What follows belongs to an exercise in optimizing a design on an open flow for small area; a production flow would make more cautious choices. RTL that was checked went through simulation tests only; none was proved equivalent to the original. The series may have gaps, and a smaller design here may also do less where the tests do not look. No functional check of the RTL was part of runs 2, 7 and 9.

Fig. 1: run 1, met2 routing
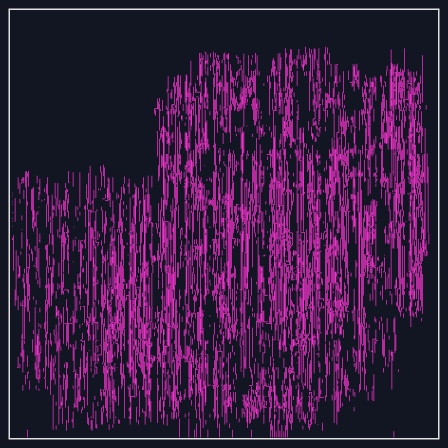
Fig. 2: run 1, nets reached from selected ports
Bar = 50 µm.
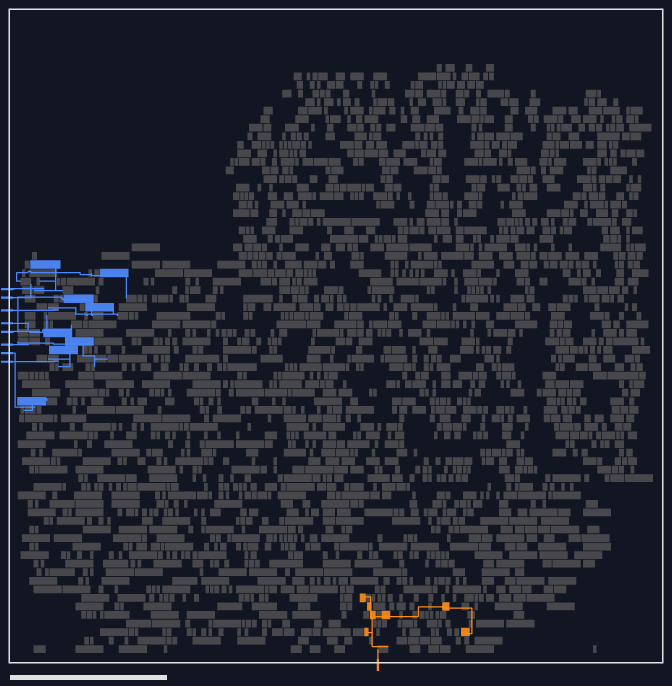
Fig. 3: run 1, gate families picked out
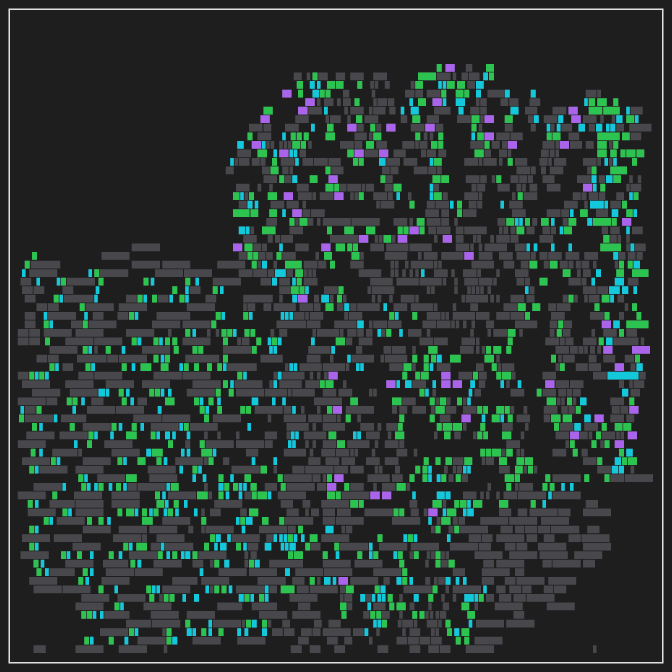
### flow/run.sh
#!/bin/bash
# synth_recipe.tcl (not shown) runs the flow's synth.tcl, then flattens the netlist and writes it again
# the make line also repeats each setting of config.mk as NAME=value (left out here)
make -C /OpenROAD-flow-scripts/flow DESIGN_CONFIG=/design/flow/config.mk WORK_HOME=/design/flow/orfs CLKGATE_MAP_FILE= SYNTH_SCRIPT=/design/flow/synth_recipe.tcl finish
### flow/constraint.sdc
create_clock -name core_clock -period 30.0 [get_ports {CLK}]
set_input_delay 6.0000 -clock core_clock [delete_from_list [all_inputs] [get_ports {CLK}]]
set_output_delay 6.0000 -clock core_clock [all_outputs]
set_load 0.01 [all_outputs]
### flow/design.v
module SYS_CTRL #( parameter ADDR_WIDTH = 4, DATA_WIDTH = 8) (
	input	wire							CLK,
	input	wire							RST,
	input	wire	[DATA_WIDTH-1:0]		UART_RX_DATA,   	 
	input	wire							UART_RX_Valid,		 
	input	wire							FIFO_FULL,
	output	reg		[DATA_WIDTH-1:0]		FIFO_WR_DATA,
	output	reg								FIFO_WR_INC,    
	input	wire	[DATA_WIDTH*2-1:0]		ALU_OUT,      
	input	wire							ALU_OUT_Valid, 
	output	reg								ALU_EN,  
	output	reg		[3:0]					ALU_FUN,     
	output	reg								CLKG_EN,    
	output	reg 							CLKDIV_EN,
	input	wire	[DATA_WIDTH-1:0]		Rd_Reg,       
	input	wire							Rd_Reg_Valid, 
	output	reg		[DATA_WIDTH-1:0]		Wr_Reg,   
	output	reg 	[ADDR_WIDTH-1:0]		Addr,  
	output	reg 							RdEn,  
	output	reg 							WrEn
	);
typedef enum bit [3:0] {
		IDLE        	= 4'b0000,
		RF_Wr_Addr 		= 4'b0001,
		RF_Wr_Data  	= 4'b0011,
		RF_Rd_Addr  	= 4'b0010,
		FIFO_WRITE_RF 	= 4'b0110,
		Operand_A   	= 4'b0111,
		Operand_B 		= 4'b0101,
		FUN_of_ALU  	= 4'b0100,
		ALU_Save_OUT    = 4'b1100,
		ALU_1st_Byte    = 4'b1101,
		ALU_2nd_Byte    = 4'b1111
} state;						
state 	current_state, next_state;
reg [ADDR_WIDTH-1:0] 	ADDR_REG; 
reg 					ADDR_REG_CHECK;   
reg [DATA_WIDTH*2-1:0]	ALU_OUT_REG;
reg 					ALU_OUT_REG_CHECK;   
always@(posedge CLK or negedge RST) 
 begin
	if (!RST) 
	 begin
	  current_state <= IDLE;		
	 end
	else 
	 begin
	  current_state <= next_state;
	 end
 end
always@(*)
 begin
 	next_state = IDLE;
 	WrEn        = 1'b0;
 	RdEn        = 1'b0;
 	CLKG_EN     = 1'b0;
 	CLKDIV_EN   = 1'b1;
 	ALU_EN      = 1'b0;
 	FIFO_WR_INC = 1'b0;
 	Addr          = 'b0;
 	Wr_Reg        = 'b0;
 	ALU_FUN       = 'b0;
 	FIFO_WR_DATA  = 'b0;
 	ALU_OUT_REG_CHECK = 1'b0;
 	ADDR_REG_CHECK    = 1'b0;
 	case (current_state)
 	 IDLE : begin
 	 		 if (UART_RX_Valid)
 	 		  begin
 	 		   case (UART_RX_DATA)
 	 		    'hAA : begin
 	 		  		    next_state = RF_Wr_Addr;
 	 		  		   end
 	 		    'hBB : begin
 	 		  		    next_state = RF_Rd_Addr; 
 	 		  		   end
 	 		    'hCC : begin
 	 		  		    next_state = Operand_A; 
 	 		  		   end
 	 		    'hDD : begin
 	 		  		    next_state = FUN_of_ALU; 
 	 		  		   end
 	 		  	default: begin
 	 		  			  next_state = IDLE;
 	 		  			 end
 	 		   endcase
 	 		  end
 	 		end
 	 RF_Wr_Addr : begin
 	 			   if (UART_RX_Valid)
 	 			    begin
 	 			     ADDR_REG_CHECK = 1'b1;
 	 			     next_state = RF_Wr_Data;
 	 			    end
 	 			   else
 	 			    begin
 	 			     ADDR_REG_CHECK = 1'b0;
 	 			     next_state = RF_Wr_Addr;
 	 			    end
 	 			  end
 	 RF_Wr_Data : begin
 	 			   if (UART_RX_Valid)
 	 			    begin
 	 			     WrEn = 1'b1;
 	 			     Addr = ADDR_REG;
 	 			     Wr_Reg = UART_RX_DATA;
 	 			     next_state = IDLE;	
 	 			    end
 	 			   else
 	 			    begin
 	 			     next_state = RF_Wr_Data;
 	 			    end
 	 			  end
 	 RF_Rd_Addr : begin
 	 			   if (UART_RX_Valid)
 	 			    begin
 	 			     RdEn = 1;
 	 			     Addr = UART_RX_DATA[ADDR_WIDTH-1:0];
 	 			     next_state = FIFO_WRITE_RF; 	 			     
 	 			    end
 	 			   else
 	 			    begin
 	 			     next_state = RF_Rd_Addr;
 	 			    end
 	 			  end
  	 FIFO_WRITE_RF : begin
 	 			   if (!FIFO_FULL)    
 	 			    begin
 	 			     FIFO_WR_DATA = Rd_Reg;
 	 			     FIFO_WR_INC = 1'b1;
 	 			     next_state = IDLE; 	 			     
 	 			    end
 	 			   else
 	 			    begin
 	 			     next_state = FIFO_WRITE_RF;
 	 			    end
 	 			  end
 	 Operand_A : begin
 	 			   if (UART_RX_Valid)
 	 			    begin
 	 			     WrEn = 1'b1;
 	 			     Addr = 'b0;
 	 			     Wr_Reg = UART_RX_DATA;
 	 			     next_state = Operand_B;	
 	 			    end
 	 			   else
 	 			    begin
 	 			     next_state = Operand_A;
 	 			    end
 	 			 end
 	 Operand_B : begin
 	 			   if (UART_RX_Valid)
 	 			    begin
 	 			     WrEn = 1'b1;
 	 			     Addr = 'b1;
 	 			     Wr_Reg = UART_RX_DATA;
 	 			     next_state = FUN_of_ALU;	
 	 			    end
 	 			   else
 	 			    begin
 	 			     next_state = Operand_B;
 	 			    end
 	 			 end
 	 FUN_of_ALU : begin
 	 			   CLKG_EN = 1'b1;
 	 			   if (UART_RX_Valid)
 	 			    begin
 	 			     ALU_EN = 1'b1;
 	 			     ALU_FUN = UART_RX_DATA[3:0];
 	 			     next_state = ALU_Save_OUT;
 	 			    end
 	 			   else
 	 			    begin
 	 			     next_state = FUN_of_ALU;
 	 			    end
 	 			 end
 	 ALU_Save_OUT : begin
	 	 			  CLKG_EN = 1'b1;
	 	 			  if (ALU_OUT_Valid)
	 	 			   begin
	 	 			    ALU_OUT_REG_CHECK = 1'b1;
	 	 			    next_state = ALU_1st_Byte;
	 	 			   end
	 	 			  else
	 	 			   begin
	 	 			   	ALU_OUT_REG_CHECK = 1'b0;
	 	 			    next_state = ALU_Save_OUT;
	 	 			   end
 	 			     end
 	 ALU_1st_Byte : begin
 	 				 CLKG_EN = 1'b1;
	 	 			 if (!FIFO_FULL)
	 	 			  begin
	 	 			   FIFO_WR_INC = 1'b1;
	 	 			   FIFO_WR_DATA = ALU_OUT_REG[DATA_WIDTH-1:0];
	 	 			   next_state = ALU_2nd_Byte;
	 	 			  end
	 	 			 else
	 	 			  begin
	 	 			   next_state = ALU_1st_Byte;
	 	 			  end
	 	 			end
 	 ALU_2nd_Byte : begin
 	 				 CLKG_EN = 1'b1;
	 	 			 if (!FIFO_FULL)
	 	 			  begin
	 	 			   FIFO_WR_INC = 1'b1;
	 	 			   FIFO_WR_DATA = ALU_OUT_REG[2*DATA_WIDTH-1:DATA_WIDTH];
	 	 			   next_state = IDLE;
	 	 			  end
	 	 			 else
	 	 			  begin
	 	 			   next_state = ALU_2nd_Byte;
	 	 			  end
	 	 			end
 	 default : begin
 	 			next_state = IDLE;
 	 		   end
 	endcase
 end
always@(posedge CLK or negedge RST)
 begin
 	if (!RST)
 	 begin
 	 	ADDR_REG <= 'b0;
 	 end
 	else if (ADDR_REG_CHECK)
 	 begin
 	 	ADDR_REG <= UART_RX_DATA[ADDR_WIDTH-1:0];
 	 end
 end
always@(posedge CLK or negedge RST)
 begin
 	if (!RST)
 	 begin
 	 	ALU_OUT_REG <= 'b0;
 	 end
 	else if (ALU_OUT_REG_CHECK)
 	 begin
 	 	ALU_OUT_REG <= ALU_OUT;
 	 end
 end
endmodule
module Register_File #( parameter ADDR_WIDTH = 4, DATA_WIDTH = 8, MEM_DEPTH = 16) (
	input	wire 	[DATA_WIDTH-1:0]		WrData,
	input	wire 	[ADDR_WIDTH-1:0]		Adresss,
	input 	wire 							WrEn,
	input	wire 							RdEn,
	input 	wire 							CLK,
	input 	wire 							RST,
	output 	reg 	[DATA_WIDTH-1:0]		RdData,
	output	reg 							RdData_Valid,
	output	wire 	[DATA_WIDTH-1:0]		REG0,
	output	wire 	[DATA_WIDTH-1:0]		REG1,
	output	wire 	[DATA_WIDTH-1:0]		REG2,
	output	wire 	[DATA_WIDTH-1:0]		REG3 
	);
reg [DATA_WIDTH-1:0] Memory [MEM_DEPTH-1:0];
integer i;
always@(posedge CLK or negedge RST)
 begin
 	if (!RST)
 	 begin
 	 	RdData <= 'b0;
 	 	RdData_Valid <= 1'b0;
 	 	for (i=0; i<MEM_DEPTH; i=i+1)
 	 	 begin
 	 	  if(i == 2)
 	 	  	Memory[i] <= 'b10000001;    
 	 	  else if (i == 3)
 	 	  	Memory[i] <= 'b00100000;      
 	 	  else
 	 	  	Memory[i] <= 'b0;
 	 	 end
 	 end
 	else
 	 begin
 	 	if (WrEn && !RdEn)
 	 	 begin
 	 	 	Memory[Adresss] <= WrData;
 	 	 end
 	 	else if (RdEn && !WrEn)
 	 	 begin
 	 	 	RdData <= Memory[Adresss];
 	 	 	RdData_Valid <= 1'b1;
 	 	 end
 	 	else
 	 	 begin
 	 	 	RdData_Valid <= 1'b0;
 	 	 end
 	 end
 end
assign REG0 = Memory[0];
assign REG1 = Memory[1];
assign REG2 = Memory[2];
assign REG3 = Memory[3];
 endmodule
module ALU_16B #( parameter OPER_WIDTH = 8, OUT_WIDTH = OPER_WIDTH*2) (
input		wire		[OPER_WIDTH-1:0]		A,
input		wire		[OPER_WIDTH-1:0]		B,
input		wire												EN,
input		wire		[3:0]								ALU_FUN,
input		wire												CLK,
input		wire												CLK_EN,    
input		wire												RST,
output	reg			[OUT_WIDTH-1:0]			ALU_OUT,
output	reg													OUT_VALID
	);
reg [OUT_WIDTH-1:0] ALU_OUT_Comb;
reg                 OUT_VALID_Comb;
always @(posedge CLK or negedge RST)
 begin
  if(!RST)
   begin
    ALU_OUT   <= 'b0;
    OUT_VALID <= 1'b0;	
   end
  else if (CLK_EN)
   begin  
    ALU_OUT   <= ALU_OUT_Comb;
    OUT_VALID <= OUT_VALID_Comb;
   end	
 end 
always@(*)
 begin
   OUT_VALID_Comb = 1'b0;
   ALU_OUT_Comb   = 'b0;
   if(EN)
    begin
     OUT_VALID_Comb = 1'b1;
		 case (ALU_FUN)
		 4'b0000 : begin
		 						ALU_OUT_Comb = A + B; 							 
		           end 
		4'b0001 : begin
		 						ALU_OUT_Comb = A - B;       				 
			      	end
		 4'b0010 : begin
								ALU_OUT_Comb = A * B;       				 
	   			  	 end
		 4'b0011 : begin
		 						ALU_OUT_Comb = (B == 8'b0) ? 16'b0 : A / B;       				 
		 	 	   		 end
		 4'b0100 : begin
								ALU_OUT_Comb = A & B;      				   
				   		 end
		 4'b0101 : begin
								ALU_OUT_Comb = A | B;       				 
			  	  	 end
		 4'b0110 : begin
								ALU_OUT_Comb = ~ (A & B);      			 
				   		 end
		 4'b0111 : begin
								ALU_OUT_Comb = ~ (A | B);      			 
			 	   		 end
		 4'b1000 : begin
								ALU_OUT_Comb = A ^ B;       				 
				   		 end
		 4'b1001 : begin
								ALU_OUT_Comb = ~(A ^ B);      			 
				   		 end
		 4'b1010 : begin
								if (A == B)             						 
								 begin
								  ALU_OUT_Comb = 'd1;
								 end
								else 
								 begin
								  ALU_OUT_Comb = 'd0;
								 end
				   		 end
		 4'b1011 : begin
								if (A > B)              						 
								 begin
								  ALU_OUT_Comb = 'd2;
								 end
								else
								 begin
								  ALU_OUT_Comb = 'd0;
								 end
				   		 end
		 4'b1100 : begin
						    if (A < B)              						 
							   begin
							    ALU_OUT_Comb = 'd3;
							   end
							  else
							   begin
							    ALU_OUT_Comb = 'd0;
							   end
				   	   end
		 4'b1101 : begin
						    ALU_OUT_Comb = A >> 1;      				 
						   end
		 4'b1110 : begin
								ALU_OUT_Comb = A << 1;     			 		 
						   end
		 default : begin
								ALU_OUT_Comb = 'b0;
							 end
		 endcase
		end
   else 
    begin
   	 OUT_VALID_Comb = 1'b0;
    end
 end
endmodule
module sys_ref_core #(parameter DATA_WIDTH = 8, ADDR_WIDTH = 4)
(
 input   wire                      CLK,
 input   wire                      RST,             
 input   wire  [DATA_WIDTH-1:0]    UART_RX_DATA,
 input   wire                      UART_RX_Valid,
 input   wire                      FIFO_FULL,
 output  wire  [DATA_WIDTH-1:0]    FIFO_WR_DATA,
 output  wire                      FIFO_WR_INC,
 output  wire  [DATA_WIDTH-1:0]    UART_Config,
 output  wire  [DATA_WIDTH-1:0]    Div_Ratio,
 output  wire                      CLKDIV_EN
);
wire                      WrEn;
wire                      RdEn;
wire  [ADDR_WIDTH-1:0]    Addr;
wire  [DATA_WIDTH-1:0]    Wr_Reg;
wire  [DATA_WIDTH-1:0]    Rd_Reg;
wire                      Rd_Reg_Valid;
wire  [DATA_WIDTH-1:0]    Operand_A;
wire  [DATA_WIDTH-1:0]    Operand_B;
wire  [3:0]               ALU_FUN;
wire                      ALU_EN;
wire                      CLKG_EN;
wire  [DATA_WIDTH*2-1:0]  ALU_OUT;
wire                      ALU_OUT_Valid;
SYS_CTRL U0_SYS_CTRL (
	.CLK(CLK),
	.RST(RST),
	.UART_RX_DATA(UART_RX_DATA),
	.UART_RX_Valid(UART_RX_Valid),
	.FIFO_FULL(FIFO_FULL),
	.FIFO_WR_DATA(FIFO_WR_DATA),
	.FIFO_WR_INC(FIFO_WR_INC),
	.ALU_OUT(ALU_OUT),
	.ALU_OUT_Valid(ALU_OUT_Valid),
	.ALU_EN(ALU_EN),
	.ALU_FUN(ALU_FUN),
	.CLKG_EN(CLKG_EN),
	.CLKDIV_EN(CLKDIV_EN),
	.Rd_Reg(Rd_Reg),
	.Rd_Reg_Valid(Rd_Reg_Valid),
	.Wr_Reg(Wr_Reg),
	.Addr(Addr),
	.RdEn(RdEn),
	.WrEn(WrEn)
	);
Register_File U0_Register_File (
	.WrData(Wr_Reg),
	.Adresss(Addr),
	.WrEn(WrEn),
	.RdEn(RdEn),
	.CLK(CLK),
	.RST(RST),
	.RdData(Rd_Reg),
	.RdData_Valid(Rd_Reg_Valid),
	.REG0(Operand_A),
	.REG1(Operand_B),
	.REG2(UART_Config),
	.REG3(Div_Ratio)
	);
ALU_16B U0_ALU_16B (
	.A(Operand_A),
	.B(Operand_B),
	.EN(ALU_EN),
	.ALU_FUN(ALU_FUN),
	.CLK(CLK),
	.CLK_EN(CLKG_EN),
	.RST(RST),
	.ALU_OUT(ALU_OUT),
	.OUT_VALID(ALU_OUT_Valid)
	);
endmodule
### flow/config.mk
export PLATFORM = sky130hd
export DESIGN_NAME = sys_ref_core
export DESIGN_NICKNAME = sys_ref_core
export VERILOG_FILES = /design/flow/design.v
export SDC_FILE = /design/flow/constraint.sdc
export NUM_CORES = 4
export LEC_CHECK = 0
export CAP_MARGIN = 20
export CORE_MARGIN = 2
export CORE_UTILIZATION = 40
export PLACE_DENSITY = 0.6
export SLEW_MARGIN = 20
==> flow_metrics.env, run 1 <==
export IMPL_floorplan_die_height_um=207
export IMPL_antenna_cells=0
export IMPL_drt_wirelength_per_cell_um=19.8
export IMPL_die_area_um2=43000
export IMPL_core_region_area_um2=40800
export IMPL_synth_cells_most_frequent="sky130_fd_sc_hd__nand2_1 (277), sky130_fd_sc_hd__o21ai_0 (223), sky130_fd_sc_hd__dfrtp_1 (174)"
export IMPL_cts_buffers_inserted=17
export IMPL_place_detailed_hpwl_mm=37.4
export IMPL_syn_area_per_cell_um2=8.27
export IMPL_grt_antenna_before_repair=0
export IMPL_ys_dominant_reg_cell="sky130_fd_sc_hd__dfrtp_1"
export IMPL_worst_hold_path_type="flop to flop"
export IMPL_start_util=0.406
export IMPL_synth_warning_count=4
export IMPL_cts_tree="yes"
export IMPL_post_synth_num_cell_types=101
export IMPL_root_buffer="sky130_fd_sc_hd__clkbuf_16"
export IMPL_globalRouteTotalUtil=0.233
export IMPL_routabilityCongestion=0.936
export IMPL_finalHoldViolations=0
export IMPL_hold_depth=2
export IMPL_timing_final_setup_violations=0
export IMPL_detailed_place_area_um2=17500
export IMPL_worstSkewPairLatency_ns=0.44
export IMPL_clk_pin_slew_ns=0.07
export IMPL_finalWorstPathRequiredPeriod_ns=27.85
export IMPL_flow_area_growth_from_synthesis_pct=9.68
export IMPL_max_slew_margin_rel=0.375
export IMPL_crit_family="compound AO/OA/AOI/OAI gates"
export IMPL_grt_first_pass_wirelength_mm=81.0
export IMPL_grt_start_max_net_pins=97
export IMPL_worst_r2r_startpoint="U0_Register_File.Memory[1][2]$_DFFE_PN0P_"
export IMPL_detailedRoute_firstPassIterationCount=9
export IMPL_holdPathEnd="U0_Register_File.Memory[9][6]$_DFFE_PN0P_"
export IMPL_worst_setup_path_type="flop to flop"
export IMPL_regToRegEndpoint="U0_ALU_16B.ALU_OUT[0]$_DFFE_PN0P_"
export IMPL_ys_ff_latch=177
export IMPL_post_synth_top_area_cell="sky130_fd_sc_hd__dfrtp_1"
export IMPL_startpoint_type_of_the_worst_setup_path="flop"
export IMPL_cts_htree_levels=4
export IMPL_dieWidth_um=207
export IMPL_finish_net_count=2216
export IMPL_synth_sequential_area_ratio=0.268
export IMPL_r2r_setup_slack_ns=2.15
export IMPL_netlist_instances=2002
export IMPL_clock_sinks=177
export IMPL_status="timing/DRC/antenna clean"
export IMPL_timing_final_ws_setup_ns=2.15
export IMPL_count_of_flip_flops_with_a_built_in_enable_after_synthesis=0
export IMPL_drt_iter0_drc=1384
export IMPL_top_level_ports=38
export IMPL_crit_required_ns=30.31
export IMPL_yosysTopAreaCellShare=0.263
export IMPL_globalRouteOverflowTotal=0
export IMPL_r2r_cells=130
export IMPL_max_slew_worst_pin_slew_ns=0.913
export IMPL_max_clock_path_buffers=2
export IMPL_route_detailed_drc=0
export IMPL_cp_buffers_inverters=4
export IMPL_async_flop_share=1.00
export IMPL_timing_max_cap_violations=0
export IMPL_synth_area_leaders="sky130_fd_sc_hd__dfrtp_1 (26%), sky130_fd_sc_hd__ha_1 (12%), sky130_fd_sc_hd__o21ai_0 (6.7%)"
export IMPL_cp_max_fo=21
export IMPL_yosysMostFrequentCell="sky130_fd_sc_hd__nand2_1"
export IMPL_dpl_worst_slack_ns=1.05
export IMPL_post_route_cells_drive_above_1_share=0.0863
export IMPL_first_global_vias=14541
export IMPL_worstSetupEndpointType="flop"
export IMPL_antenna_violating_nets_post_route=0
export IMPL_io_buffers=36
export IMPL_critical_path_slowest_cell="sky130_fd_sc_hd__dfrtp_2"
export IMPL_cpMostUsedCell="sky130_fd_sc_hd__o21a_1"
export IMPL_hold_path_startpoint="U0_Register_File.Memory[9][6]$_DFFE_PN0P_"
export IMPL_slew_viol_final=0
export IMPL_finClkSkew_ns=0.00822
export IMPL_timing_final_crit_share=0.928
export IMPL_synthesis_area_um2=16600
export IMPL_core_rowCount=74
export IMPL_fmax_mhz=35.9
export IMPL_timing_critical_path_slowest_cell_delay_ns=0.49
Back to the opening pictures, Fig. 1:
share of all routed wire: 47%
longest straight run: 87.0 µm
nets with wire on the layer: 1,832
detailed-route wire length: 50.6 mm
global routing usage on met2: 0.382
detailed-route via count: 15,054

Back to the opening pictures, Fig. 2:
[blue] UART_Config | direction: output | edge: west | end cells: 8 | wire: 325 µm
[orange] UART_RX_Valid | direction: input | edge: south | end cells: 7 | wire: 74.6 µm

Back to the opening pictures, Fig. 3:
[cyan] nand cells | cells: 364 | most used: nand2_1 | where: widely spread
[purple] xor and xnor cells | cells: 56 | most used: xnor2_1
[green] aoi and oai cells | cells: 504 | most used: o21ai_0 | where: widely spread

[run 1: state kept, by name, indices dropped and copies added (netlist names)]
register,cells
U0_SYS_CTRL.ADDR_REG,4
U0_Register_File.RdData,8
U0_SYS_CTRL.ALU_OUT_REG,16
U0_ALU_16B.OUT_VALID,1
U0_SYS_CTRL.current_state,4
U0_ALU_16B.ALU_OUT,16
U0_Register_File.Memory,128
[run 1: per-stage QoR]
stage	hold WS (ns)	setup TNS [ns]	util	instances
floorplan	0.444	0	-	2009
global placement	0.456	0	0.427	2514
detailed placement	0.468	0	0.427	2515
CTS	0.485	0	0.442	2546
global route	0.499	-0.102	0.445	2548
finish	0.481	0	0.445	2548
[run 1: worst min-delay path: stages (launching register included)]
cell and delay [ns]:
sky130_fd_sc_hd__dfrtp_1 0.34, sky130_fd_sc_hd__nand2_1 0.04, sky130_fd_sc_hd__o21ai_0 0.06
[run 1: worst max path at each step]
stage | start | end | slack, ns | depth (start not counted)
after global placement | U0_Register_File.Memory[1][0]$_DFFE_PN0P_ | U0_ALU_16B.ALU_OUT[0]$_DFFE_PN0P_ | 2.04 | 127
after CTS | U0_Register_File.Memory[1][0]$_DFFE_PN0P_ | U0_ALU_16B.ALU_OUT[0]$_DFFE_PN0P_ | 0.97 | 129
final | U0_Register_File.Memory[1][2]$_DFFE_PN0P_ | U0_ALU_16B.ALU_OUT[0]$_DFFE_PN0P_ | 2.15 | 130
after detailed placement | U0_Register_File.Memory[1][0]$_DFFE_PN0P_ | U0_ALU_16B.ALU_OUT[0]$_DFFE_PN0P_ | 1.05 | 127
after floorplan | U0_Register_File.Memory[1][0]$_DFFE_PN0P_ | U0_ALU_16B.ALU_OUT[0]$_DFFE_PN0P_ | 4.13 | 136
after global routing | U0_Register_File.Memory[1][2]$_DFFE_PN0P_ | U0_ALU_16B.ALU_OUT[0]$_DFFE_PN0P_ | -0.10 | 130
[run 1: cells by family after synthesis]
kind of cell,Yosys count,share of synthesized area
buf+inv,202,0.0483
simple gates,665,0.180
compound gates,600,0.232
xor+xnor,56,0.0301
mux,99,0.0726
other cells,2,0.000454
fa+ha+maj,201,0.169
flops,177,0.268
[run 1: area by class of cell]
| cell class | instances | area (µm²) |
|---|---|---|
| repair buffers | 65 | 593 |
| well taps | 532 | 666 |
| fillers | 3984 | 22700 |
| clock buffers | 19 | 443 |
| clock inverters | 12 | 170 |
| flip-flops and latches | 177 | 4440 |
| inverters | 113 | 424 |
| multi-input cells | 1630 | 11400 |
[run 1: placed cells by master (no fill, tap or decap), types with 33 or more instances in the layout]
| master | instances |
|---|---|
| sky130_fd_sc_hd__ha_1 | 162 |
| sky130_fd_sc_hd__o21a_1 | 45 |
| sky130_fd_sc_hd__mux2_2 | 50 |
| sky130_fd_sc_hd__fa_1 | 38 |
| sky130_fd_sc_hd__a21oi_1 | 110 |
| sky130_fd_sc_hd__inv_1 | 112 |
| sky130_fd_sc_hd__clkdlybuf4s50_1 | 35 |
| sky130_fd_sc_hd__nand2_1 | 277 |
| sky130_fd_sc_hd__xnor2_1 | 33 |
| sky130_fd_sc_hd__o21ai_0 | 223 |
| sky130_fd_sc_hd__dfrtp_1 | 171 |
| sky130_fd_sc_hd__mux2i_1 | 35 |
| sky130_fd_sc_hd__nand3_1 | 43 |
| sky130_fd_sc_hd__nor2_1 | 167 |
| sky130_fd_sc_hd__nor3_1 | 58 |
[run 1: routing by layer]
metal | global-route usage | wire length, µm | up-vias
li1 | - | - | 7182
met1 | 0.316 | 22800 | 7342
met2 | 0.382 | 23700 | 432
met3 | 0.0325 | 2340 | 98
met4 | 0.0791 | 1700 | 0
met5 | 0 | 0 | -
[run 1: timing repair]
| item | CTS | global route |
|---|---|---|
| gates resized for setup | 0 | 14 |
| setup endpoints to repair | 0 | 1 |
| buffers inserted | 0 | 2 |
| hold buffers | 0 | 0 |
==> run 2: a larger rewrite; changed files in full <==
==> flow/design.v <==
module sys_ref_core
(
 input   wire        CLK,
 input   wire        RST,             
 input   wire  [7:0] UART_RX_DATA,
 input   wire        UART_RX_Valid,
 input   wire        FIFO_FULL,
 output  reg   [7:0] FIFO_WR_DATA,
 output  reg         FIFO_WR_INC,
 output  wire  [7:0] UART_Config,
 output  wire  [7:0] Div_Ratio,
 output  wire        CLKDIV_EN
);
localparam [3:0] S_IDLE = 4'd0,
                 S_WA   = 4'd1,
                 S_WD   = 4'd2,
                 S_RA   = 4'd3,
                 S_OA   = 4'd4,
                 S_OB   = 4'd5,
                 S_FN   = 4'd6,
                 S_BUSY = 4'd7,
                 S_R1   = 4'd8,
                 S_R2   = 4'd9,
                 S_RD   = 4'd10,
                 S_RW   = 4'd11;
reg [3:0] st;
reg [3:0] ar;         
reg [2:0] cnt;
reg [7:0] H, L;       
reg [7:0] WB;         
reg [1:0] pc;         
reg [1:0] pp;         
reg [7:0] r0, r1, r2, r3;
reg [7:0] ring [0:11];
reg [1:0] p3, p4;
wire v = UART_RX_Valid;
wire [7:0] d = UART_RX_DATA;
wire [7:0] A = r0;
wire [7:0] B = r1;
assign UART_Config = r2;
assign Div_Ratio   = r3;
assign CLKDIV_EN   = 1'b1;
wire wfix = v & (st == S_WD) & (ar[3:2] == 2'b00);
always @(posedge CLK or negedge RST)
  if (!RST) begin
    r0 <= 8'h00; r1 <= 8'h00; r2 <= 8'h81; r3 <= 8'h20;
  end else begin
    if ((wfix & (ar[1:0] == 2'd0)) | (v & (st == S_OA))) r0 <= d;
    if ((wfix & (ar[1:0] == 2'd1)) | (v & (st == S_OB))) r1 <= d;
    if (wfix & (ar[1:0] == 2'd2)) r2 <= d;
    if (wfix & (ar[1:0] == 2'd3)) r3 <= d;
  end
always @(posedge CLK or negedge RST)
  if (!RST) begin
    p3 <= 2'd0; p4 <= 2'd0;
  end else begin
    p3 <= (p3 == 2'd2) ? 2'd0 : p3 + 2'd1;
    p4 <= p4 + 2'd1;
  end
wire       pend = (pc != 2'd0);
wire [1:0] w3  = (ar[3:2] == 2'd3) ? 2'd0 : ar[3:2];
wire [2:0] s3x = w3 + p3;
wire [1:0] s3  = (s3x >= 3'd3) ? s3x - 3'd3 : s3x[1:0];   
wire [1:0] s4  = ar[1:0] + p4;                           
wire       at_port = (s3 == 2'd2);
wire [1:0] port    = ~s4;                                
wire       at_rd   = (s3 == 2'd1) & (s4 == 2'd1);
integer k;
always @(posedge CLK or negedge RST)
  if (!RST) begin
    for (k = 0; k < 12; k = k + 1) ring[k] <= 8'h00;
  end else begin
    for (k = 0; k < 12; k = k + 1)
      if ((k % 3 == 0) && (pc == 2'd1) && (pp == k / 3))
        ring[k] <= WB;
      else
        ring[k] <= ring[(k + 11) % 12];
  end
wire [1:0] dl  = (s3 == 2'd0) ? 2'd1 : (s3 == 2'd1) ? 2'd0 : 2'd2;
always @(posedge CLK or negedge RST)
  if (!RST) pc <= 2'd0;
  else if (v & (st == S_WD) & (ar[3:2] != 2'b00)) pc <= dl + 2'd1;
  else if (pend) pc <= pc - 2'd1;
always @(posedge CLK)
  if (v & (st == S_WD)) pp <= ~(s4 + dl + 2'd1);
always @(posedge CLK)
  if (v & (st == S_WD)) WB <= d;
  else if ((st == S_RW) & at_rd & ~pend) WB <= ring[1];
always @(posedge CLK)
  if (v) ar <= d[3:0];
wire [3:0] f    = ar;
wire f_mul = (f == 4'd2);
wire f_div = (f == 4'd3);
wire f_inv = (f == 4'd1) | f_div | (f == 4'd10) | (f == 4'd11) | (f == 4'd12);
wire [8:0] X  = f_div ? {H, L[7]} : {1'b0, H};
wire [8:0] Y  = {1'b0, B & {8{~f_mul | L[0]}}};
wire [8:0] S  = X + (Y ^ {9{f_inv}}) + {8'b0, f_inv};
wire       lt = S[8];
wire fn_mul = (d[3:0] == 4'd2);
wire fn_div = (d[3:0] == 4'd3);
always @(posedge CLK)
  if (st == S_FN) begin
    H <= (fn_mul | fn_div) ? 8'h00 : A;
    L <= A;
  end else if (st == S_BUSY) begin
    if (f_mul) begin
      H <= S[8:1];
      L <= {S[0], L[7:1]};
    end else if (f_div) begin
      H <= lt ? X[7:0] : S[7:0];
      L <= {L[6:0], ~lt};
    end
  end
always @(posedge CLK or negedge RST)
  if (!RST) cnt <= 3'd0;
  else if (st == S_BUSY) cnt <= cnt + 3'd1;
wire bz = (B == 8'h00);
wire eq = (A == B);
reg [7:0] lo, hi;
always @(*) begin
  lo = 8'h00;
  hi = 8'h00;
  case (f)
    4'd0:  begin lo = S[7:0]; hi = {7'b0, S[8]}; end
    4'd1:  begin lo = S[7:0]; hi = {8{S[8]}}; end
    4'd2:  begin lo = L; hi = H; end
    4'd3:  begin lo = bz ? 8'h00 : L; end
    4'd4:  lo = A & B;
    4'd5:  lo = A | B;
    4'd6:  begin lo = ~(A & B); hi = 8'hFF; end
    4'd7:  begin lo = ~(A | B); hi = 8'hFF; end
    4'd8:  lo = A ^ B;
    4'd9:  begin lo = ~(A ^ B); hi = 8'hFF; end
    4'd10: lo = {7'b0, eq};
    4'd11: lo = {6'b0, ~lt & ~eq, 1'b0};
    4'd12: lo = {6'b0, lt, lt};
    4'd13: lo = {1'b0, A[7:1]};
    4'd14: begin lo = {A[6:0], 1'b0}; hi = {7'b0, A[7]}; end
    default: ;
  endcase
end
reg [7:0] fixrd;
always @(*)
  case (ar[1:0])
    2'd0: fixrd = r0;
    2'd1: fixrd = r1;
    2'd2: fixrd = r2;
    default: fixrd = r3;
  endcase
always @(*) begin
  FIFO_WR_INC  = 1'b0;
  FIFO_WR_DATA = lo;
  case (st)
    S_R1: FIFO_WR_INC = ~FIFO_FULL;
    S_R2: begin FIFO_WR_INC = ~FIFO_FULL; FIFO_WR_DATA = hi; end
    S_RD: begin FIFO_WR_INC = ~FIFO_FULL; FIFO_WR_DATA = (ar[3:2] == 2'b00) ? fixrd : WB; end
    default: ;
  endcase
end
always @(posedge CLK or negedge RST)
  if (!RST) st <= S_IDLE;
  else case (st)
    S_IDLE: if (v) begin
              if (d == 8'hAA) st <= S_WA;
              else if (d == 8'hBB) st <= S_RA;
              else if (d == 8'hCC) st <= S_OA;
              else if (d == 8'hDD) st <= S_FN;
            end
    S_WA:   if (v) st <= S_WD;
    S_WD:   if (v) st <= S_IDLE;
    S_RA:   if (v) st <= (d[3:2] == 2'b00) ? S_RD : S_RW;
    S_RW:   if (at_rd & ~pend) st <= S_RD;
    S_OA:   if (v) st <= S_OB;
    S_OB:   if (v) st <= S_FN;
    S_FN:   if (v) st <= S_BUSY;
    S_BUSY: if (cnt == 3'd7) st <= S_R1;
    S_R1:   if (!FIFO_FULL) st <= S_R2;
    S_R2:   if (!FIFO_FULL) st <= S_IDLE;
    S_RD:   if (!FIFO_FULL) st <= S_IDLE;
    default: st <= S_IDLE;
  endcase
endmodule
==> flow/config.mk <==
export PLATFORM = sky130hd
export DESIGN_NAME = sys_ref_core
export DESIGN_NICKNAME = sys_ref_core
export VERILOG_FILES = /design/flow/design.v
export SDC_FILE = /design/flow/constraint.sdc
export NUM_CORES = 4
export LEC_CHECK = 0
export ABC_AREA = 1
export CAP_MARGIN = 20
export CORE_MARGIN = 2
export CORE_UTILIZATION = 40
export PLACE_DENSITY = 0.6
export SLEW_MARGIN = 20
Fig. 4: run 2, critical path on the layout
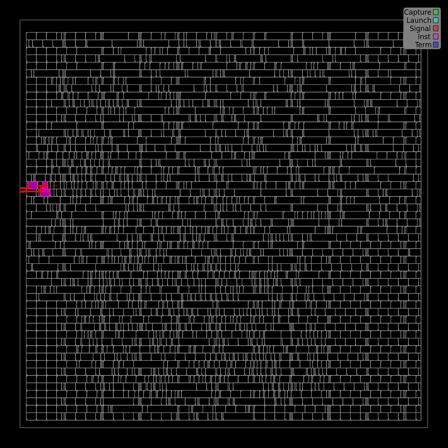
clock period minus final worst setup slack: 13.17 ns
accumulated negative setup slack: 0 ns
core utilization of the finished layout: 0.475

Fig. 5: run 2, cell sizes after repair
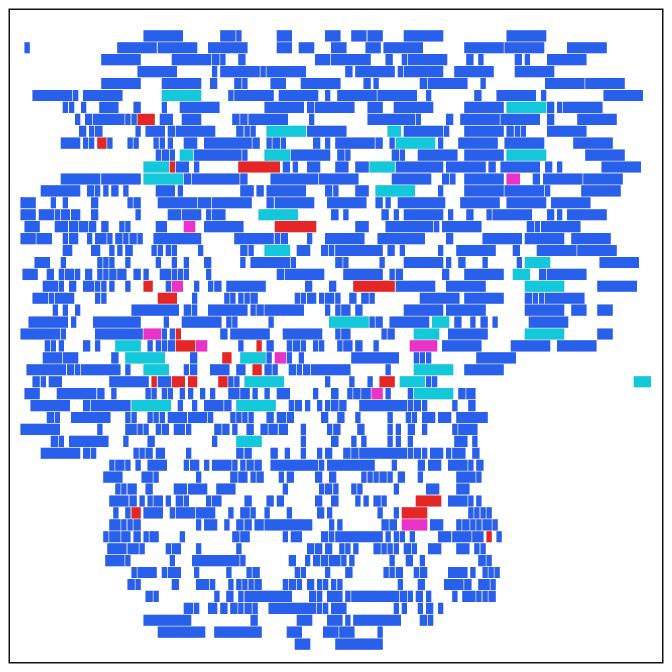
[red] x2 | cells: 22 | share: 2.2% | most used: inv_2
[magenta] x3 and x4 | cells: 9 | share: 0.90% | most used: buf_4
[cyan] x6 and larger | cells: 33 | share: 3.3% | most used: clkbuf_16
[blue] x1 and smaller | cells: 941 | share: 94% | most used: nand2_1
area overhead of the layout relative to synthesis: 15.4%
Post-Layout Inst Area: 9670 µm²
Setup WS post-layout: 16.83 ns
non-clock buffer count: 42

==> flow_metrics.env, run 2 <==
export IMPL_status="timing/DRC/antenna clean"
export IMPL_cp_max_fo=2
export IMPL_synth_sequential_area_ratio=0.529
export IMPL_ys_ff_latch=171
export IMPL_holdPathEnd="ring[4][0]$_DFF_PN0_"
export IMPL_finalWirelength_mm=23.0
export IMPL_yosysMostFrequentCell="sky130_fd_sc_hd__nand2_1"
export IMPL_max_slew_margin_rel=0.403
export IMPL_largest_reg_flops=96
export IMPL_cts_resized=0
export IMPL_finish_net_count=1037
export IMPL_synth_warning_count=2
export IMPL_grt_start_max_net_pins=79
export IMPL_hold_path_startpoint="ring[3][0]$_DFF_PN0_"
export IMPL_timing_final_crit_share=0.439
export IMPL_startpoint_type_of_the_worst_setup_path="primary input"
export IMPL_globalRouteOverflowTotal=0
export IMPL_ys_dominant_reg_cell="sky130_fd_sc_hd__dfrtp_1"
export IMPL_async_flop_share=0.825
export IMPL_fillCellCount=1971
export IMPL_timing_max_cap_violations=0
export IMPL_post_route_cells_drive_above_1_share=0.0637
export IMPL_worst_hold_path_type="flop to flop"
export IMPL_finalHoldViolations=0
export IMPL_detailed_route_via_count=6711
export IMPL_grt_first_pass_wirelength_mm=36.3
export IMPL_globalRouteTotalUtil=0.218
export IMPL_top_level_ports=38
export IMPL_cts_htree_levels=4
export IMPL_detailedRoute_firstPassIterationCount=5
export IMPL_clk_pin_slew_ns=0.08
export IMPL_floorplan_die_height_um=149
export IMPL_dieWidth_um=149
export IMPL_fmax_mhz=76.0
export IMPL_holdBufCountCts=0
export IMPL_drt_wirelength_per_cell_um=18.0
export IMPL_post_synth_num_cell_types=46
export IMPL_clock_sinks=171
export IMPL_timing_final_setup_violations=0
export IMPL_synthesis_area_um2=8370
export IMPL_post_synth_top_area_cell="sky130_fd_sc_hd__dfrtp_1"
export IMPL_core_rowCount=52
export IMPL_crit_required_ns=24.00
export IMPL_worst_setup_path_type="primary input to output pin"
export IMPL_grt_antenna_before_repair=0
export IMPL_r2r_cells=16
export IMPL_slew_viol_final=0
export IMPL_worstSkewPairLatency_ns=0.45
export IMPL_worst_r2r_startpoint="ar[1]$_DFFE_PP_"
export IMPL_routabilityCongestion=0.980
export IMPL_root_buffer="sky130_fd_sc_hd__clkbuf_16"
export IMPL_first_global_vias=6307
export IMPL_max_clock_path_buffers=2
export IMPL_post_cts_setup_buffers=0
export IMPL_r2r_setup_slack_ns=25.79
export IMPL_route_detailed_drc=0
export IMPL_layout_cells_most_common_list="sky130_fd_sc_hd__nand2_1 (245), sky130_fd_sc_hd__dfrtp_1 (138), sky130_fd_sc_hd__o21ai_0 (110), sky130_fd_sc_hd__inv_1 (107), sky130_fd_sc_hd__nor2_1 (62)"
export IMPL_cts_tree="yes"
export IMPL_count_of_flip_flops_with_a_built_in_enable_after_synthesis=30
export IMPL_synth_cells_most_frequent="sky130_fd_sc_hd__nand2_1 (245), sky130_fd_sc_hd__dfrtp_1 (138), sky130_fd_sc_hd__o21ai_0 (110)"
export IMPL_regToRegEndpoint="H[2]$_DFFE_PP_"
export IMPL_syn_area_per_cell_um2=8.76
export IMPL_start_util=0.411
export IMPL_die_area_um2=22100
export IMPL_synth_area_leaders="sky130_fd_sc_hd__dfrtp_1 (41%), sky130_fd_sc_hd__nand2_1 (11%), sky130_fd_sc_hd__edfxtp_1 (11%)"
export IMPL_io_buffers=36
export IMPL_drt_iter0_drc=653
export IMPL_antenna_violating_nets_post_route=0
export IMPL_netlist_instances=956
export IMPL_max_slew_worst_pin_slew_ns=0.892
export IMPL_yosysTopAreaCellShare=0.412
Fig. 6: run 2, clock routing
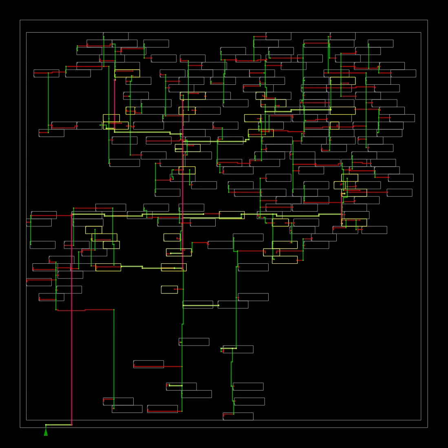
number of clock buffers inserted by TritonCTS: 17
num sequential: 171
Max Clock Skew: 0.0132 ns

-- run 2: cell types whose count changed in the layout (fill, tap and decap cells not counted), sizes merged, moves of 31 or more --
cell,delta
a21oi,-85
dfrtp,-36
fa,-36
ha,-131
mux2,-52
mux2i,-36
nand2,-31
nor2,-104
nor3,-56
o21a,-46
o21ai,-103
-- run 2: critical path: stages --
cell                              delay [ns]
sky130_fd_sc_hd__clkdlybuf4s50_1        0.42
sky130_fd_sc_hd__nor3_1                 0.19
sky130_fd_sc_hd__clkdlybuf4s50_1        0.56
-- run 2: worst max path at each step --
stage	from	to	depth (start not counted)	slack [ns]
finish	FIFO_FULL	FIFO_WR_INC	3	16.83
detailed placement	FIFO_FULL	FIFO_WR_INC	3	16.83
global placement	FIFO_FULL	FIFO_WR_INC	3	16.81
floorplan	FIFO_FULL	FIFO_WR_INC	1	17.70
global route	FIFO_FULL	FIFO_WR_INC	3	16.79
CTS	FIFO_FULL	FIFO_WR_INC	3	16.82
-- run 2: layer usage --
layer	wire, µm	share of wire	global-route usage	up-vias
met4	524	0.023	0.0748	0
li1	-	-	-	3241
met2	10500	0.46	0.329	245
met3	1520	0.066	0.0383	35
met1	10500	0.46	0.317	3190
met5	0	0	0	-
-- run 2: through the flow --
| stage | setup WS (ns) | instances | hold slack [ns] | area, µm² |
|---|---|---|---|---|
| floorplan | 17.70 | 956 | 0.331 | 8370 |
| global placement | 16.81 | 1243 | 0.331 | 9010 |
| detailed placement | 16.83 | 1243 | 0.335 | 9010 |
| CTS | 16.82 | 1275 | 0.345 | 9660 |
| global route | 16.79 | 1275 | 0.341 | 9670 |
| finish | 16.83 | 1275 | 0.340 | 9670 |
-- run 2: logic make-up after synthesis --
family,share of synthesized area
other,0.000448
buffers and inverters,0.0632
XOR/XNOR,0.0258
AO/OA/AOI/OAI,0.140
adder cells (fa/ha/maj),0.0511
flip-flops,0.529
AND/OR/NAND/NOR,0.189
multiplexers,0.00134
-- run 2: cell type report --
class | instances | area [µm²] | share of cell area
sequential | 171 | 4430 | 0.459
multi-input combinational | 648 | 3420 | 0.354
clock buffer | 17 | 425 | 0.0440
inverter | 112 | 420 | 0.0435
timing repair buffer | 42 | 410 | 0.0425
tap | 270 | 338 | 0.0349
clock inverter | 15 | 216 | 0.0224
==> run 3: changes to the inputs <==
--- a/flow/design.v
+++ b/flow/design.v
@@ -21,71 +21,29 @@
                  S_BUSY = 4'd7,
                  S_R1   = 4'd8,
                  S_R2   = 4'd9,
-                 S_RD   = 4'd10,
-                 S_RW   = 4'd11;
+                 S_RD   = 4'd10;
 reg [3:0] st;
 reg [3:0] ar;         
 reg [2:0] cnt;
 reg [7:0] H, L;       
-reg [7:0] WB;         
-reg [1:0] pc;         
-reg [1:0] pp;         
-reg [7:0] r0, r1, r2, r3;
-reg [7:0] ring [0:11];
-reg [1:0] p3, p4;
+reg [7:0] mem [0:15];
 wire v = UART_RX_Valid;
 wire [7:0] d = UART_RX_DATA;
-wire [7:0] A = r0;
-wire [7:0] B = r1;
-assign UART_Config = r2;
-assign Div_Ratio   = r3;
+wire [7:0] A = mem[0];
+wire [7:0] B = mem[1];
+assign UART_Config = mem[2];
+assign Div_Ratio   = mem[3];
 assign CLKDIV_EN   = 1'b1;
-wire wfix = v & (st == S_WD) & (ar[3:2] == 2'b00);
+integer i;
 always @(posedge CLK or negedge RST)
   if (!RST) begin
-    r0 <= 8'h00; r1 <= 8'h00; r2 <= 8'h81; r3 <= 8'h20;
-  end else begin
-    if ((wfix & (ar[1:0] == 2'd0)) | (v & (st == S_OA))) r0 <= d;
-    if ((wfix & (ar[1:0] == 2'd1)) | (v & (st == S_OB))) r1 <= d;
-    if (wfix & (ar[1:0] == 2'd2)) r2 <= d;
-    if (wfix & (ar[1:0] == 2'd3)) r3 <= d;
+    for (i = 0; i < 16; i = i + 1)
+      mem[i] <= (i == 2) ? 8'h81 : (i == 3) ? 8'h20 : 8'h00;
+  end else if (v) begin
+    if (st == S_WD) mem[ar] <= d;
+    else if (st == S_OA) mem[0] <= d;
+    else if (st == S_OB) mem[1] <= d;
   end
-always @(posedge CLK or negedge RST)
-  if (!RST) begin
-    p3 <= 2'd0; p4 <= 2'd0;
-  end else begin
-    p3 <= (p3 == 2'd2) ? 2'd0 : p3 + 2'd1;
-    p4 <= p4 + 2'd1;
-  end
-wire       pend = (pc != 2'd0);
-wire [1:0] w3  = (ar[3:2] == 2'd3) ? 2'd0 : ar[3:2];
-wire [2:0] s3x = w3 + p3;
-wire [1:0] s3  = (s3x >= 3'd3) ? s3x - 3'd3 : s3x[1:0];   
-wire [1:0] s4  = ar[1:0] + p4;                           
-wire       at_port = (s3 == 2'd2);
-wire [1:0] port    = ~s4;                                
-wire       at_rd   = (s3 == 2'd1) & (s4 == 2'd1);
-integer k;
-always @(posedge CLK or negedge RST)
-  if (!RST) begin
-    for (k = 0; k < 12; k = k + 1) ring[k] <= 8'h00;
-  end else begin
-    for (k = 0; k < 12; k = k + 1)
-      if ((k % 3 == 0) && (pc == 2'd1) && (pp == k / 3))
-        ring[k] <= WB;
-      else
-        ring[k] <= ring[(k + 11) % 12];
-  end
-wire [1:0] dl  = (s3 == 2'd0) ? 2'd1 : (s3 == 2'd1) ? 2'd0 : 2'd2;
-always @(posedge CLK or negedge RST)
-  if (!RST) pc <= 2'd0;
-  else if (v & (st == S_WD) & (ar[3:2] != 2'b00)) pc <= dl + 2'd1;
-  else if (pend) pc <= pc - 2'd1;
-always @(posedge CLK)
-  if (v & (st == S_WD)) pp <= ~(s4 + dl + 2'd1);
-always @(posedge CLK)
-  if (v & (st == S_WD)) WB <= d;
-  else if ((st == S_RW) & at_rd & ~pend) WB <= ring[1];
 always @(posedge CLK)
   if (v) ar <= d[3:0];
 wire [3:0] f    = ar;
@@ -139,21 +97,13 @@
     default: ;
   endcase
 end
-reg [7:0] fixrd;
-always @(*)
-  case (ar[1:0])
-    2'd0: fixrd = r0;
-    2'd1: fixrd = r1;
-    2'd2: fixrd = r2;
-    default: fixrd = r3;
-  endcase
 always @(*) begin
   FIFO_WR_INC  = 1'b0;
   FIFO_WR_DATA = lo;
   case (st)
     S_R1: FIFO_WR_INC = ~FIFO_FULL;
     S_R2: begin FIFO_WR_INC = ~FIFO_FULL; FIFO_WR_DATA = hi; end
-    S_RD: begin FIFO_WR_INC = ~FIFO_FULL; FIFO_WR_DATA = (ar[3:2] == 2'b00) ? fixrd : WB; end
+    S_RD: begin FIFO_WR_INC = ~FIFO_FULL; FIFO_WR_DATA = mem[ar]; end
     default: ;
   endcase
 end
@@ -168,8 +118,7 @@
             end
     S_WA:   if (v) st <= S_WD;
     S_WD:   if (v) st <= S_IDLE;
-    S_RA:   if (v) st <= (d[3:2] == 2'b00) ? S_RD : S_RW;
-    S_RW:   if (at_rd & ~pend) st <= S_RD;
+    S_RA:   if (v) st <= S_RD;
     S_OA:   if (v) st <= S_OB;
     S_OB:   if (v) st <= S_FN;
     S_FN:   if (v) st <= S_BUSY;
Fig. 7: run 3, nets reached from selected ports
Bar = 50 µm.
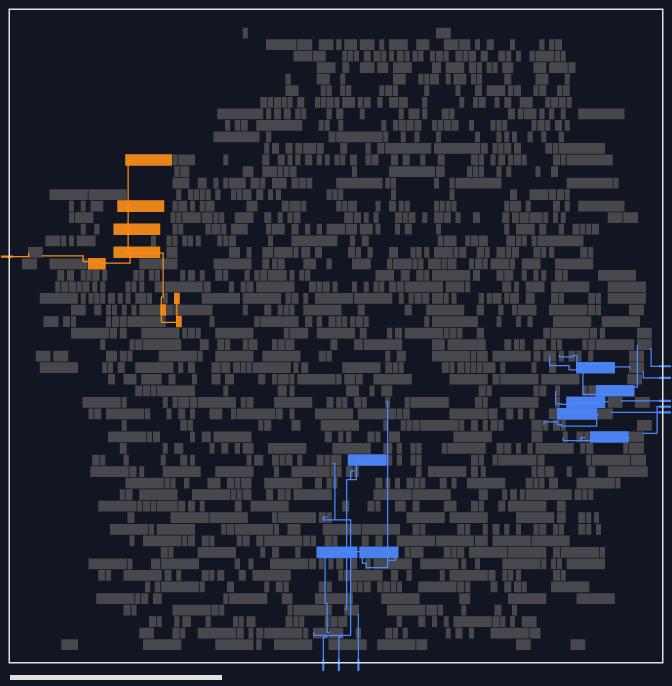
[blue] UART_Config | direction: output | edge: 5 east, 3 south | end cells: 8 | wire: 368 µm
[orange] UART_RX_Valid | direction: input | edge: west | end cells: 8 | wire: 90.6 µm
PortBufs: 36
Top-Level Pins: 38

Fig. 8: run 3, met2 routing
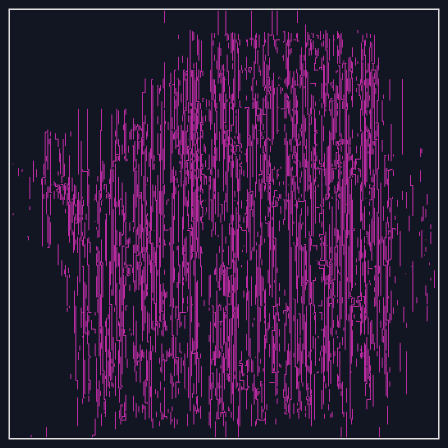
share of all routed wire: 45%
longest straight run: 64.9 µm

==> flow_metrics.env, run 3 <==
export IMPL_slew_viol_final=0
export IMPL_synth_cells_most_frequent="sky130_fd_sc_hd__nand2_1 (338), sky130_fd_sc_hd__o21ai_0 (178), sky130_fd_sc_hd__inv_1 (145)"
export IMPL_synth_sequential_area_ratio=0.444
export IMPL_status="timing/DRC/antenna clean"
export IMPL_utilization=0.463
export IMPL_cts_buffers_inserted=17
export IMPL_crit_end="FIFO_WR_INC"
export IMPL_synth_area_leaders="sky130_fd_sc_hd__dfrtp_1 (37%), sky130_fd_sc_hd__nand2_1 (14%), sky130_fd_sc_hd__o21ai_0 (9.9%)"
export IMPL_finalHoldViolations=0
export IMPL_crit_path_start="FIFO_FULL"
export IMPL_worstSkewPairLatency_ns=0.43
export IMPL_finClkSkew_ns=0.0115
export IMPL_cp_max_fo=2
export IMPL_r2r_cells=18
export IMPL_cts_tree="yes"
export IMPL_max_slew_worst_pin_slew_ns=1.04
export IMPL_cts_resized=0
export IMPL_grt_antenna_before_repair=0
export IMPL_r2r_setup_slack_ns=26.26
export IMPL_worstSetupEndpointType="output pin"
export IMPL_route_met2_wl_mm=13.0
export IMPL_finish_net_count=1256
export IMPL_yosysTopAreaCellShare=0.369
export IMPL_dpl_worst_slack_ns=16.88
export IMPL_drt_wirelength_per_cell_um=19.4
export IMPL_globalRouteTotalUtil=0.253
export IMPL_fmax_mhz=76.2
export IMPL_max_flop_register="mem"
export IMPL_critical_path_cell_chain="clkdlybuf4s50_1 > a21oi_1 > clkdlybuf4s50_1"
export IMPL_globalRouteOverflowTotal=0
export IMPL_grt_first_pass_wirelength_mm=46.3
export IMPL_post_route_cells_drive_above_1_share=0.0553
export IMPL_clock_sinks=155
export IMPL_clk_pin_slew_ns=0.06
export IMPL_routabilityCongestion=0.896
export IMPL_critical_path_slowest_cell="sky130_fd_sc_hd__clkdlybuf4s50_1"
export IMPL_max_clock_path_buffers=2
export IMPL_crit_required_ns=24.00
export IMPL_antenna_cells=0
export IMPL_detailed_route_via_count=8327
export IMPL_floorplan_die_height_um=154
export IMPL_drt_iter0_drc=811
export IMPL_antenna_violating_nets_post_route=0
export IMPL_regToRegEndpoint="H[0]$_DFFE_PP_"
export IMPL_synth_warning_count=2
export IMPL_max_slew_margin_rel=0.306
export IMPL_syn_area_per_cell_um2=7.48
export IMPL_cpMostUsedCell="sky130_fd_sc_hd__clkdlybuf4s50_1"
export IMPL_count_of_flip_flops_with_a_built_in_enable_after_synthesis=20
export IMPL_async_flop_share=0.871
export IMPL_top_layer="met4"
export IMPL_timing_final_setup_violations=0
export IMPL_core_rowCount=54
export IMPL_layout_cells_most_common_list="sky130_fd_sc_hd__nand2_1 (338), sky130_fd_sc_hd__o21ai_0 (178), sky130_fd_sc_hd__inv_1 (145), sky130_fd_sc_hd__dfrtp_1 (132), sky130_fd_sc_hd__nor2_1 (74)"
export IMPL_timing_final_crit_share=0.437
export IMPL_worst_setup_path_type="primary input to output pin"
Fig. 9: run 3, cell sizes after repair
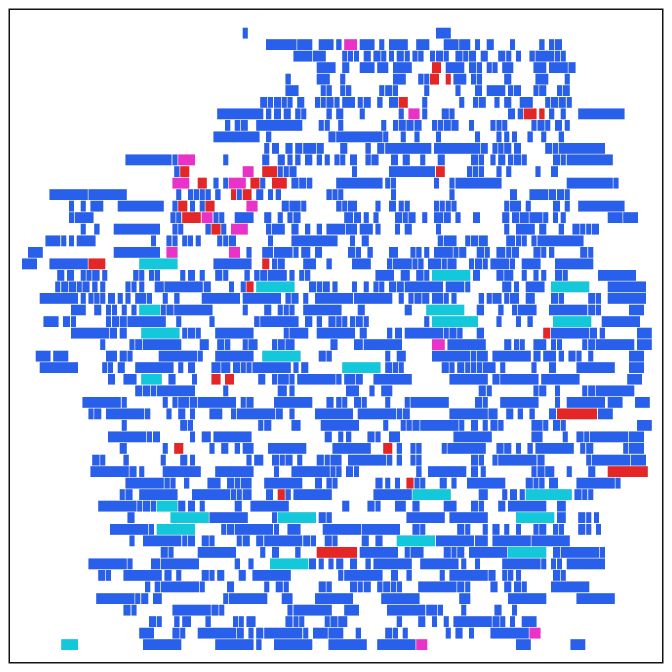
non-clock buffer count: 44
area overhead of the layout relative to synthesis: 13.0%
Post-Layout Inst Area: 10,100 µm²
Setup WS post-layout: 16.88 ns

-- run 3: cell count changes in the layout (fill, tap and decap cells not counted), sizes merged, moves of 6 or more --
cell,previous run,this run
nand2,247,346
o21ai,130,188
inv,118,148
nor2,66,85
o22ai,11,26
xnor2,12,0
edfxtp,30,20
nor3,6,15
nand3,44,52
a211oi,6,13
a21oi,28,35
a31oi,10,4
clkbuf,17,23
dfrtp,138,132
-- run 3: layer usage --
metal,vias up,global-route usage
li1,3978,-
met1,3998,0.373
met2,313,0.383
met3,38,0.0479
met4,0,0.0642
met5,-,0
-- run 3: worst min path at each step --
stage | start | to | depth (start not counted)
detailed placement | cnt[0]$_DFFE_PN0P_ | cnt[0]$_DFFE_PN0P_ | 1
global route | cnt[1]$_DFFE_PN0P_ | cnt[1]$_DFFE_PN0P_ | 2
CTS | cnt[0]$_DFFE_PN0P_ | cnt[0]$_DFFE_PN0P_ | 1
global placement | cnt[2]$_DFFE_PN0P_ | cnt[2]$_DFFE_PN0P_ | 2
floorplan | cnt[1]$_DFFE_PN0P_ | cnt[1]$_DFFE_PN0P_ | 2
finish | cnt[0]$_DFFE_PN0P_ | cnt[0]$_DFFE_PN0P_ | 1
-- run 3: kinds of logic (layout without fill, tap and decap cells) --
| family | after synthesis | after routing | synth area share |
|---|---|---|---|
| AOI/OAI and AO/OA | 295 | 295 | 0.184 |
| xor gates and xnor gates | 12 | 12 | 0.0117 |
| adders and majority gates | 27 | 27 | 0.0385 |
| buffers and inverters | 196 | 227 | 0.0848 |
| DFF | 155 | 155 | 0.444 |
| other | 1 | 1 | 0.000419 |
| and+or+nand+nor | 512 | 512 | 0.236 |
-- run 3: stage by stage --
stage,instance area [µm²],cells
6_report,10100,1509
5_1_grt,10100,1509
4_1_cts,10100,1509
3_5_place_dp,9550,1478
3_3_place_gp,9550,1478
2_1_floorplan,8960,1198
-- run 3: final cells by class --
type,count,share of cell area
clock buffers,23,0.0472
clock inverters,8,0.00927
inverters,152,0.0563
multi-input cells,847,0.418
flip-flops and latches,155,0.393
well taps,280,0.0346
repair buffers,44,0.0416
-- run 3: critical path, delay by kind of cell --
kind	cells	cell delay (ns)
buffers and inverters	2	0.98
AOI/OAI and AO/OA	1	0.13
--- run 4 (changed files replaced; the others as in run 3) ---
==> flow/design.v <==
module sys_ref_core
(
 input   wire        CLK,
 input   wire        RST,             
 input   wire  [7:0] UART_RX_DATA,
 input   wire        UART_RX_Valid,
 input   wire        FIFO_FULL,
 output  reg   [7:0] FIFO_WR_DATA,
 output  reg         FIFO_WR_INC,
 output  wire  [7:0] UART_Config,
 output  wire  [7:0] Div_Ratio,
 output  wire        CLKDIV_EN
);
localparam [3:0] S_IDLE = 4'd0,
                 S_WA   = 4'd1,
                 S_WD   = 4'd2,
                 S_RA   = 4'd3,
                 S_OA   = 4'd4,
                 S_OB   = 4'd5,
                 S_FN   = 4'd6,
                 S_BUSY = 4'd7,
                 S_R1   = 4'd8,
                 S_R2   = 4'd9,
                 S_RD   = 4'd10,
                 S_RW   = 4'd11;
reg [3:0] st;
reg [3:0] ar;         
reg [2:0] cnt;
reg [7:0] H, L;       
reg       C;          
reg [7:0] WB;         
reg [1:0] pc;         
reg [1:0] pp;         
reg [7:0] r0, r1, r2, r3;
reg [7:0] ring [0:11];
reg [1:0] p3, p4;
reg [1:0] clr;        
wire v = UART_RX_Valid;
wire [7:0] d = UART_RX_DATA;
wire [7:0] A = r0;
wire [7:0] B = r1;
assign UART_Config = r2;
assign Div_Ratio   = r3;
assign CLKDIV_EN   = 1'b1;
wire wfix = v & (st == S_WD) & (ar[3:2] == 2'b00);
always @(posedge CLK or negedge RST)
  if (!RST) begin
    r0 <= 8'h00; r1 <= 8'h00; r2 <= 8'h81; r3 <= 8'h20;
  end else begin
    if ((wfix & (ar[1:0] == 2'd0)) | (v & (st == S_OA))) r0 <= d;
    if ((wfix & (ar[1:0] == 2'd1)) | (v & (st == S_OB))) r1 <= d;
    if (wfix & (ar[1:0] == 2'd2)) r2 <= d;
    if (wfix & (ar[1:0] == 2'd3)) r3 <= d;
  end
always @(posedge CLK or negedge RST)
  if (!RST) begin
    p3 <= 2'd0; p4 <= 2'd0;
  end else begin
    p3 <= (p3 == 2'd2) ? 2'd0 : p3 + 2'd1;
    p4 <= p4 + 2'd1;
  end
wire [1:0] w3  = (ar[3:2] == 2'd3) ? 2'd0 : ar[3:2];
wire [2:0] s3x = w3 + p3;
wire [1:0] s3  = (s3x >= 3'd3) ? s3x - 3'd3 : s3x[1:0];   
wire [1:0] s4  = ar[1:0] + p4;                           
wire       at_rd = (s3 == 2'd1) & (s4 == 2'd1);          
wire       pend  = (pc != 2'd0);
wire [1:0] dl  = (s3 == 2'd0) ? 2'd1 : (s3 == 2'd1) ? 2'd0 : 2'd2;
always @(posedge CLK or negedge RST)
  if (!RST) clr <= 2'd0;
  else if (clr != 2'd3) clr <= clr + 2'd1;
wire clearing = (clr != 2'd3);
integer k;
always @(posedge CLK)
  begin
    for (k = 0; k < 12; k = k + 1)
      if ((k % 3 == 0) && (clearing || ((pc == 2'd1) && (pp == k / 3))))
        ring[k] <= WB;
      else
        ring[k] <= ring[(k + 11) % 12];
  end
always @(posedge CLK or negedge RST)
  if (!RST) pc <= 2'd0;
  else if (v & (st == S_WD) & (ar[3:2] != 2'b00)) pc <= dl + 2'd1;
  else if (pend) pc <= pc - 2'd1;
always @(posedge CLK or negedge RST)
  if (!RST) WB <= 8'h00;
  else if (v & (st == S_WD)) WB <= d;
always @(posedge CLK)
  if (v & (st == S_WD)) pp <= ~(s4 + dl + 2'd1);
always @(posedge CLK)
  if (v) ar <= d[3:0];
wire [3:0] f    = ar;
wire f_mul = (f == 4'd2);
wire f_div = (f == 4'd3);
wire f_sub = (f == 4'd1) | (f == 4'd10) | (f == 4'd11) | (f == 4'd12);
wire f_shl = (f == 4'd14);
wire f_shr = (f == 4'd13);
wire [8:0] X  = f_div ? {H, L[7]} : {1'b0, H};
wire [8:0] Y  = {1'b0, B & {8{f_div | (f_mul & L[0])}}};
wire [8:0] S  = X + (Y ^ {9{f_div}}) + {8'b0, f_div};
wire       lt = S[8];
wire a = L[0];
wire b = H[0] ^ f_sub;
reg  [3:0] tt;        
always @(*)
  case (f[2:0])
    3'd4:    tt = 4'b1000;    
    3'd5:    tt = 4'b1110;    
    3'd6:    tt = 4'b0111;    
    3'd7:    tt = 4'b0001;    
    3'd0:    tt = 4'b0110;    
    default: tt = 4'b1001;    
  endcase
wire last = (cnt == 3'd7);
reg  r;               
always @(*)
  if (f_mul)                               r = S[0];
  else if ((f == 4'd0) | f_sub)            r = a ^ b ^ C;
  else if (f_shl)                          r = C;
  else if (f_shr)                          r = L[1] & ~last;
  else if ((f[3:2] == 2'b01) | (f[3:1] == 3'b100)) r = tt[{a, b}];
  else                                     r = 1'b0;
wire fn_mul = (d[3:0] == 4'd2);
wire fn_div = (d[3:0] == 4'd3);
wire fn_sub = (d[3:0] == 4'd1) | (d[3:0] == 4'd10) | (d[3:0] == 4'd11) | (d[3:0] == 4'd12);
reg [7:0] fixrd;
always @(*)
  case (ar[1:0])
    2'd0: fixrd = r0;
    2'd1: fixrd = r1;
    2'd2: fixrd = r2;
    default: fixrd = r3;
  endcase
always @(posedge CLK)
  if (st == S_FN) begin
    H <= (fn_mul | fn_div) ? 8'h00 : B;
    L <= A;
    C <= fn_sub;
  end else if (st == S_BUSY) begin
    if (f_div) begin
      H <= lt ? X[7:0] : S[7:0];
      L <= {L[6:0], ~lt};
    end else begin
      H <= S[8:1];
      L <= {r, L[7:1]};
      C <= f_shl ? a : ((a & b) | (a & C) | (b & C));
    end
  end else if (st == S_RW) begin
    if (ar[3:2] == 2'b00) L <= fixrd;
    else L <= ring[1];
  end
always @(posedge CLK or negedge RST)
  if (!RST) cnt <= 3'd0;
  else if (st == S_BUSY) cnt <= cnt + 3'd1;
wire bz = (B == 8'h00);
wire eq = (L == 8'h00) & C;      
wire kill = (f == 4'd15) | (f_div & bz) | (f[3:2] == 2'b10 & f[1]) | (f == 4'd12);
wire [7:0] lo = ({8{~kill}} & L)
              | {6'b0, (f == 4'd11) & C & ~eq, ((f == 4'd10) & eq) | ((f == 4'd12) & ~C)}
              | {6'b0, (f == 4'd12) & ~C, 1'b0};
wire hfill = (f == 4'd6) | (f == 4'd7) | (f == 4'd9) | ((f == 4'd1) & ~C);
wire [7:0] hi = {8{hfill}} | ({8{f_mul}} & H) | {7'b0, ((f == 4'd0) | f_shl) & C};
always @(*) begin
  FIFO_WR_INC  = 1'b0;
  FIFO_WR_DATA = lo;
  case (st)
    S_R1: FIFO_WR_INC = ~FIFO_FULL;
    S_R2: begin FIFO_WR_INC = ~FIFO_FULL; FIFO_WR_DATA = hi; end
    S_RD: begin FIFO_WR_INC = ~FIFO_FULL; FIFO_WR_DATA = L; end
    default: ;
  endcase
end
always @(posedge CLK or negedge RST)
  if (!RST) st <= S_IDLE;
  else case (st)
    S_IDLE: if (v) begin
              if (d == 8'hAA) st <= S_WA;
              else if (d == 8'hBB) st <= S_RA;
              else if (d == 8'hCC) st <= S_OA;
              else if (d == 8'hDD) st <= S_FN;
            end
    S_WA:   if (v) st <= S_WD;
    S_WD:   if (v) st <= S_IDLE;
    S_RA:   if (v) st <= S_RW;
    S_RW:   if ((ar[3:2] == 2'b00) | (at_rd & ~pend)) st <= S_RD;
    S_OA:   if (v) st <= S_OB;
    S_OB:   if (v) st <= S_FN;
    S_FN:   if (v) st <= S_BUSY;
    S_BUSY: if (last) st <= S_R1;
    S_R1:   if (!FIFO_FULL) st <= S_R2;
    S_R2:   if (!FIFO_FULL) st <= S_IDLE;
    S_RD:   if (!FIFO_FULL) st <= S_IDLE;
    default: st <= S_IDLE;
  endcase
endmodule
Fig. 10: run 4, met2 routing
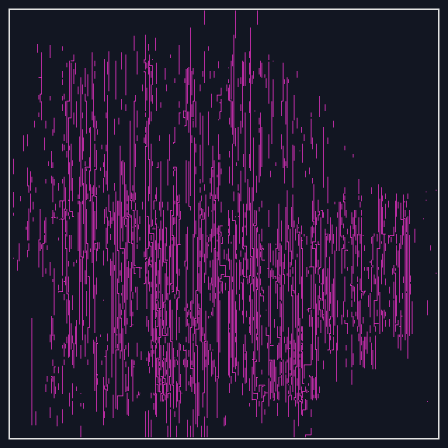
wire length on this layer: 8,740 µm
share of all routed wire: 46%

Fig. 11: run 4, gate families picked out
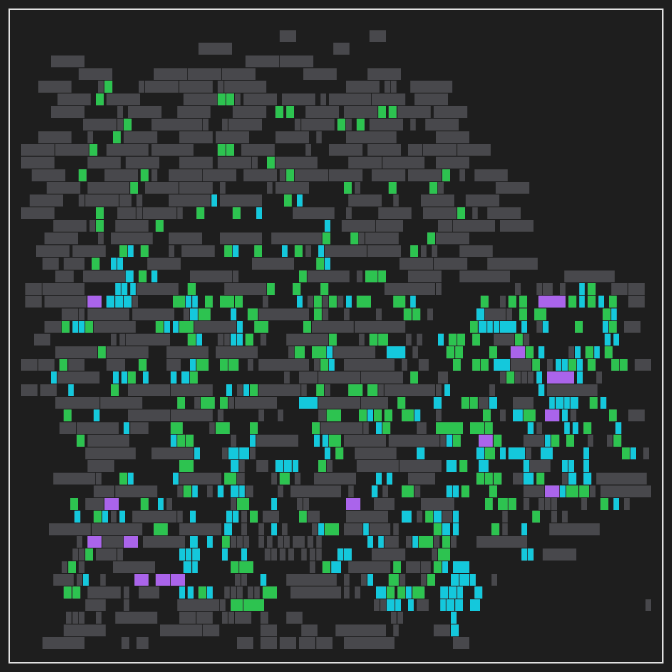
[purple] xor and xnor cells | cells: 14 | most used: xor2_1
[cyan] nand cells | cells: 196 | most used: nand2_1
[green] aoi and oai cells | cells: 214 | most used: a21oi_1

==> flow_metrics.env, run 4 <==
export IMPL_max_slew_worst_pin_slew_ns=0.859
export IMPL_die_area_um2=19700
export IMPL_timing_final_setup_violations=0
export IMPL_crit_required_ns=24.00
export IMPL_cp_max_fo=2
export IMPL_max_slew_margin_rel=0.425
export IMPL_yosysMostFrequentCell="sky130_fd_sc_hd__nand2_1"
export IMPL_drt_iter0_drc=593
export IMPL_detailed_route_via_count=5967
export IMPL_cp_depth=3
export IMPL_slew_viol_final=0
export IMPL_route_detailed_drc=0
export IMPL_first_global_vias=5577
export IMPL_drt_wirelength_per_cell_um=16.8
export IMPL_place_detailed_hpwl_mm=13.7
export IMPL_synth_warning_count=2
export IMPL_fmax_mhz=75.8
export IMPL_r2r_setup_slack_ns=25.65
export IMPL_synth_cells_most_frequent="sky130_fd_sc_hd__nand2_1 (143), sky130_fd_sc_hd__inv_1 (101), sky130_fd_sc_hd__dfxtp_1 (96), sky130_fd_sc_hd__nor2_1 (96), sky130_fd_sc_hd__a21oi_1 (85)"
export IMPL_routabilityCongestion=0.888
export IMPL_yosysTopAreaCellShare=0.259
export IMPL_finalHoldViolations=0
export IMPL_root_buffer="sky130_fd_sc_hd__clkbuf_16"
export IMPL_clock_sinks=174
export IMPL_max_clock_path_buffers=2
export IMPL_top_level_ports=38
export IMPL_r2r_cells=16
export IMPL_ys_dominant_reg_cell="sky130_fd_sc_hd__dfxtp_1"
export IMPL_finalWirelength_mm=19.1
export IMPL_worstSkewPairLatency_ns=0.43
export IMPL_fillCellCount=1733
export IMPL_netlist_instances=856
export IMPL_cpMostUsedCell="sky130_fd_sc_hd__clkdlybuf4s50_1"
export IMPL_post_synth_top_area_cell="sky130_fd_sc_hd__dfxtp_1"
export IMPL_post_route_cells_drive_above_1_share=0.0727
export IMPL_syn_area_per_cell_um2=8.68
export IMPL_synth_area_leaders="sky130_fd_sc_hd__dfxtp_1 (26%), sky130_fd_sc_hd__dfrtp_1 (18%), sky130_fd_sc_hd__edfxtp_1 (9.3%)"
export IMPL_critical_path_cell_chain="clkdlybuf4s50_1 > nor3_1 > clkdlybuf4s50_1"
export IMPL_ys_ff_latch=174
export IMPL_dieWidth_um=140
export IMPL_timing_max_cap_violations=0
export IMPL_antenna_violating_nets_post_route=0
export IMPL_regToRegEndpoint="H[0]$_DFFE_PP_"
export IMPL_layout_cells_most_common_list="sky130_fd_sc_hd__nand2_1 (143), sky130_fd_sc_hd__inv_1 (101), sky130_fd_sc_hd__nor2_1 (96), sky130_fd_sc_hd__dfxtp_1 (96), sky130_fd_sc_hd__a21oi_1 (85)"
export IMPL_worstSetupEndpointType="output pin"
export IMPL_largest_reg_flops=96
export IMPL_start_util=0.411
export IMPL_cts_htree_levels=4
export IMPL_core_rowCount=49
export IMPL_async_flop_share=0.316
export IMPL_startpoint_type_of_the_worst_setup_path="primary input"
export IMPL_status="timing/DRC/antenna clean"
export IMPL_cts_tree="yes"
export IMPL_post_synth_num_cell_types=55
export IMPL_worst_setup_path_type="primary input to output pin"
Fig. 12: run 4, cell sizes after repair
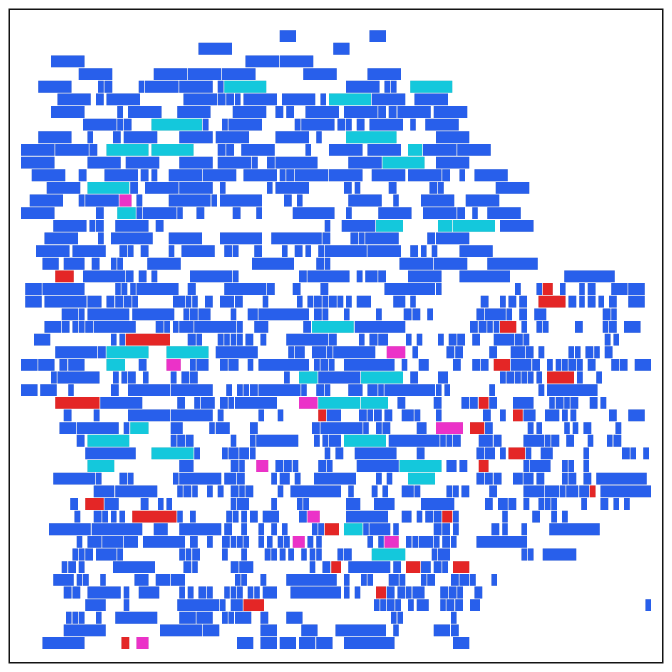
[blue] x1 and smaller | cells: 842 | share: 93% | most used: nand2_1
[cyan] x6 and larger | cells: 31 | share: 3.4% | most used: clkbuf_16
[magenta] x3 and x4 | cells: 10 | share: 1.1% | most used: buf_4
[red] x2 | cells: 25 | share: 2.8%

[run 4: cell families (layout without fill, tap and decap cells)]
| kind of cell | count (synthesis) | count (layout) | share of synthesized area |
|---|---|---|---|
| compound gates | 217 | 217 | 0.165 |
| fa+ha+maj | 19 | 19 | 0.0350 |
| mux | 2 | 2 | 0.00303 |
| simple gates | 304 | 304 | 0.175 |
| buf+inv | 125 | 177 | 0.0655 |
| xor+xnor | 14 | 14 | 0.0185 |
| other cells | 1 | 1 | 0.000505 |
| flops | 174 | 174 | 0.538 |
[run 4: final cells by class]
class,count,area (µm²),area share
clock buffer,17,425,0.0491
clock inverter,15,215,0.0249
inverter,105,400,0.0462
multi-input combinational,557,2950,0.341
sequential,174,3990,0.461
tap,229,287,0.0331
timing repair buffer,40,385,0.0445
[run 4: metrics by stage]
step / area (µm²) / worst slack, ns / instances / hold WS, ns
global placement: 8010 / 16.81 / 1105 / 0.310
floorplan: 7430 / 17.70 / 856 / 0.310
global route: 8660 / 16.76 / 1137 / 0.332
CTS: 8650 / 16.80 / 1137 / 0.327
detailed placement: 8010 / 16.81 / 1105 / 0.312
finish: 8660 / 16.81 / 1137 / 0.325
[run 4: worst min path at each step]
stage | start | to | slack (ns) | cells past startpoint
CTS | ring[3][0]$_DFF_P_ | ring[4][0]$_DFF_P_ | 0.33 | 0
detailed placement | ring[0][6]$_DFF_P_ | ring[1][6]$_DFF_P_ | 0.31 | 0
finish | ring[0][1]$_DFF_P_ | ring[1][1]$_DFF_P_ | 0.33 | 0
global placement | ring[10][5]$_DFF_P_ | ring[11][5]$_DFF_P_ | 0.31 | 0
global route | ring[3][0]$_DFF_P_ | ring[4][0]$_DFF_P_ | 0.33 | 0
floorplan | ring[9][0]$_DFF_P_ | ring[10][0]$_DFF_P_ | 0.31 | 0
[run 4: worst register-to-register path: stages, from the launching register on]
cell and delay [ns]:
sky130_fd_sc_hd__edfxtp_1 0.51, sky130_fd_sc_hd__nand2_2 0.20, sky130_fd_sc_hd__clkinv_2 0.18, sky130_fd_sc_hd__nand2_4 0.43, sky130_fd_sc_hd__inv_1 0.45, sky130_fd_sc_hd__a21oi_1 0.33
sky130_fd_sc_hd__inv_1 0.10, sky130_fd_sc_hd__fa_1 0.44, sky130_fd_sc_hd__nand3b_1 0.17, sky130_fd_sc_hd__nand2_1 0.13, sky130_fd_sc_hd__nand2_1 0.06, sky130_fd_sc_hd__o211ai_1 0.12
sky130_fd_sc_hd__xnor2_2 0.25, sky130_fd_sc_hd__inv_2 0.17, sky130_fd_sc_hd__nor2_1 0.36, sky130_fd_sc_hd__o22ai_1 0.14, sky130_fd_sc_hd__a21oi_1 0.15
[run 4: layer usage]
| layer | up-vias | routed length, µm | GRT usage |
|---|---|---|---|
| li1 | 2943 | - | - |
| met1 | 2838 | 9190 | 0.283 |
| met2 | 168 | 8740 | 0.313 |
| met3 | 18 | 920 | 0.0379 |
| met4 | 0 | 205 | 0.0484 |
| met5 | - | 0 | 0 |
==> run 5: changes to the inputs <==
==> flow/flow/run.sh (new file) <==
#!/bin/bash
# The standard layout (standard.sh), with two changes:
#  - the port buffers are sky130_fd_sc_hd__buf_1 instead of the flow's
#    default choice (every input and output still gets its buffer);
#  - clock tree synthesis inserts no dummy loads.
# The full output of the flow goes to standard.log in this folder.
set -euo pipefail
export BUFFER_PORTS_ARGS="-buffer_cell sky130_fd_sc_hd__buf_1"
export CTS_ARGS="-sink_clustering_enable -repair_clock_nets -dont_use_dummy_load -buf_list sky130_fd_sc_hd__clkbuf_8 -root_buf sky130_fd_sc_hd__clkbuf_8"
bash standard.sh > standard.log 2>&1
==> flow/standard.sh (new file) <==
#!/bin/bash
# synth_recipe.tcl (not shown) runs the flow's synth.tcl, then flattens the netlist and writes it again
# the make line also repeats each setting of config.mk as NAME=value (left out here)
make -C /OpenROAD-flow-scripts/flow DESIGN_CONFIG=/design/flow/config.mk WORK_HOME=/design/flow/orfs CLKGATE_MAP_FILE= SYNTH_SCRIPT=/design/flow/synth_recipe.tcl "${@:-finish}"
removed: flow/run.sh
Fig. 13: run 5, met2 routing
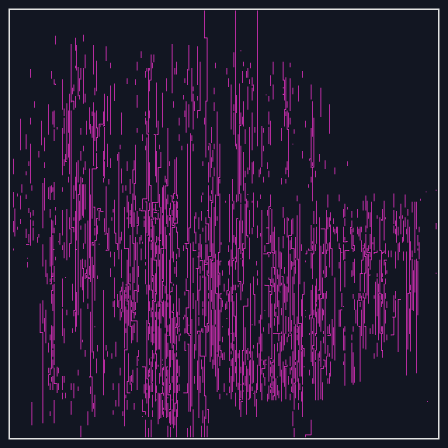
nets with wire on the layer: 730
share of all routed wire: 44%
wire length on this layer: 8,340 µm
main direction: vertical
global routing usage on met2: 0.311
detailed-route via count: 5,953
detailed-route wire length: 18.9 mm

Fig. 14: run 5, nets reached from selected ports
Bar = 50 µm.
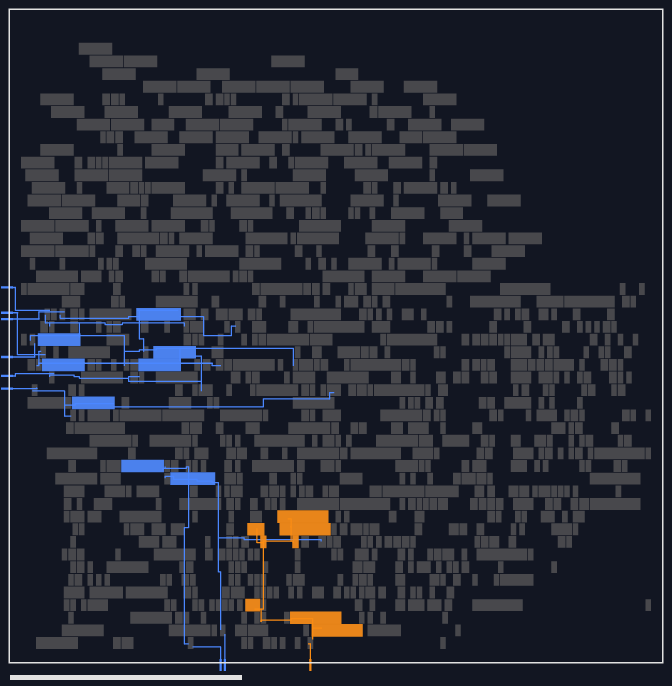

==> flow_metrics.env, run 5 <==
export IMPL_clock_sinks=174
export IMPL_layout_cells_most_common_list="sky130_fd_sc_hd__nand2_1 (143), sky130_fd_sc_hd__inv_1 (101), sky130_fd_sc_hd__nor2_1 (96), sky130_fd_sc_hd__dfxtp_1 (96), sky130_fd_sc_hd__a21oi_1 (85)"
export IMPL_globalRouteOverflowTotal=0
export IMPL_post_route_cells_drive_above_1_share=0.0560
export IMPL_synth_sequential_area_ratio=0.538
export IMPL_max_flop_register="ring"
export IMPL_place_detailed_hpwl_mm=13.7
export IMPL_synth_warning_count=2
export IMPL_floorplan_die_height_um=140
export IMPL_area_share_of_fa_ha_maj_cells_after_synthesis=0.0350
export IMPL_synth_area_leaders="sky130_fd_sc_hd__dfxtp_1 (26%), sky130_fd_sc_hd__dfrtp_1 (18%), sky130_fd_sc_hd__edfxtp_1 (9.3%)"
export IMPL_grt_start_max_net_pins=56
export IMPL_timing_max_cap_violations=0
export IMPL_max_clock_path_buffers=2
export IMPL_critical_path_slowest_cell="sky130_fd_sc_hd__nor3_1"
export IMPL_totalNegativeSetupSlack_ns=0
export IMPL_ys_ff_latch=174
export IMPL_globalRouteTotalUtil=0.203
export IMPL_route_detailed_drc=0
export IMPL_max_slew_worst_pin_slew_ns=1.02
export IMPL_dieWidth_um=140
export IMPL_cp_max_fo=2
export IMPL_startpoint_type_of_the_worst_setup_path="primary input"
export IMPL_holdBufCountCts=0
export IMPL_post_synth_top_area_cell="sky130_fd_sc_hd__dfxtp_1"
export IMPL_post_synth_num_cell_types=55
export IMPL_drt_iter0_drc=609
export IMPL_crit_required_ns=24.00
export IMPL_antenna_cells=0
export IMPL_worst_setup_path_type="primary input to output pin"
export IMPL_yosysMostFrequentCell="sky130_fd_sc_hd__nand2_1"
export IMPL_timing_critical_path_slowest_cell_delay_ns=0.17
export IMPL_count_of_flip_flops_with_a_built_in_enable_after_synthesis=23
export IMPL_r2r_setup_slack_ns=25.56
export IMPL_async_flop_share=0.316
export IMPL_max_slew_margin_rel=0.318
export IMPL_status="timing/DRC/antenna clean"
export IMPL_start_util=0.411
export IMPL_yosys_area_share_simple=0.175
export IMPL_finalWorstPathRequiredPeriod_ns=12.43
export IMPL_post_cts_setup_buffers=0
export IMPL_utilization=0.444
export IMPL_cts_resized=0
export IMPL_crit_family="buffers and inverters"
export IMPL_finish_net_count=926
export IMPL_netlist_instances=856
export IMPL_syn_area_per_cell_um2=8.68
export IMPL_cpMostUsedCell="sky130_fd_sc_hd__buf_1"
export IMPL_routabilityCongestion=0.901
export IMPL_fmax_mhz=80.4
export IMPL_cp_buffers_inverters=2
export IMPL_critical_path_cell_chain="buf_1 > nor3_1 > buf_1"
export IMPL_timing_final_setup_violations=0
export IMPL_clk_pin_slew_ns=0.08
export IMPL_grt_antenna_before_repair=0
export IMPL_cts_htree_levels=4
export IMPL_dp_cells=1105
export IMPL_finalHoldViolations=0
export IMPL_top_level_ports=38
export IMPL_drt_wirelength_per_cell_um=16.9
export IMPL_worstSkewPairLatency_ns=0.47
export IMPL_die_area_um2=19700
export IMPL_worstSetupEndpointType="output pin"
export IMPL_largest_reg_flops=96
export IMPL_muxShareOfSynthArea=0.00303
export IMPL_finClkSkew_ns=0.0379
export IMPL_slew_viol_final=0
export IMPL_yosysTopAreaCellShare=0.259
export IMPL_synth_compound_area_share=0.165
export IMPL_cts_buffers_inserted=17
export IMPL_worst_hold_path_type="flop to flop"
export IMPL_antenna_violating_nets_post_route=0
export IMPL_io_buffers=36
export IMPL_core_region_area_um2=18100
export IMPL_grt_first_pass_wirelength_mm=31.1
export IMPL_synth_top_family_by_area="simple AND/OR/NAND/NOR gates"
export IMPL_core_rowCount=49
export IMPL_root_buffer="sky130_fd_sc_hd__clkbuf_8"
export IMPL_cts_tree="yes"
export IMPL_fillCellCount=1838
Fig. 15: run 5, gate families picked out
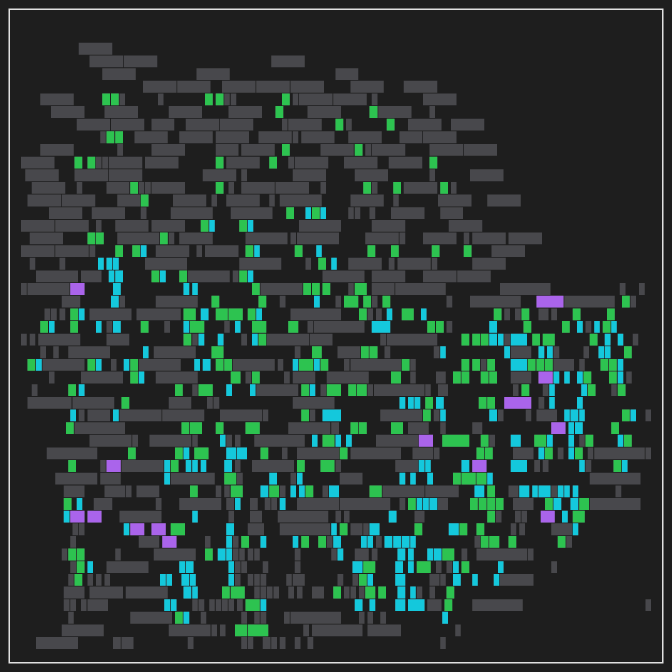
[green] aoi and oai cells | cells: 214 | most used: a21oi_1
[purple] xor and xnor cells | cells: 14 | most used: xor2_1
[cyan] nand cells | cells: 196 | most used: nand2_1
number of standard cells in the layout, taps in and fillers out: 1,122
fraction of area in multi-input gates: 0.367
leading cell type in the layout, fill and taps excluded: sky130_fd_sc_hd__nand2_1

-- run 5: cell counts after synthesis --
Identical to the previous run, type by type.
-- run 5: cells by family after synthesis --
logic type | Yosys count
XOR/XNOR | 14
AO/OA/AOI/OAI | 217
adder cells (fa/ha/maj) | 19
flip-flops | 174
buffers and inverters | 125
AND/OR/NAND/NOR | 304
other | 1
multiplexers | 2
-- run 5: path summary, 6_finish.rpt --
check / cells after the start / startpoint / end
min: 0 / ring[4][0]$_DFF_P_ / ring[5][0]$_DFF_P_
max in group asynchronous: 2 / RST / r0[3]$_DFFE_PN0P_
max reg2reg: 16 / ar[2]$_DFFE_PP_ / H[0]$_DFFE_PP_
max: 3 / FIFO_FULL / FIFO_WR_INC
min in group asynchronous: 2 / RST / st[2]$_DFFE_PN0P_
min reg2reg: 0 / ring[4][0]$_DFF_P_ / ring[5][0]$_DFF_P_
-- run 5: through the flow --
stage / instance area [µm²] / worst slack [ns]
global placement: 7790 / 17.54
global route: 8030 / 17.50
finish: 8030 / 17.57
CTS: 8030 / 17.57
detailed placement: 7790 / 17.57
floorplan: 7430 / 17.70
-- run 5: layout make-up --
cell class	instances	area (µm²)	share of cell area
multi-input combinational	557	2950	0.367
inverter	105	400	0.0499
tap	229	287	0.0357
clock buffer	17	234	0.0291
timing repair buffer	40	166	0.0207
sequential	174	3990	0.497
-- run 5: metal layers --
layer,up-vias,wire length [µm],global-route usage,part of all wire
li1,2919,-,-,-
met5,-,0,0,0
met1,2792,8970,0.289,0.47
met3,37,1180,0.0393,0.063
met4,0,411,0.0707,0.022
met2,205,8340,0.311,0.44
==> run 6: changes to the inputs <==
--- a/flow/flow/run.sh
+++ b/flow/flow/run.sh
@@ -6,5 +6,5 @@
 # The full output of the flow goes to standard.log in this folder.
 set -euo pipefail
 export BUFFER_PORTS_ARGS="-buffer_cell sky130_fd_sc_hd__buf_1"
-export CTS_ARGS="-sink_clustering_enable -repair_clock_nets -dont_use_dummy_load -buf_list sky130_fd_sc_hd__clkbuf_8 -root_buf sky130_fd_sc_hd__clkbuf_8"
+export CTS_ARGS="-sink_clustering_enable -repair_clock_nets -dont_use_dummy_load"
 bash standard.sh > standard.log 2>&1
Fig. 16: run 6, met2 routing
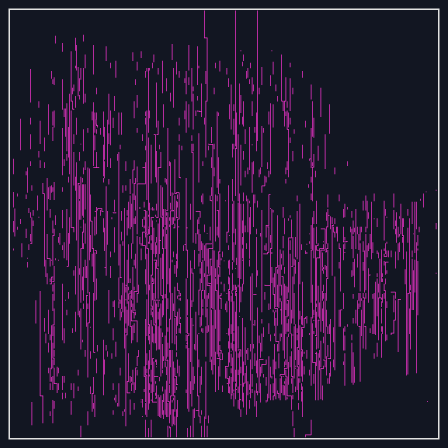
share of all routed wire: 45%
main direction: vertical
wire length on this layer: 8,400 µm
longest straight run: 45.9 µm
nets with wire on the layer: 733
global routing usage on met2: 0.313
detailed-route wire length: 18.9 mm

Fig. 17: run 6, clock routing
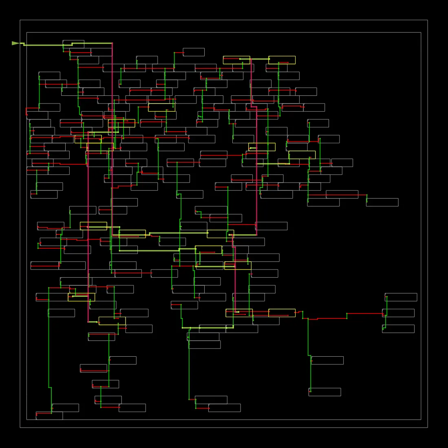
final-layout clock buffer total: 17
Worst-Skew Late Latency: 0.43 ns
sink count of the clock tree: 174

==> flow_metrics.env, run 6 <==
export IMPL_synth_compound_area_share=0.165
export IMPL_cp_depth=3
export IMPL_timing_final_crit_share=0.414
export IMPL_cts_tree="yes"
export IMPL_netlist_instances=856
export IMPL_detailed_place_area_um2=7790
export IMPL_syn_area_per_cell_um2=8.68
export IMPL_timing_max_cap_violations=0
export IMPL_area_share_of_fa_ha_maj_cells_after_synthesis=0.0350
export IMPL_antenna_violating_nets_post_route=0
export IMPL_finalHoldViolations=0
export IMPL_max_flop_register="ring"
export IMPL_status="timing/DRC/antenna clean"
export IMPL_r2r_cells=16
export IMPL_largest_reg_flops=96
export IMPL_crit_required_ns=24.00
export IMPL_dieWidth_um=140
export IMPL_worst_hold_path_type="flop to flop"
export IMPL_drt_wirelength_per_cell_um=16.8
export IMPL_post_cts_setup_buffers=0
export IMPL_root_buffer="sky130_fd_sc_hd__clkbuf_16"
export IMPL_routabilityCongestion=0.901
export IMPL_critical_path_slowest_cell="sky130_fd_sc_hd__nor3_1"
export IMPL_max_clock_path_buffers=2
export IMPL_finish_net_count=926
export IMPL_hold_depth=0
export IMPL_finClkSkew_ns=0.0260
export IMPL_cp_max_fo=2
export IMPL_cts_htree_levels=4
export IMPL_layout_commonest_cell="sky130_fd_sc_hd__nand2_1"
export IMPL_antenna_cells=0
export IMPL_totalNegativeSetupSlack_ns=0
export IMPL_ys_ff_latch=174
export IMPL_synthesis_area_um2=7430
export IMPL_async_flop_share=0.316
export IMPL_post_layout_inst_area_um2=8220
export IMPL_count_of_flip_flops_with_a_built_in_enable_after_synthesis=23
export IMPL_timing_final_setup_violations=0
export IMPL_holdBufCountCts=0
export IMPL_route_detailed_drc=0
export IMPL_dpl_worst_slack_ns=17.57
export IMPL_timing_critical_path_slowest_cell_delay_ns=0.17
export IMPL_max_slew_worst_pin_slew_ns=1.04
export IMPL_worstSetupEndpointType="output pin"
export IMPL_cpMostUsedCell="sky130_fd_sc_hd__buf_1"
export IMPL_drt_iter0_drc=612
export IMPL_startpoint_type_of_the_worst_setup_path="primary input"
export IMPL_crit_path_start="FIFO_FULL"
export IMPL_worst_setup_path_type="primary input to output pin"
export IMPL_cts_resized=0
export IMPL_finalWorstPathRequiredPeriod_ns=12.43
export IMPL_core_region_area_um2=18100
export IMPL_muxShareOfSynthArea=0.00303
export IMPL_post_route_cells_drive_above_1_share=0.0560
export IMPL_max_slew_margin_rel=0.302
export IMPL_die_area_um2=19700
export IMPL_grt_antenna_before_repair=0
export IMPL_detailed_route_via_count=5953
export IMPL_synth_warning_count=2
export IMPL_start_util=0.411
export IMPL_clk_pin_slew_ns=0.06
export IMPL_cp_buffers_inverters=2
export IMPL_crit_family="buffers and inverters"
export IMPL_floorplan_die_height_um=140
export IMPL_cts_buffers_inserted=17
export IMPL_synth_cells_most_frequent="sky130_fd_sc_hd__nand2_1 (143), sky130_fd_sc_hd__inv_1 (101), sky130_fd_sc_hd__dfxtp_1 (96), sky130_fd_sc_hd__nor2_1 (96), sky130_fd_sc_hd__a21oi_1 (85)"
export IMPL_post_synth_num_cell_types=55
export IMPL_slew_viol_final=0
export IMPL_fmax_mhz=80.4
export IMPL_first_global_vias=5802
Fig. 18: run 6, critical path on the layout
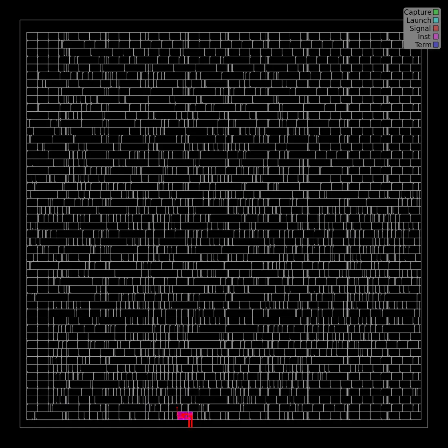
Setup WS post-layout: 17.57 ns
core utilization of the finished layout: 0.454

==> run 6: cell count changes in the layout (fill, tap and decap cells not counted) <==
cell	delta
sky130_fd_sc_hd__clkbuf_16	+17
sky130_fd_sc_hd__clkbuf_8	-17
==> run 6: path summary, 6_finish.rpt <==
check / endpoint / slack (ns)
min reg2reg: ring[5][0]$_DFF_P_ / 0.32
max: FIFO_WR_INC / 17.57
max in group asynchronous: r0[3]$_DFFE_PN0P_ / 23.77
min in group asynchronous: st[2]$_DFFE_PN0P_ / 5.71
max reg2reg: H[0]$_DFFE_PP_ / 25.59
min: ring[5][0]$_DFF_P_ / 0.32
==> run 6: worst reg2reg max path: stages (launching register included) <==
cell	delay (ns)
sky130_fd_sc_hd__edfxtp_1	0.52
sky130_fd_sc_hd__nor2_8	0.32
sky130_fd_sc_hd__nand2_4	0.35
sky130_fd_sc_hd__inv_1	0.64
sky130_fd_sc_hd__a21oi_1	0.10
sky130_fd_sc_hd__a21oi_1	0.20
sky130_fd_sc_hd__inv_1	0.09
sky130_fd_sc_hd__fa_1	0.44
sky130_fd_sc_hd__nand3b_1	0.18
sky130_fd_sc_hd__nand2_1	0.13
sky130_fd_sc_hd__nand2_1	0.06
sky130_fd_sc_hd__o211ai_1	0.13
sky130_fd_sc_hd__xnor2_2	0.25
sky130_fd_sc_hd__inv_2	0.16
sky130_fd_sc_hd__nor2_1	0.38
sky130_fd_sc_hd__o22ai_1	0.13
sky130_fd_sc_hd__a21oi_1	0.16
==> run 6: cells by family after synthesis <==
| kind of cell | count (synthesis) |
|---|---|
| AOI/OAI and AO/OA | 217 |
| xor gates and xnor gates | 14 |
| adders and majority gates | 19 |
| buffers and inverters | 125 |
| DFF | 174 |
| muxes | 2 |
| other | 1 |
| and+or+nand+nor | 304 |
==> run 6: metrics by stage <==
| step | hold slack (ns) | cells | util |
|---|---|---|---|
| 4_1_cts | 0.319 | 1122 | 0.454 |
| 6_report | 0.322 | 1122 | 0.454 |
| 3_3_place_gp | 0.310 | 1105 | 0.431 |
| 3_5_place_dp | 0.312 | 1105 | 0.431 |
| 5_1_grt | 0.330 | 1122 | 0.454 |
| 2_1_floorplan | 0.310 | 856 | - |
==> run 6: final cells by class <==
type | count | area [µm²]
sequential | 174 | 3990
multi-input combinational | 557 | 2950
tap | 229 | 287
inverter | 105 | 400
timing repair buffer | 40 | 166
fill | 1809 | 9870
clock buffer | 17 | 425
==> run 6: per-layer routing <==
layer  wire length, µm  share of wire  track usage  up-vias
li1                  -              -            -     2919
met1              8900           0.47        0.288     2820
met2              8400           0.45        0.313      190
met3              1230          0.065       0.0427       24
met4               338          0.018       0.0680        0
met5                 0              0            0        -
## Run 7: files that changed since run 6, shown whole
==> flow/design.v <==
module sys_ref_core
(
 input   wire        CLK,
 input   wire        RST,             
 input   wire  [7:0] UART_RX_DATA,
 input   wire        UART_RX_Valid,
 input   wire        FIFO_FULL,
 output  reg   [7:0] FIFO_WR_DATA,
 output  wire        FIFO_WR_INC,
 output  wire  [7:0] UART_Config,
 output  wire  [7:0] Div_Ratio,
 output  wire        CLKDIV_EN
);
localparam [3:0] S_IDLE = 4'd0,
                 S_WA   = 4'd1,
                 S_WD   = 4'd2,
                 S_RA   = 4'd3,
                 S_OA   = 4'd4,
                 S_OB   = 4'd5,
                 S_FN   = 4'd6,
                 S_RW   = 4'd7,
                 S_PRE  = 4'd8,
                 S_BUSY = 4'd9,
                 S_R1   = 4'd12,
                 S_R2   = 4'd13,
                 S_RD   = 4'd14;
reg [3:0] st;
reg [3:0] ar;         
reg [2:0] cnt;
reg [7:0] H, L;       
reg       C;          
reg [1:0] pc;         
reg [1:0] pp;         
reg [7:0] r0, r1, r2, r3;
reg [7:0] ring [0:11];
reg [1:0] p3, p4;
reg       rdy;        
wire v = UART_RX_Valid;
wire [7:0] d = UART_RX_DATA;
wire [7:0] A = r0;
wire [7:0] B = r1;
assign UART_Config = r2;
assign Div_Ratio   = r3;
assign CLKDIV_EN   = 1'b1;
wire wfix = v & (st == S_WD) & (ar[3:2] == 2'b00);
always @(posedge CLK or negedge RST)
  if (!RST) begin
    r0 <= 8'h00; r1 <= 8'h00; r2 <= 8'h81; r3 <= 8'h20;
  end else begin
    if ((wfix & (ar[1:0] == 2'd0)) | (v & (st == S_OA))) r0 <= d;
    if ((wfix & (ar[1:0] == 2'd1)) | (v & (st == S_OB))) r1 <= d;
    if (wfix & (ar[1:0] == 2'd2)) r2 <= d;
    if (wfix & (ar[1:0] == 2'd3)) r3 <= d;
  end
always @(posedge CLK or negedge RST)
  if (!RST) begin
    p3 <= 2'd0; p4 <= 2'd0; rdy <= 1'b0;
  end else begin
    p3 <= (p3 == 2'd2) ? 2'd0 : p3 + 2'd1;
    p4 <= p4 + 2'd1;
    if (p3 == 2'd2) rdy <= 1'b1;
  end
wire [1:0] w3  = (ar[3:2] == 2'd3) ? 2'd0 : ar[3:2];
wire [2:0] s3x = w3 + p3;
wire [1:0] s3  = (s3x >= 3'd3) ? s3x - 3'd3 : s3x[1:0];   
wire [1:0] s4  = ar[1:0] + p4;                           
wire       at_rd = (s3 == 2'd1) & (s4 == 2'd1);          
wire       pend  = (pc != 2'd0);
wire [1:0] dl  = (s3 == 2'd0) ? 2'd1 : (s3 == 2'd1) ? 2'd0 : 2'd2;
wire [7:0] wdat = H & {8{rdy}};
integer k;
always @(posedge CLK)
  begin
    for (k = 0; k < 12; k = k + 1)
      if ((k % 3 == 0) && (!rdy || ((pc == 2'd1) && (pp == k / 3))))
        ring[k] <= wdat;
      else
        ring[k] <= ring[(k + 11) % 12];
  end
always @(posedge CLK or negedge RST)
  if (!RST) pc <= 2'd0;
  else if (v & (st == S_WD) & (ar[3:2] != 2'b00)) pc <= dl + 2'd1;
  else if (pend) pc <= pc - 2'd1;
always @(posedge CLK)
  if (v & (st == S_WD)) pp <= ~(s4 + dl + 2'd1);
always @(posedge CLK)
  if (v) ar <= d[3:0];
wire [3:0] f    = ar;
wire f_mul = (f == 4'd2);
wire f_div = (f == 4'd3);
wire f_sub = (f == 4'd1) | (f == 4'd10) | (f == 4'd11) | (f == 4'd12);
wire f_shl = (f == 4'd14);
wire f_shr = (f == 4'd13);
wire [8:0] X  = f_div ? {H, L[7]} : {1'b0, H};
wire [8:0] Y  = {1'b0, B & {8{f_div | (f_mul & L[0])}}};
wire [8:0] S  = X + (Y ^ {9{f_div}}) + {8'b0, f_div};
wire       lt = S[8];
wire a = L[0];
wire b = H[0] ^ f_sub;
reg  [3:0] tt;        
always @(*)
  case (f[2:0])
    3'd4:    tt = 4'b1000;    
    3'd5:    tt = 4'b1110;    
    3'd6:    tt = 4'b0111;    
    3'd7:    tt = 4'b0001;    
    3'd0:    tt = 4'b0110;    
    default: tt = 4'b1001;    
  endcase
wire last = (cnt == 3'd7);
reg  r;               
always @(*)
  if (f_mul)                               r = S[0];
  else if ((f == 4'd0) | f_sub)            r = a ^ b ^ C;
  else if (f_shl)                          r = C;
  else if (f_shr)                          r = L[1] & ~last;
  else if ((f[3:2] == 2'b01) | (f[3:1] == 3'b100)) r = tt[{a, b}];
  else                                     r = 1'b0;
wire [1:0] idx = (st == S_PRE) ? 2'd0 : ar[1:0];
reg [7:0] fixrd;
always @(*)
  case (idx)
    2'd0: fixrd = r0;
    2'd1: fixrd = r1;
    2'd2: fixrd = r2;
    default: fixrd = r3;
  endcase
always @(posedge CLK)
  if (v & (st == S_WD)) begin
    H <= d;
  end else if (st == S_PRE) begin
    if (!pend) begin
      H <= (f_mul | f_div) ? 8'h00 : B;
      L <= fixrd;
      C <= f_sub;
    end
  end else if (st == S_BUSY) begin
    if (f_div) begin
      H <= lt ? X[7:0] : S[7:0];
      L <= {L[6:0], ~lt};
    end else begin
      H <= S[8:1];
      L <= {r, L[7:1]};
      C <= f_shl ? a : ((a & b) | (a & C) | (b & C));
    end
  end else if (st == S_RW) begin
    if (ar[3:2] == 2'b00) L <= fixrd;
    else L <= ring[1];
  end
always @(posedge CLK or negedge RST)
  if (!RST) cnt <= 3'd0;
  else if (st == S_BUSY) cnt <= cnt + 3'd1;
wire bz = (B == 8'h00);
wire eq = (L == 8'h00) & C;      
wire kill = (f == 4'd15) | (f_div & bz) | (f[3:2] == 2'b10 & f[1]) | (f == 4'd12);
wire [7:0] lo = ({8{~kill}} & L)
              | {6'b0, (f == 4'd11) & C & ~eq, ((f == 4'd10) & eq) | ((f == 4'd12) & ~C)}
              | {6'b0, (f == 4'd12) & ~C, 1'b0};
wire hfill = (f == 4'd6) | (f == 4'd7) | (f == 4'd9) | ((f == 4'd1) & ~C);
wire [7:0] hi = {8{hfill}} | ({8{f_mul}} & H) | {7'b0, ((f == 4'd0) | f_shl) & C};
assign FIFO_WR_INC = (st[3:2] == 2'b11) & ~FIFO_FULL;
always @(*)
  case (st)
    S_R2:    FIFO_WR_DATA = hi;
    S_RD:    FIFO_WR_DATA = L;
    default: FIFO_WR_DATA = lo;
  endcase
always @(posedge CLK or negedge RST)
  if (!RST) st <= S_IDLE;
  else case (st)
    S_IDLE: if (v) begin
              if (d == 8'hAA) st <= S_WA;
              else if (d == 8'hBB) st <= S_RA;
              else if (d == 8'hCC) st <= S_OA;
              else if (d == 8'hDD) st <= S_FN;
            end
    S_WA:   if (v) st <= S_WD;
    S_WD:   if (v) st <= S_IDLE;
    S_RA:   if (v) st <= S_RW;
    S_RW:   if ((ar[3:2] == 2'b00) | (at_rd & ~pend)) st <= S_RD;
    S_OA:   if (v) st <= S_OB;
    S_OB:   if (v) st <= S_FN;
    S_FN:   if (v) st <= S_PRE;
    S_PRE:  if (!pend) st <= S_BUSY;
    S_BUSY: if (last) st <= S_R1;
    S_R1:   if (!FIFO_FULL) st <= S_R2;
    S_R2:   if (!FIFO_FULL) st <= S_IDLE;
    S_RD:   if (!FIFO_FULL) st <= S_IDLE;
    default: st <= S_IDLE;
  endcase
endmodule
==> flow/flow/run.sh <==
#!/bin/bash
# The standard layout (standard.sh), with two changes:
#  - the port buffers are sky130_fd_sc_hd__buf_1 instead of the flow's
#    default choice (every input and output still gets its buffer);
#  - clock tree synthesis inserts no dummy loads.
# The full output of the flow goes to standard.log in this folder.
set -euo pipefail
export BUFFER_PORTS_ARGS="-buffer_cell sky130_fd_sc_hd__buf_1"
export CTS_ARGS="-sink_clustering_enable -repair_clock_nets -dont_use_dummy_load -buf_list {sky130_fd_sc_hd__clkbuf_4 sky130_fd_sc_hd__clkbuf_8} -root_buf sky130_fd_sc_hd__clkbuf_8 -sink_clustering_size 24 -sink_clustering_max_diameter 80"
bash standard.sh > standard.log 2>&1
Fig. 19: run 7, critical path on the layout
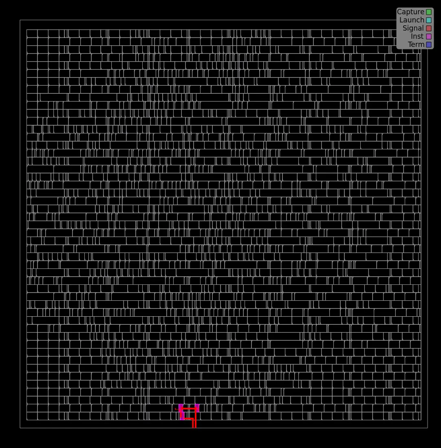
clock period minus final worst setup slack: 12.33 ns
Setup WS post-layout: 17.67 ns
core utilization of the finished layout: 0.439

Fig. 20: run 7, cell sizes after repair
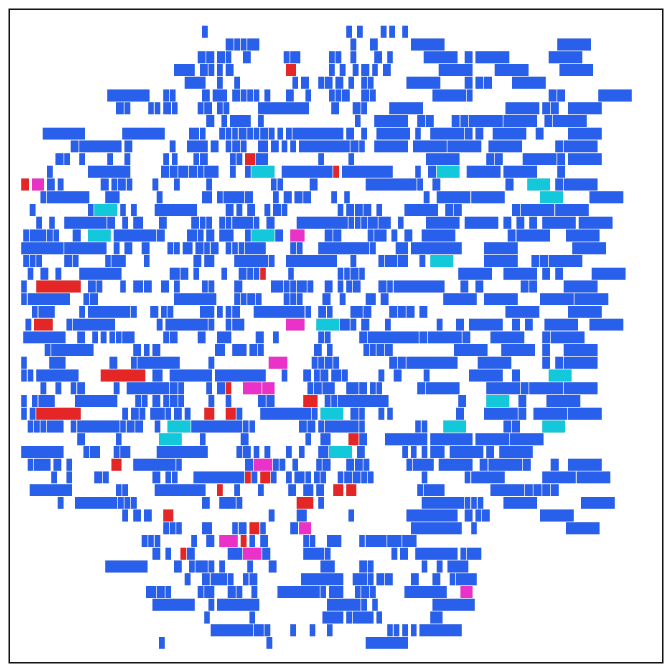
[blue] x1 and smaller | cells: 859 | share: 94% | most used: nand2_1
[red] x2 | cells: 25 | share: 2.7%
[magenta] x3 and x4 | cells: 11 | share: 1.2% | most used: buf_4
[cyan] x6 and larger | cells: 17 | share: 1.9% | most used: clkbuf_8

==> flow_metrics.env, run 7 <==
export IMPL_status="timing/DRC/antenna clean"
export IMPL_post_route_cells_drive_above_1_share=0.0581
export IMPL_timing_final_setup_violations=0
export IMPL_grt_start_max_net_pins=47
export IMPL_cts_resized=0
export IMPL_startpoint_type_of_the_worst_setup_path="primary input"
export IMPL_worst_hold_path_type="flop to flop"
export IMPL_detailed_route_via_count=6038
export IMPL_drt_iter0_drc=554
export IMPL_grt_antenna_before_repair=0
export IMPL_floorplan_die_height_um=139
export IMPL_max_flop_register="ring"
export IMPL_async_flop_share=0.279
export IMPL_cts_buffers_inserted=17
export IMPL_largest_reg_flops=96
export IMPL_detailedRoute_firstPassIterationCount=7
export IMPL_totalNegativeSetupSlack_ns=0
export IMPL_multi_input_area_um2=3020
export IMPL_dieWidth_um=139
export IMPL_cp_max_fo=2
export IMPL_slew_viol_final=0
export IMPL_timing_final_crit_share=0.411
export IMPL_first_global_vias=5578
export IMPL_worst_r2r_startpoint="ar[2]$_DFFE_PP_"
export IMPL_top_level_ports=38
export IMPL_post_synth_num_cell_types=52
export IMPL_synth_cells_most_frequent="sky130_fd_sc_hd__nand2_1 (173), sky130_fd_sc_hd__o21ai_0 (116), sky130_fd_sc_hd__inv_1 (103)"
export IMPL_yosysMostFrequentCell="sky130_fd_sc_hd__nand2_1"
export IMPL_io_buffers=36
export IMPL_finish_net_count=944
export IMPL_antenna_cells=0
export IMPL_netlist_instances=882
export IMPL_finalHoldViolations=0
export IMPL_holdBufCountCts=0
export IMPL_synthesis_area_um2=7320
export IMPL_layout_cells_most_common_list="sky130_fd_sc_hd__nand2_1 (173), sky130_fd_sc_hd__o21ai_0 (116), sky130_fd_sc_hd__inv_1 (103), sky130_fd_sc_hd__dfxtp_1 (96), sky130_fd_sc_hd__nand3_1 (71)"
export IMPL_synth_area_leaders="sky130_fd_sc_hd__dfxtp_1 (26%), sky130_fd_sc_hd__dfrtp_1 (15%), sky130_fd_sc_hd__edfxtp_1 (9.4%)"
export IMPL_root_buffer="sky130_fd_sc_hd__clkbuf_8"
export IMPL_drt_wirelength_per_cell_um=16.6
export IMPL_max_slew_worst_pin_slew_ns=0.981
export IMPL_finClkSkew_ns=0.0409
export IMPL_max_slew_margin_rel=0.342
export IMPL_core_rowCount=49
export IMPL_antenna_violating_nets_post_route=0
export IMPL_max_clock_path_buffers=2
export IMPL_ys_ff_latch=165
export IMPL_post_layout_inst_area_um2=7880
export IMPL_place_detailed_hpwl_mm=13.9
export IMPL_globalRouteOverflowTotal=0
export IMPL_regToRegEndpoint="H[3]$_DFFE_PP_"
export IMPL_hold_worst_slack_ns=0.298
export IMPL_detailed_place_area_um2=7650
export IMPL_flow_area_growth_from_synthesis_pct=7.66
export IMPL_seqCellArea_um2=3770
export IMPL_post_synth_top_area_cell="sky130_fd_sc_hd__dfxtp_1"
export IMPL_timing_max_cap_violations=0
export IMPL_worst_setup_path_type="primary input to output pin"
export IMPL_r2r_setup_slack_ns=25.57
export IMPL_r2r_cells=17
export IMPL_syn_area_per_cell_um2=8.30
export IMPL_cts_htree_levels=4
export IMPL_synth_sequential_area_ratio=0.515
export IMPL_finalWirelength_mm=19.0
export IMPL_fillCellCount=1791
export IMPL_holdPathEnd="ring[5][6]$_DFF_P_"
export IMPL_count_of_flip_flops_with_a_built_in_enable_after_synthesis=23
export IMPL_die_area_um2=19400
export IMPL_globalRouteTotalUtil=0.195
export IMPL_hold_path_startpoint="ring[4][6]$_DFF_P_"
Fig. 21: run 7, met2 routing
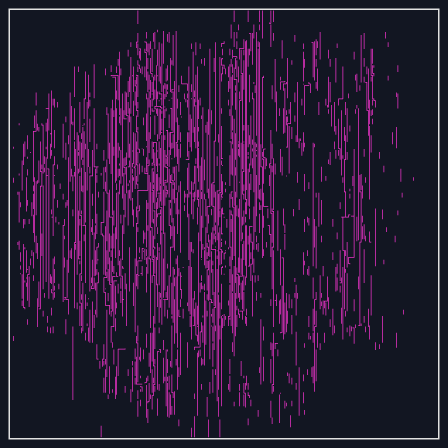
longest straight run: 51.3 µm
nets with wire on the layer: 741
share of all routed wire: 47%

==> run 7: cell type report <==
cell class,instances,area share
clock buffer,17,0.0297
inverter,110,0.0524
sequential,165,0.478
tap,229,0.0363
multi-input combinational,580,0.383
timing repair buffer,40,0.0211
==> run 7: worst max-delay path by stage <==
stage	start	to	cells past startpoint
finish	FIFO_FULL	FIFO_WR_INC	3
floorplan	FIFO_FULL	FIFO_WR_INC	1
detailed placement	FIFO_FULL	FIFO_WR_INC	3
global route	FIFO_FULL	FIFO_WR_INC	3
CTS	FIFO_FULL	FIFO_WR_INC	3
global placement	FIFO_FULL	FIFO_WR_INC	3
==> run 7: logic make-up after synthesis <==
family,synth area share
AOI/OAI and AO/OA,0.146
xor gates and xnor gates,0.0132
adders and majority gates,0.0338
buffers and inverters,0.0736
DFF,0.515
muxes,0.00974
other,0.000512
and+or+nand+nor,0.209
==> run 7: worst max-delay path: stages <==
cell	delay, ns
sky130_fd_sc_hd__buf_1	0.08
sky130_fd_sc_hd__nor2_1	0.09
sky130_fd_sc_hd__buf_1	0.15
==> run 7: routing by layer <==
metal,track usage,vias to the layer above,part of all wire
met2,0.317,190,0.47
li1,-,2980,-
met1,0.265,2848,0.47
met5,0,-,0
met3,0.0437,20,0.053
met4,0.0500,0,0.012
==> run 7: through the flow <==
| stage | cells | setup WS (ns) | utilization |
|---|---|---|---|
| 2_1_floorplan | 882 | 17.83 | - |
| 3_3_place_gp | 1124 | 17.66 | 0.426 |
| 3_5_place_dp | 1124 | 17.66 | 0.426 |
| 4_1_cts | 1141 | 17.66 | 0.439 |
| 5_1_grt | 1141 | 17.62 | 0.439 |
| 6_report | 1141 | 17.67 | 0.439 |
==> run 8: changes to the inputs <==
--- a/flow/design.v
+++ b/flow/design.v
@@ -56,8 +56,8 @@
   if (!RST) begin
     p3 <= 2'd0; p4 <= 2'd0; rdy <= 1'b0;
   end else begin
-    p3 <= (p3 == 2'd2) ? 2'd0 : p3 + 2'd1;
-    p4 <= p4 + 2'd1;
+    p3 <= {p3[0], ~p3[1] & ~p3[0]};           
+    p4 <= {p4[1] ^ p4[0], ~p4[0]};
     if (p3 == 2'd2) rdy <= 1'b1;
   end
 wire [1:0] w3  = (ar[3:2] == 2'd3) ? 2'd0 : ar[3:2];
@@ -93,7 +93,15 @@
 wire f_shr = (f == 4'd13);
 wire [8:0] X  = f_div ? {H, L[7]} : {1'b0, H};
 wire [8:0] Y  = {1'b0, B & {8{f_div | (f_mul & L[0])}}};
-wire [8:0] S  = X + (Y ^ {9{f_div}}) + {8'b0, f_div};
+wire [8:0] Yx = Y ^ {9{f_div}};
+wire [9:0] cy;
+wire [8:0] S;
+assign cy[0] = f_div;
+genvar gi;
+generate for (gi = 0; gi < 9; gi = gi + 1) begin : rca
+  assign S[gi]    = X[gi] ^ Yx[gi] ^ cy[gi];
+  assign cy[gi+1] = (X[gi] & Yx[gi]) | (X[gi] & cy[gi]) | (Yx[gi] & cy[gi]);
+end endgenerate
 wire       lt = S[8];
 wire a = L[0];
 wire b = H[0] ^ f_sub;
@@ -149,7 +157,7 @@
   end
 always @(posedge CLK or negedge RST)
   if (!RST) cnt <= 3'd0;
-  else if (st == S_BUSY) cnt <= cnt + 3'd1;
+  else if (st == S_BUSY) cnt <= {cnt[2] ^ (cnt[1] & cnt[0]), cnt[1] ^ cnt[0], ~cnt[0]};
 wire bz = (B == 8'h00);
 wire eq = (L == 8'h00) & C;      
 wire kill = (f == 4'd15) | (f_div & bz) | (f[3:2] == 2'b10 & f[1]) | (f == 4'd12);
==> flow/flow/run.sh (replaced) <==
#!/bin/bash
# The standard layout (standard.sh), with two changes:
#  - the port buffers are sky130_fd_sc_hd__buf_1 instead of the flow's
#    default choice (every input and output still gets its buffer);
#  - clock tree synthesis inserts no dummy loads and uses clkbuf_8 buffers.
# The full output of the flow goes to standard.log in this folder.
set -euo pipefail
export BUFFER_PORTS_ARGS="-buffer_cell sky130_fd_sc_hd__buf_1"
export CTS_ARGS="-sink_clustering_enable -repair_clock_nets -dont_use_dummy_load -buf_list sky130_fd_sc_hd__clkbuf_8 -root_buf sky130_fd_sc_hd__clkbuf_8"
bash standard.sh > standard.log 2>&1
Fig. 22: run 8, cell sizes after repair
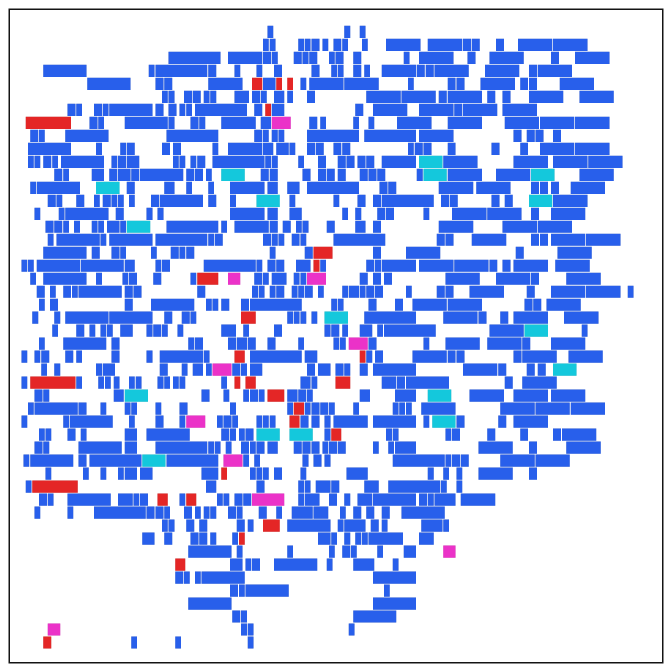
[blue] x1 and smaller | cells: 777 | share: 94% | most used: o21ai_0
[cyan] x6 and larger | cells: 17 | share: 2.0% | most used: clkbuf_8
[red] x2 | cells: 27 | share: 3.2% | most used: inv_2
[magenta] x3 and x4 | cells: 10 | share: 1.2% | most used: nor2_4
area overhead of the layout relative to synthesis: 7.93%
Post-Layout Inst Area: 7580 µm²
non-clock buffer count: 39
Setup WS post-layout: 17.67 ns

Fig. 23: run 8, clock routing
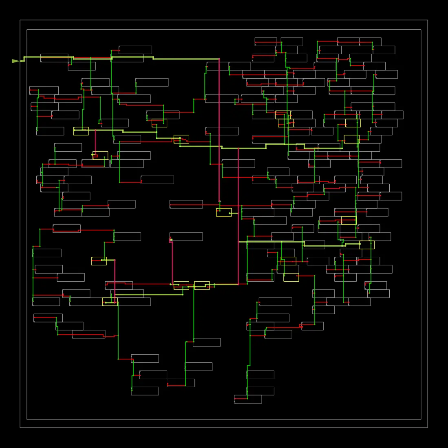
sink count of the clock tree: 165
num sequential: 165

==> flow_metrics.env, run 8 <==
export IMPL_first_global_vias=5209
export IMPL_post_route_cells_drive_above_1_share=0.0650
export IMPL_async_flop_share=0.279
export IMPL_netlist_instances=801
export IMPL_antenna_cells=0
export IMPL_antenna_violating_nets_post_route=0
export IMPL_ys_ff_latch=165
export IMPL_drt_iter0_drc=468
export IMPL_cp_max_fo=2
export IMPL_slew_viol_final=0
export IMPL_detailed_route_via_count=5531
export IMPL_ys_dominant_reg_cell="sky130_fd_sc_hd__dfxtp_1"
export IMPL_worst_hold_path_type="flop to flop"
export IMPL_floorplan_die_height_um=137
export IMPL_fmax_mhz=81.1
export IMPL_fillCellCount=1725
export IMPL_critical_path_cell_chain="buf_1 > nor2_1 > buf_1"
export IMPL_die_area_um2=18600
export IMPL_cpMostUsedCell="sky130_fd_sc_hd__buf_1"
export IMPL_cts_tree="yes"
export IMPL_status="timing/DRC/antenna clean"
export IMPL_timing_max_cap_violations=0
export IMPL_max_clock_path_buffers=2
export IMPL_timing_final_crit_share=0.411
export IMPL_cts_buffers_inserted=17
export IMPL_max_slew_worst_pin_slew_ns=0.987
export IMPL_hold_path_startpoint="ring[4][7]$_DFF_P_"
export IMPL_dieWidth_um=137
export IMPL_finish_net_count=862
export IMPL_finalHoldViolations=0
export IMPL_crit_required_ns=24.00
export IMPL_root_buffer="sky130_fd_sc_hd__clkbuf_8"
export IMPL_detailedRoute_firstPassIterationCount=5
export IMPL_synth_warning_count=2
export IMPL_top_layer="met4"
export IMPL_post_synth_top_area_cell="sky130_fd_sc_hd__dfxtp_1"
export IMPL_grt_antenna_before_repair=0
export IMPL_max_flop_register="ring"
export IMPL_synth_sequential_area_ratio=0.536
export IMPL_hold_worst_slack_ns=0.290
Fig. 24: run 8, nets reached from selected ports
Bar = 50 µm.
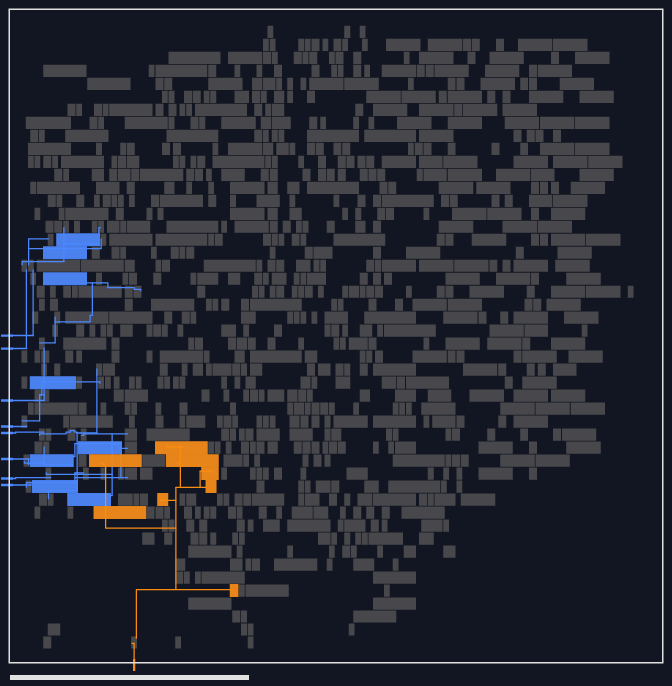

## run 8: changes by cell type after synthesis, sizes merged, moves of 4 or more
cell	delta
mux2i	-6
nand4	-4
ha	-7
a21oi	+8
nor2	-5
buf	-4
nand3	-18
a31oi	-11
inv	-17
o21ai	+30
o22ai	+4
nand2	-60
fa	+6
o21bai	+6
## run 8: metal layers
layer  track usage  vias to the layer above
met1         0.285                     2603
met3        0.0441                       30
met2         0.307                      160
met4        0.0683                        0
met5             0                        -
li1              -                     2738
## run 8: layout make-up
| type | instances | area (µm²) | area share |
|---|---|---|---|
| Clock buffer | 17 | 234 | 0.0309 |
| Inverter | 93 | 349 | 0.0461 |
| Tap cell | 225 | 282 | 0.0371 |
| Multi-Input combinational cell | 517 | 2790 | 0.368 |
| Timing Repair Buffer | 39 | 159 | 0.0210 |
| Sequential cell | 165 | 3770 | 0.497 |
## run 8: cells by family (layout without fill, tap and decap cells)
| kind of cell | Yosys count | in the layout | share of synthesized area |
|---|---|---|---|
| AO/OA/AOI/OAI | 233 | 233 | 0.182 |
| XOR/XNOR | 9 | 9 | 0.0112 |
| adder cells (fa/ha/maj) | 17 | 17 | 0.0399 |
| buffers and inverters | 119 | 149 | 0.0665 |
| flip-flops | 165 | 165 | 0.536 |
| other | 1 | 1 | 0.000534 |
| AND/OR/NAND/NOR | 257 | 257 | 0.163 |
## run 8: final timing paths
| kind | endpoint | slack, ns | cells past startpoint |
|---|---|---|---|
| setup / recovery | FIFO_WR_INC | 17.67 | 3 |
| hold reg to reg | ring[5][7]$_DFF_P_ | 0.29 | 0 |
| hold / removal | ring[5][7]$_DFF_P_ | 0.29 | 0 |
| max in group asynchronous | cnt[1]$_DFFE_PN0P_ | 23.92 | 2 |
| setup reg to reg | H[7]$_DFFE_PP_ | 24.22 | 23 |
| min in group asynchronous | pc[0]$_DFFE_PN0P_ | 5.65 | 2 |
## run 8: metrics by stage
step                      cells
after floorplan             801
final                      1056
after detailed placement   1039
after CTS                  1056
after global routing       1056
after global placement     1039
==> run 9: changes to the inputs <==
--- a/flow/design.v
+++ b/flow/design.v
@@ -67,13 +67,12 @@
 wire       at_rd = (s3 == 2'd1) & (s4 == 2'd1);          
 wire       pend  = (pc != 2'd0);
 wire [1:0] dl  = (s3 == 2'd0) ? 2'd1 : (s3 == 2'd1) ? 2'd0 : 2'd2;
-wire [7:0] wdat = H & {8{rdy}};
 integer k;
 always @(posedge CLK)
   begin
     for (k = 0; k < 12; k = k + 1)
       if ((k % 3 == 0) && (!rdy || ((pc == 2'd1) && (pp == k / 3))))
-        ring[k] <= wdat;
+        ring[k] <= H;
       else
         ring[k] <= ring[(k + 11) % 12];
   end
@@ -133,21 +132,19 @@
     2'd2: fixrd = r2;
     default: fixrd = r3;
   endcase
+always @(posedge CLK or negedge RST)
+  if (!RST) H <= 8'h00;
+  else if (v & (st == S_WD)) H <= d;
+  else if ((st == S_PRE) & !pend) H <= (f_mul | f_div) ? 8'h00 : B;
+  else if (st == S_BUSY) H <= f_div ? (lt ? X[7:0] : S[7:0]) : S[8:1];
 always @(posedge CLK)
-  if (v & (st == S_WD)) begin
-    H <= d;
-  end else if (st == S_PRE) begin
-    if (!pend) begin
-      H <= (f_mul | f_div) ? 8'h00 : B;
-      L <= fixrd;
-      C <= f_sub;
-    end
+  if ((st == S_PRE) & !pend) begin
+    L <= fixrd;
+    C <= f_sub;
   end else if (st == S_BUSY) begin
     if (f_div) begin
-      H <= lt ? X[7:0] : S[7:0];
       L <= {L[6:0], ~lt};
     end else begin
-      H <= S[8:1];
       L <= {r, L[7:1]};
       C <= f_shl ? a : ((a & b) | (a & C) | (b & C));
     end
Fig. 25: run 9, met2 routing
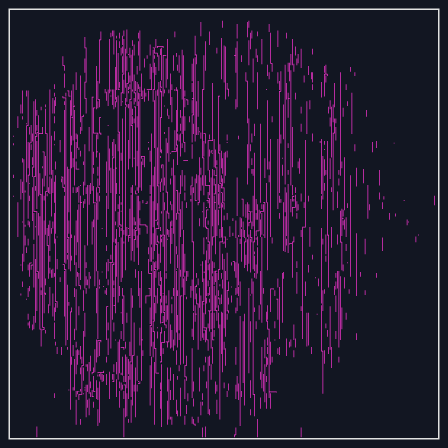
global routing usage on met2: 0.318
detailed-route wire length: 17.6 mm
detailed-route via count: 5,521

Fig. 26: run 9, cell sizes after repair
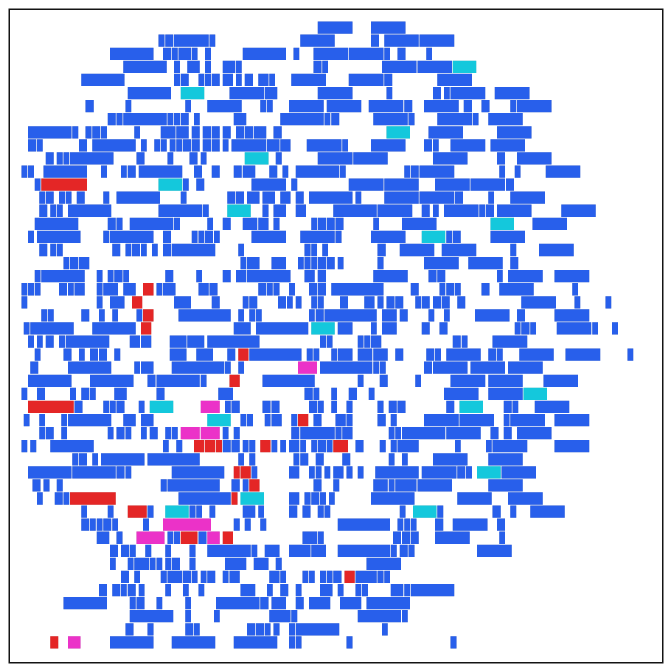
[magenta] x3 and x4 | cells: 8 | share: 0.98% | most used: nor2_4
[blue] x1 and smaller | cells: 769 | share: 94% | most used: nand2_1
[red] x2 | cells: 24 | share: 2.9% | most used: or2_2
[cyan] x6 and larger | cells: 17 | share: 2.1% | most used: clkbuf_8

==> flow_metrics.env, run 9 <==
export IMPL_hold_depth=0
export IMPL_cp_max_fo=2
export IMPL_dieWidth_um=136
export IMPL_count_of_flip_flops_with_a_built_in_enable_after_synthesis=15
export IMPL_timing_final_crit_share=0.411
export IMPL_post_synth_top_area_cell="sky130_fd_sc_hd__dfxtp_1"
export IMPL_max_clock_path_buffers=2
export IMPL_worst_r2r_startpoint="ar[1]$_DFFE_PP_"
export IMPL_worst_hold_path_type="flop to flop"
export IMPL_globalRouteOverflowTotal=0
export IMPL_start_util=0.405
export IMPL_holdBufCountCts=0
export IMPL_cpMostUsedCell="sky130_fd_sc_hd__buf_1"
export IMPL_holdPathEnd="ring[5][6]$_DFF_P_"
export IMPL_r2r_setup_slack_ns=24.27
export IMPL_muxShareOfSynthArea=0
export IMPL_cts_htree_levels=4
export IMPL_yosys_area_share_simple=0.182
export IMPL_floorplan_die_height_um=136
export IMPL_finish_net_count=849
export IMPL_synthesis_area_um2=6930
export IMPL_totalNegativeSetupSlack_ns=0
export IMPL_timing_final_setup_violations=0
export IMPL_yosysMostFrequentCell="sky130_fd_sc_hd__nand2_1"
export IMPL_synth_area_leaders="sky130_fd_sc_hd__dfxtp_1 (28%), sky130_fd_sc_hd__dfrtp_1 (18%), sky130_fd_sc_hd__nand2_1 (7.2%)"
export IMPL_first_global_vias=5123
export IMPL_r2r_cells=24
export IMPL_startpoint_type_of_the_worst_setup_path="primary input"
export IMPL_area_share_of_fa_ha_maj_cells_after_synthesis=0.0405
export IMPL_status="timing/DRC/antenna clean"
export IMPL_finalHoldViolations=0
export IMPL_post_route_cells_drive_above_1_share=0.0599
export IMPL_antenna_violating_nets_post_route=0
export IMPL_layout_commonest_cell="sky130_fd_sc_hd__nand2_1"
export IMPL_place_detailed_hpwl_mm=13.1
export IMPL_netlist_instances=781
export IMPL_core_region_area_um2=17100
export IMPL_worstSkewPairLatency_ns=0.48
export IMPL_root_buffer="sky130_fd_sc_hd__clkbuf_8"
Fig. 27: run 9, critical path on the layout
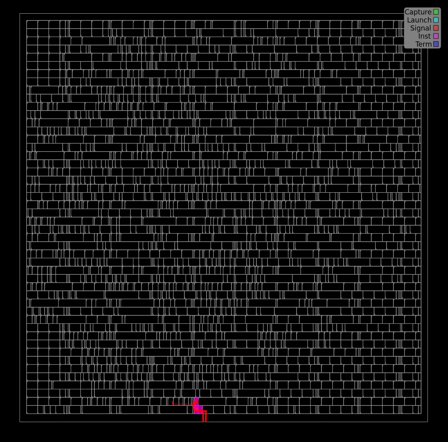
number of standard cells in the layout, taps in and fillers out: 1,043
clock period minus final worst setup slack: 12.34 ns
Setup WS post-layout: 17.66 ns
core utilization of the finished layout: 0.438

==> run 9: cell count changes in the layout (fill, tap and decap cells not counted), sizes merged, moves of 4 or more <==
cell,delta
dfrtp,+8
nand2,+16
or2,+7
o21ai,-72
edfxtp,-8
a21oi,+14
o221ai,+7
nor2,+23
inv,-4
nand3,-13
a32o,+6
==> run 9: how the worst max path moves through the flow <==
stage	to	slack [ns]	cells past startpoint
5_1_grt	FIFO_WR_INC	17.65	3
3_5_place_dp	FIFO_WR_INC	17.67	3
6_report	FIFO_WR_INC	17.66	3
3_3_place_gp	FIFO_WR_INC	17.67	3
4_1_cts	FIFO_WR_INC	17.66	3
2_1_floorplan	FIFO_WR_INC	17.83	1
==> run 9: final cells by class <==
type                    count  area (µm²)
fillers                  1750        9620
repair buffers             38         151
well taps                 225         282
flip-flops and latches    165        3730
clock buffers              17         234
inverters                  89         334
multi-input cells         509        2760
==> run 9: metrics by stage <==
| step | util | cells | instance area, µm² | setup slack (ns) |
|---|---|---|---|---|
| after CTS | 0.438 | 1043 | 7490 | 17.66 |
| after detailed placement | 0.424 | 1026 | 7260 | 17.67 |
| after floorplan | - | 781 | 6930 | 17.83 |
| final | 0.438 | 1043 | 7490 | 17.66 |
| after global placement | 0.424 | 1026 | 7260 | 17.67 |
| after global routing | 0.438 | 1043 | 7490 | 17.65 |
==> run 9: cell families (layout without fill, tap and decap cells) <==
| family | Yosys count | count (layout) |
|---|---|---|
| adders and majority gates | 17 | 17 |
| buffers and inverters | 107 | 144 |
| DFF | 165 | 165 |
| xor gates and xnor gates | 7 | 7 |
| and+or+nand+nor | 290 | 290 |
| other | 1 | 1 |
| AOI/OAI and AO/OA | 194 | 194 |
==> run 9: layer usage <==
metal,vias to the layer above,track usage,routed length [µm]
met5,-,0,0
met4,0,0.0677,327
met3,28,0.0426,987
met2,178,0.318,8140
met1,2630,0.282,8170
li1,2685,-,-
==> run 9: worst register-to-register path: cells and delay by family, from the launching register on <==
family,cells,cell delay [ns]
compound gates,3,0.32
fa+ha+maj,7,2.51
buf+inv,4,0.38
flops,1,0.61
simple gates,10,1.82

[what the ideal ports hide]
In the flow no input, the clock included, has a driving cell. The finished layouts below were timed again as built, in two steps.
Step 1: set_driving_cell puts a clkbuf_16 on CLK and a buf_2 on each other input, an assumption about the parent block.
Step 2 also shifts input and output timing later by t, the mid clock arrival at the registers, as if the neighbouring blocks saw the same clock.
Slacks: ideal ports / drivers / drivers and shift; pairs: ideal ports / drivers.
| run | t, ns | setup WS [ns] | worst slew at a driven data input, ns |
|---|---|---|---|
| run 1 | 0.478 | 2.148 / 2.148 / 2.148 | 0.04 |
| run 2 | 0.482 | 16.834 / 16.814 / 16.814 | 0.04 |
| run 3 | 0.470 | 16.882 / 16.861 / 16.861 | 0.04 |
| run 4 | 0.463 | 16.815 / 16.794 / 16.794 | 0.03 |
| run 5 | 0.485 | 17.569 / 17.549 / 17.549 | 0.03 |
| run 6 | 0.463 | 17.569 / 17.549 / 17.549 | 0.03 |
| run 7 | 0.487 | 17.670 / 17.649 / 17.649 | 0.03 |
| run 8 | 0.488 | 17.673 / 17.654 / 17.654 | 0.03 |
| run 9 | 0.494 | 17.662 / 17.640 / 17.640 | 0.03 |
After both steps every run listed still meets setup and hold. For run 9, which loses most, drivers alone change the setup slack by -0.022 ns; drivers and shift together by -0.022 ns.
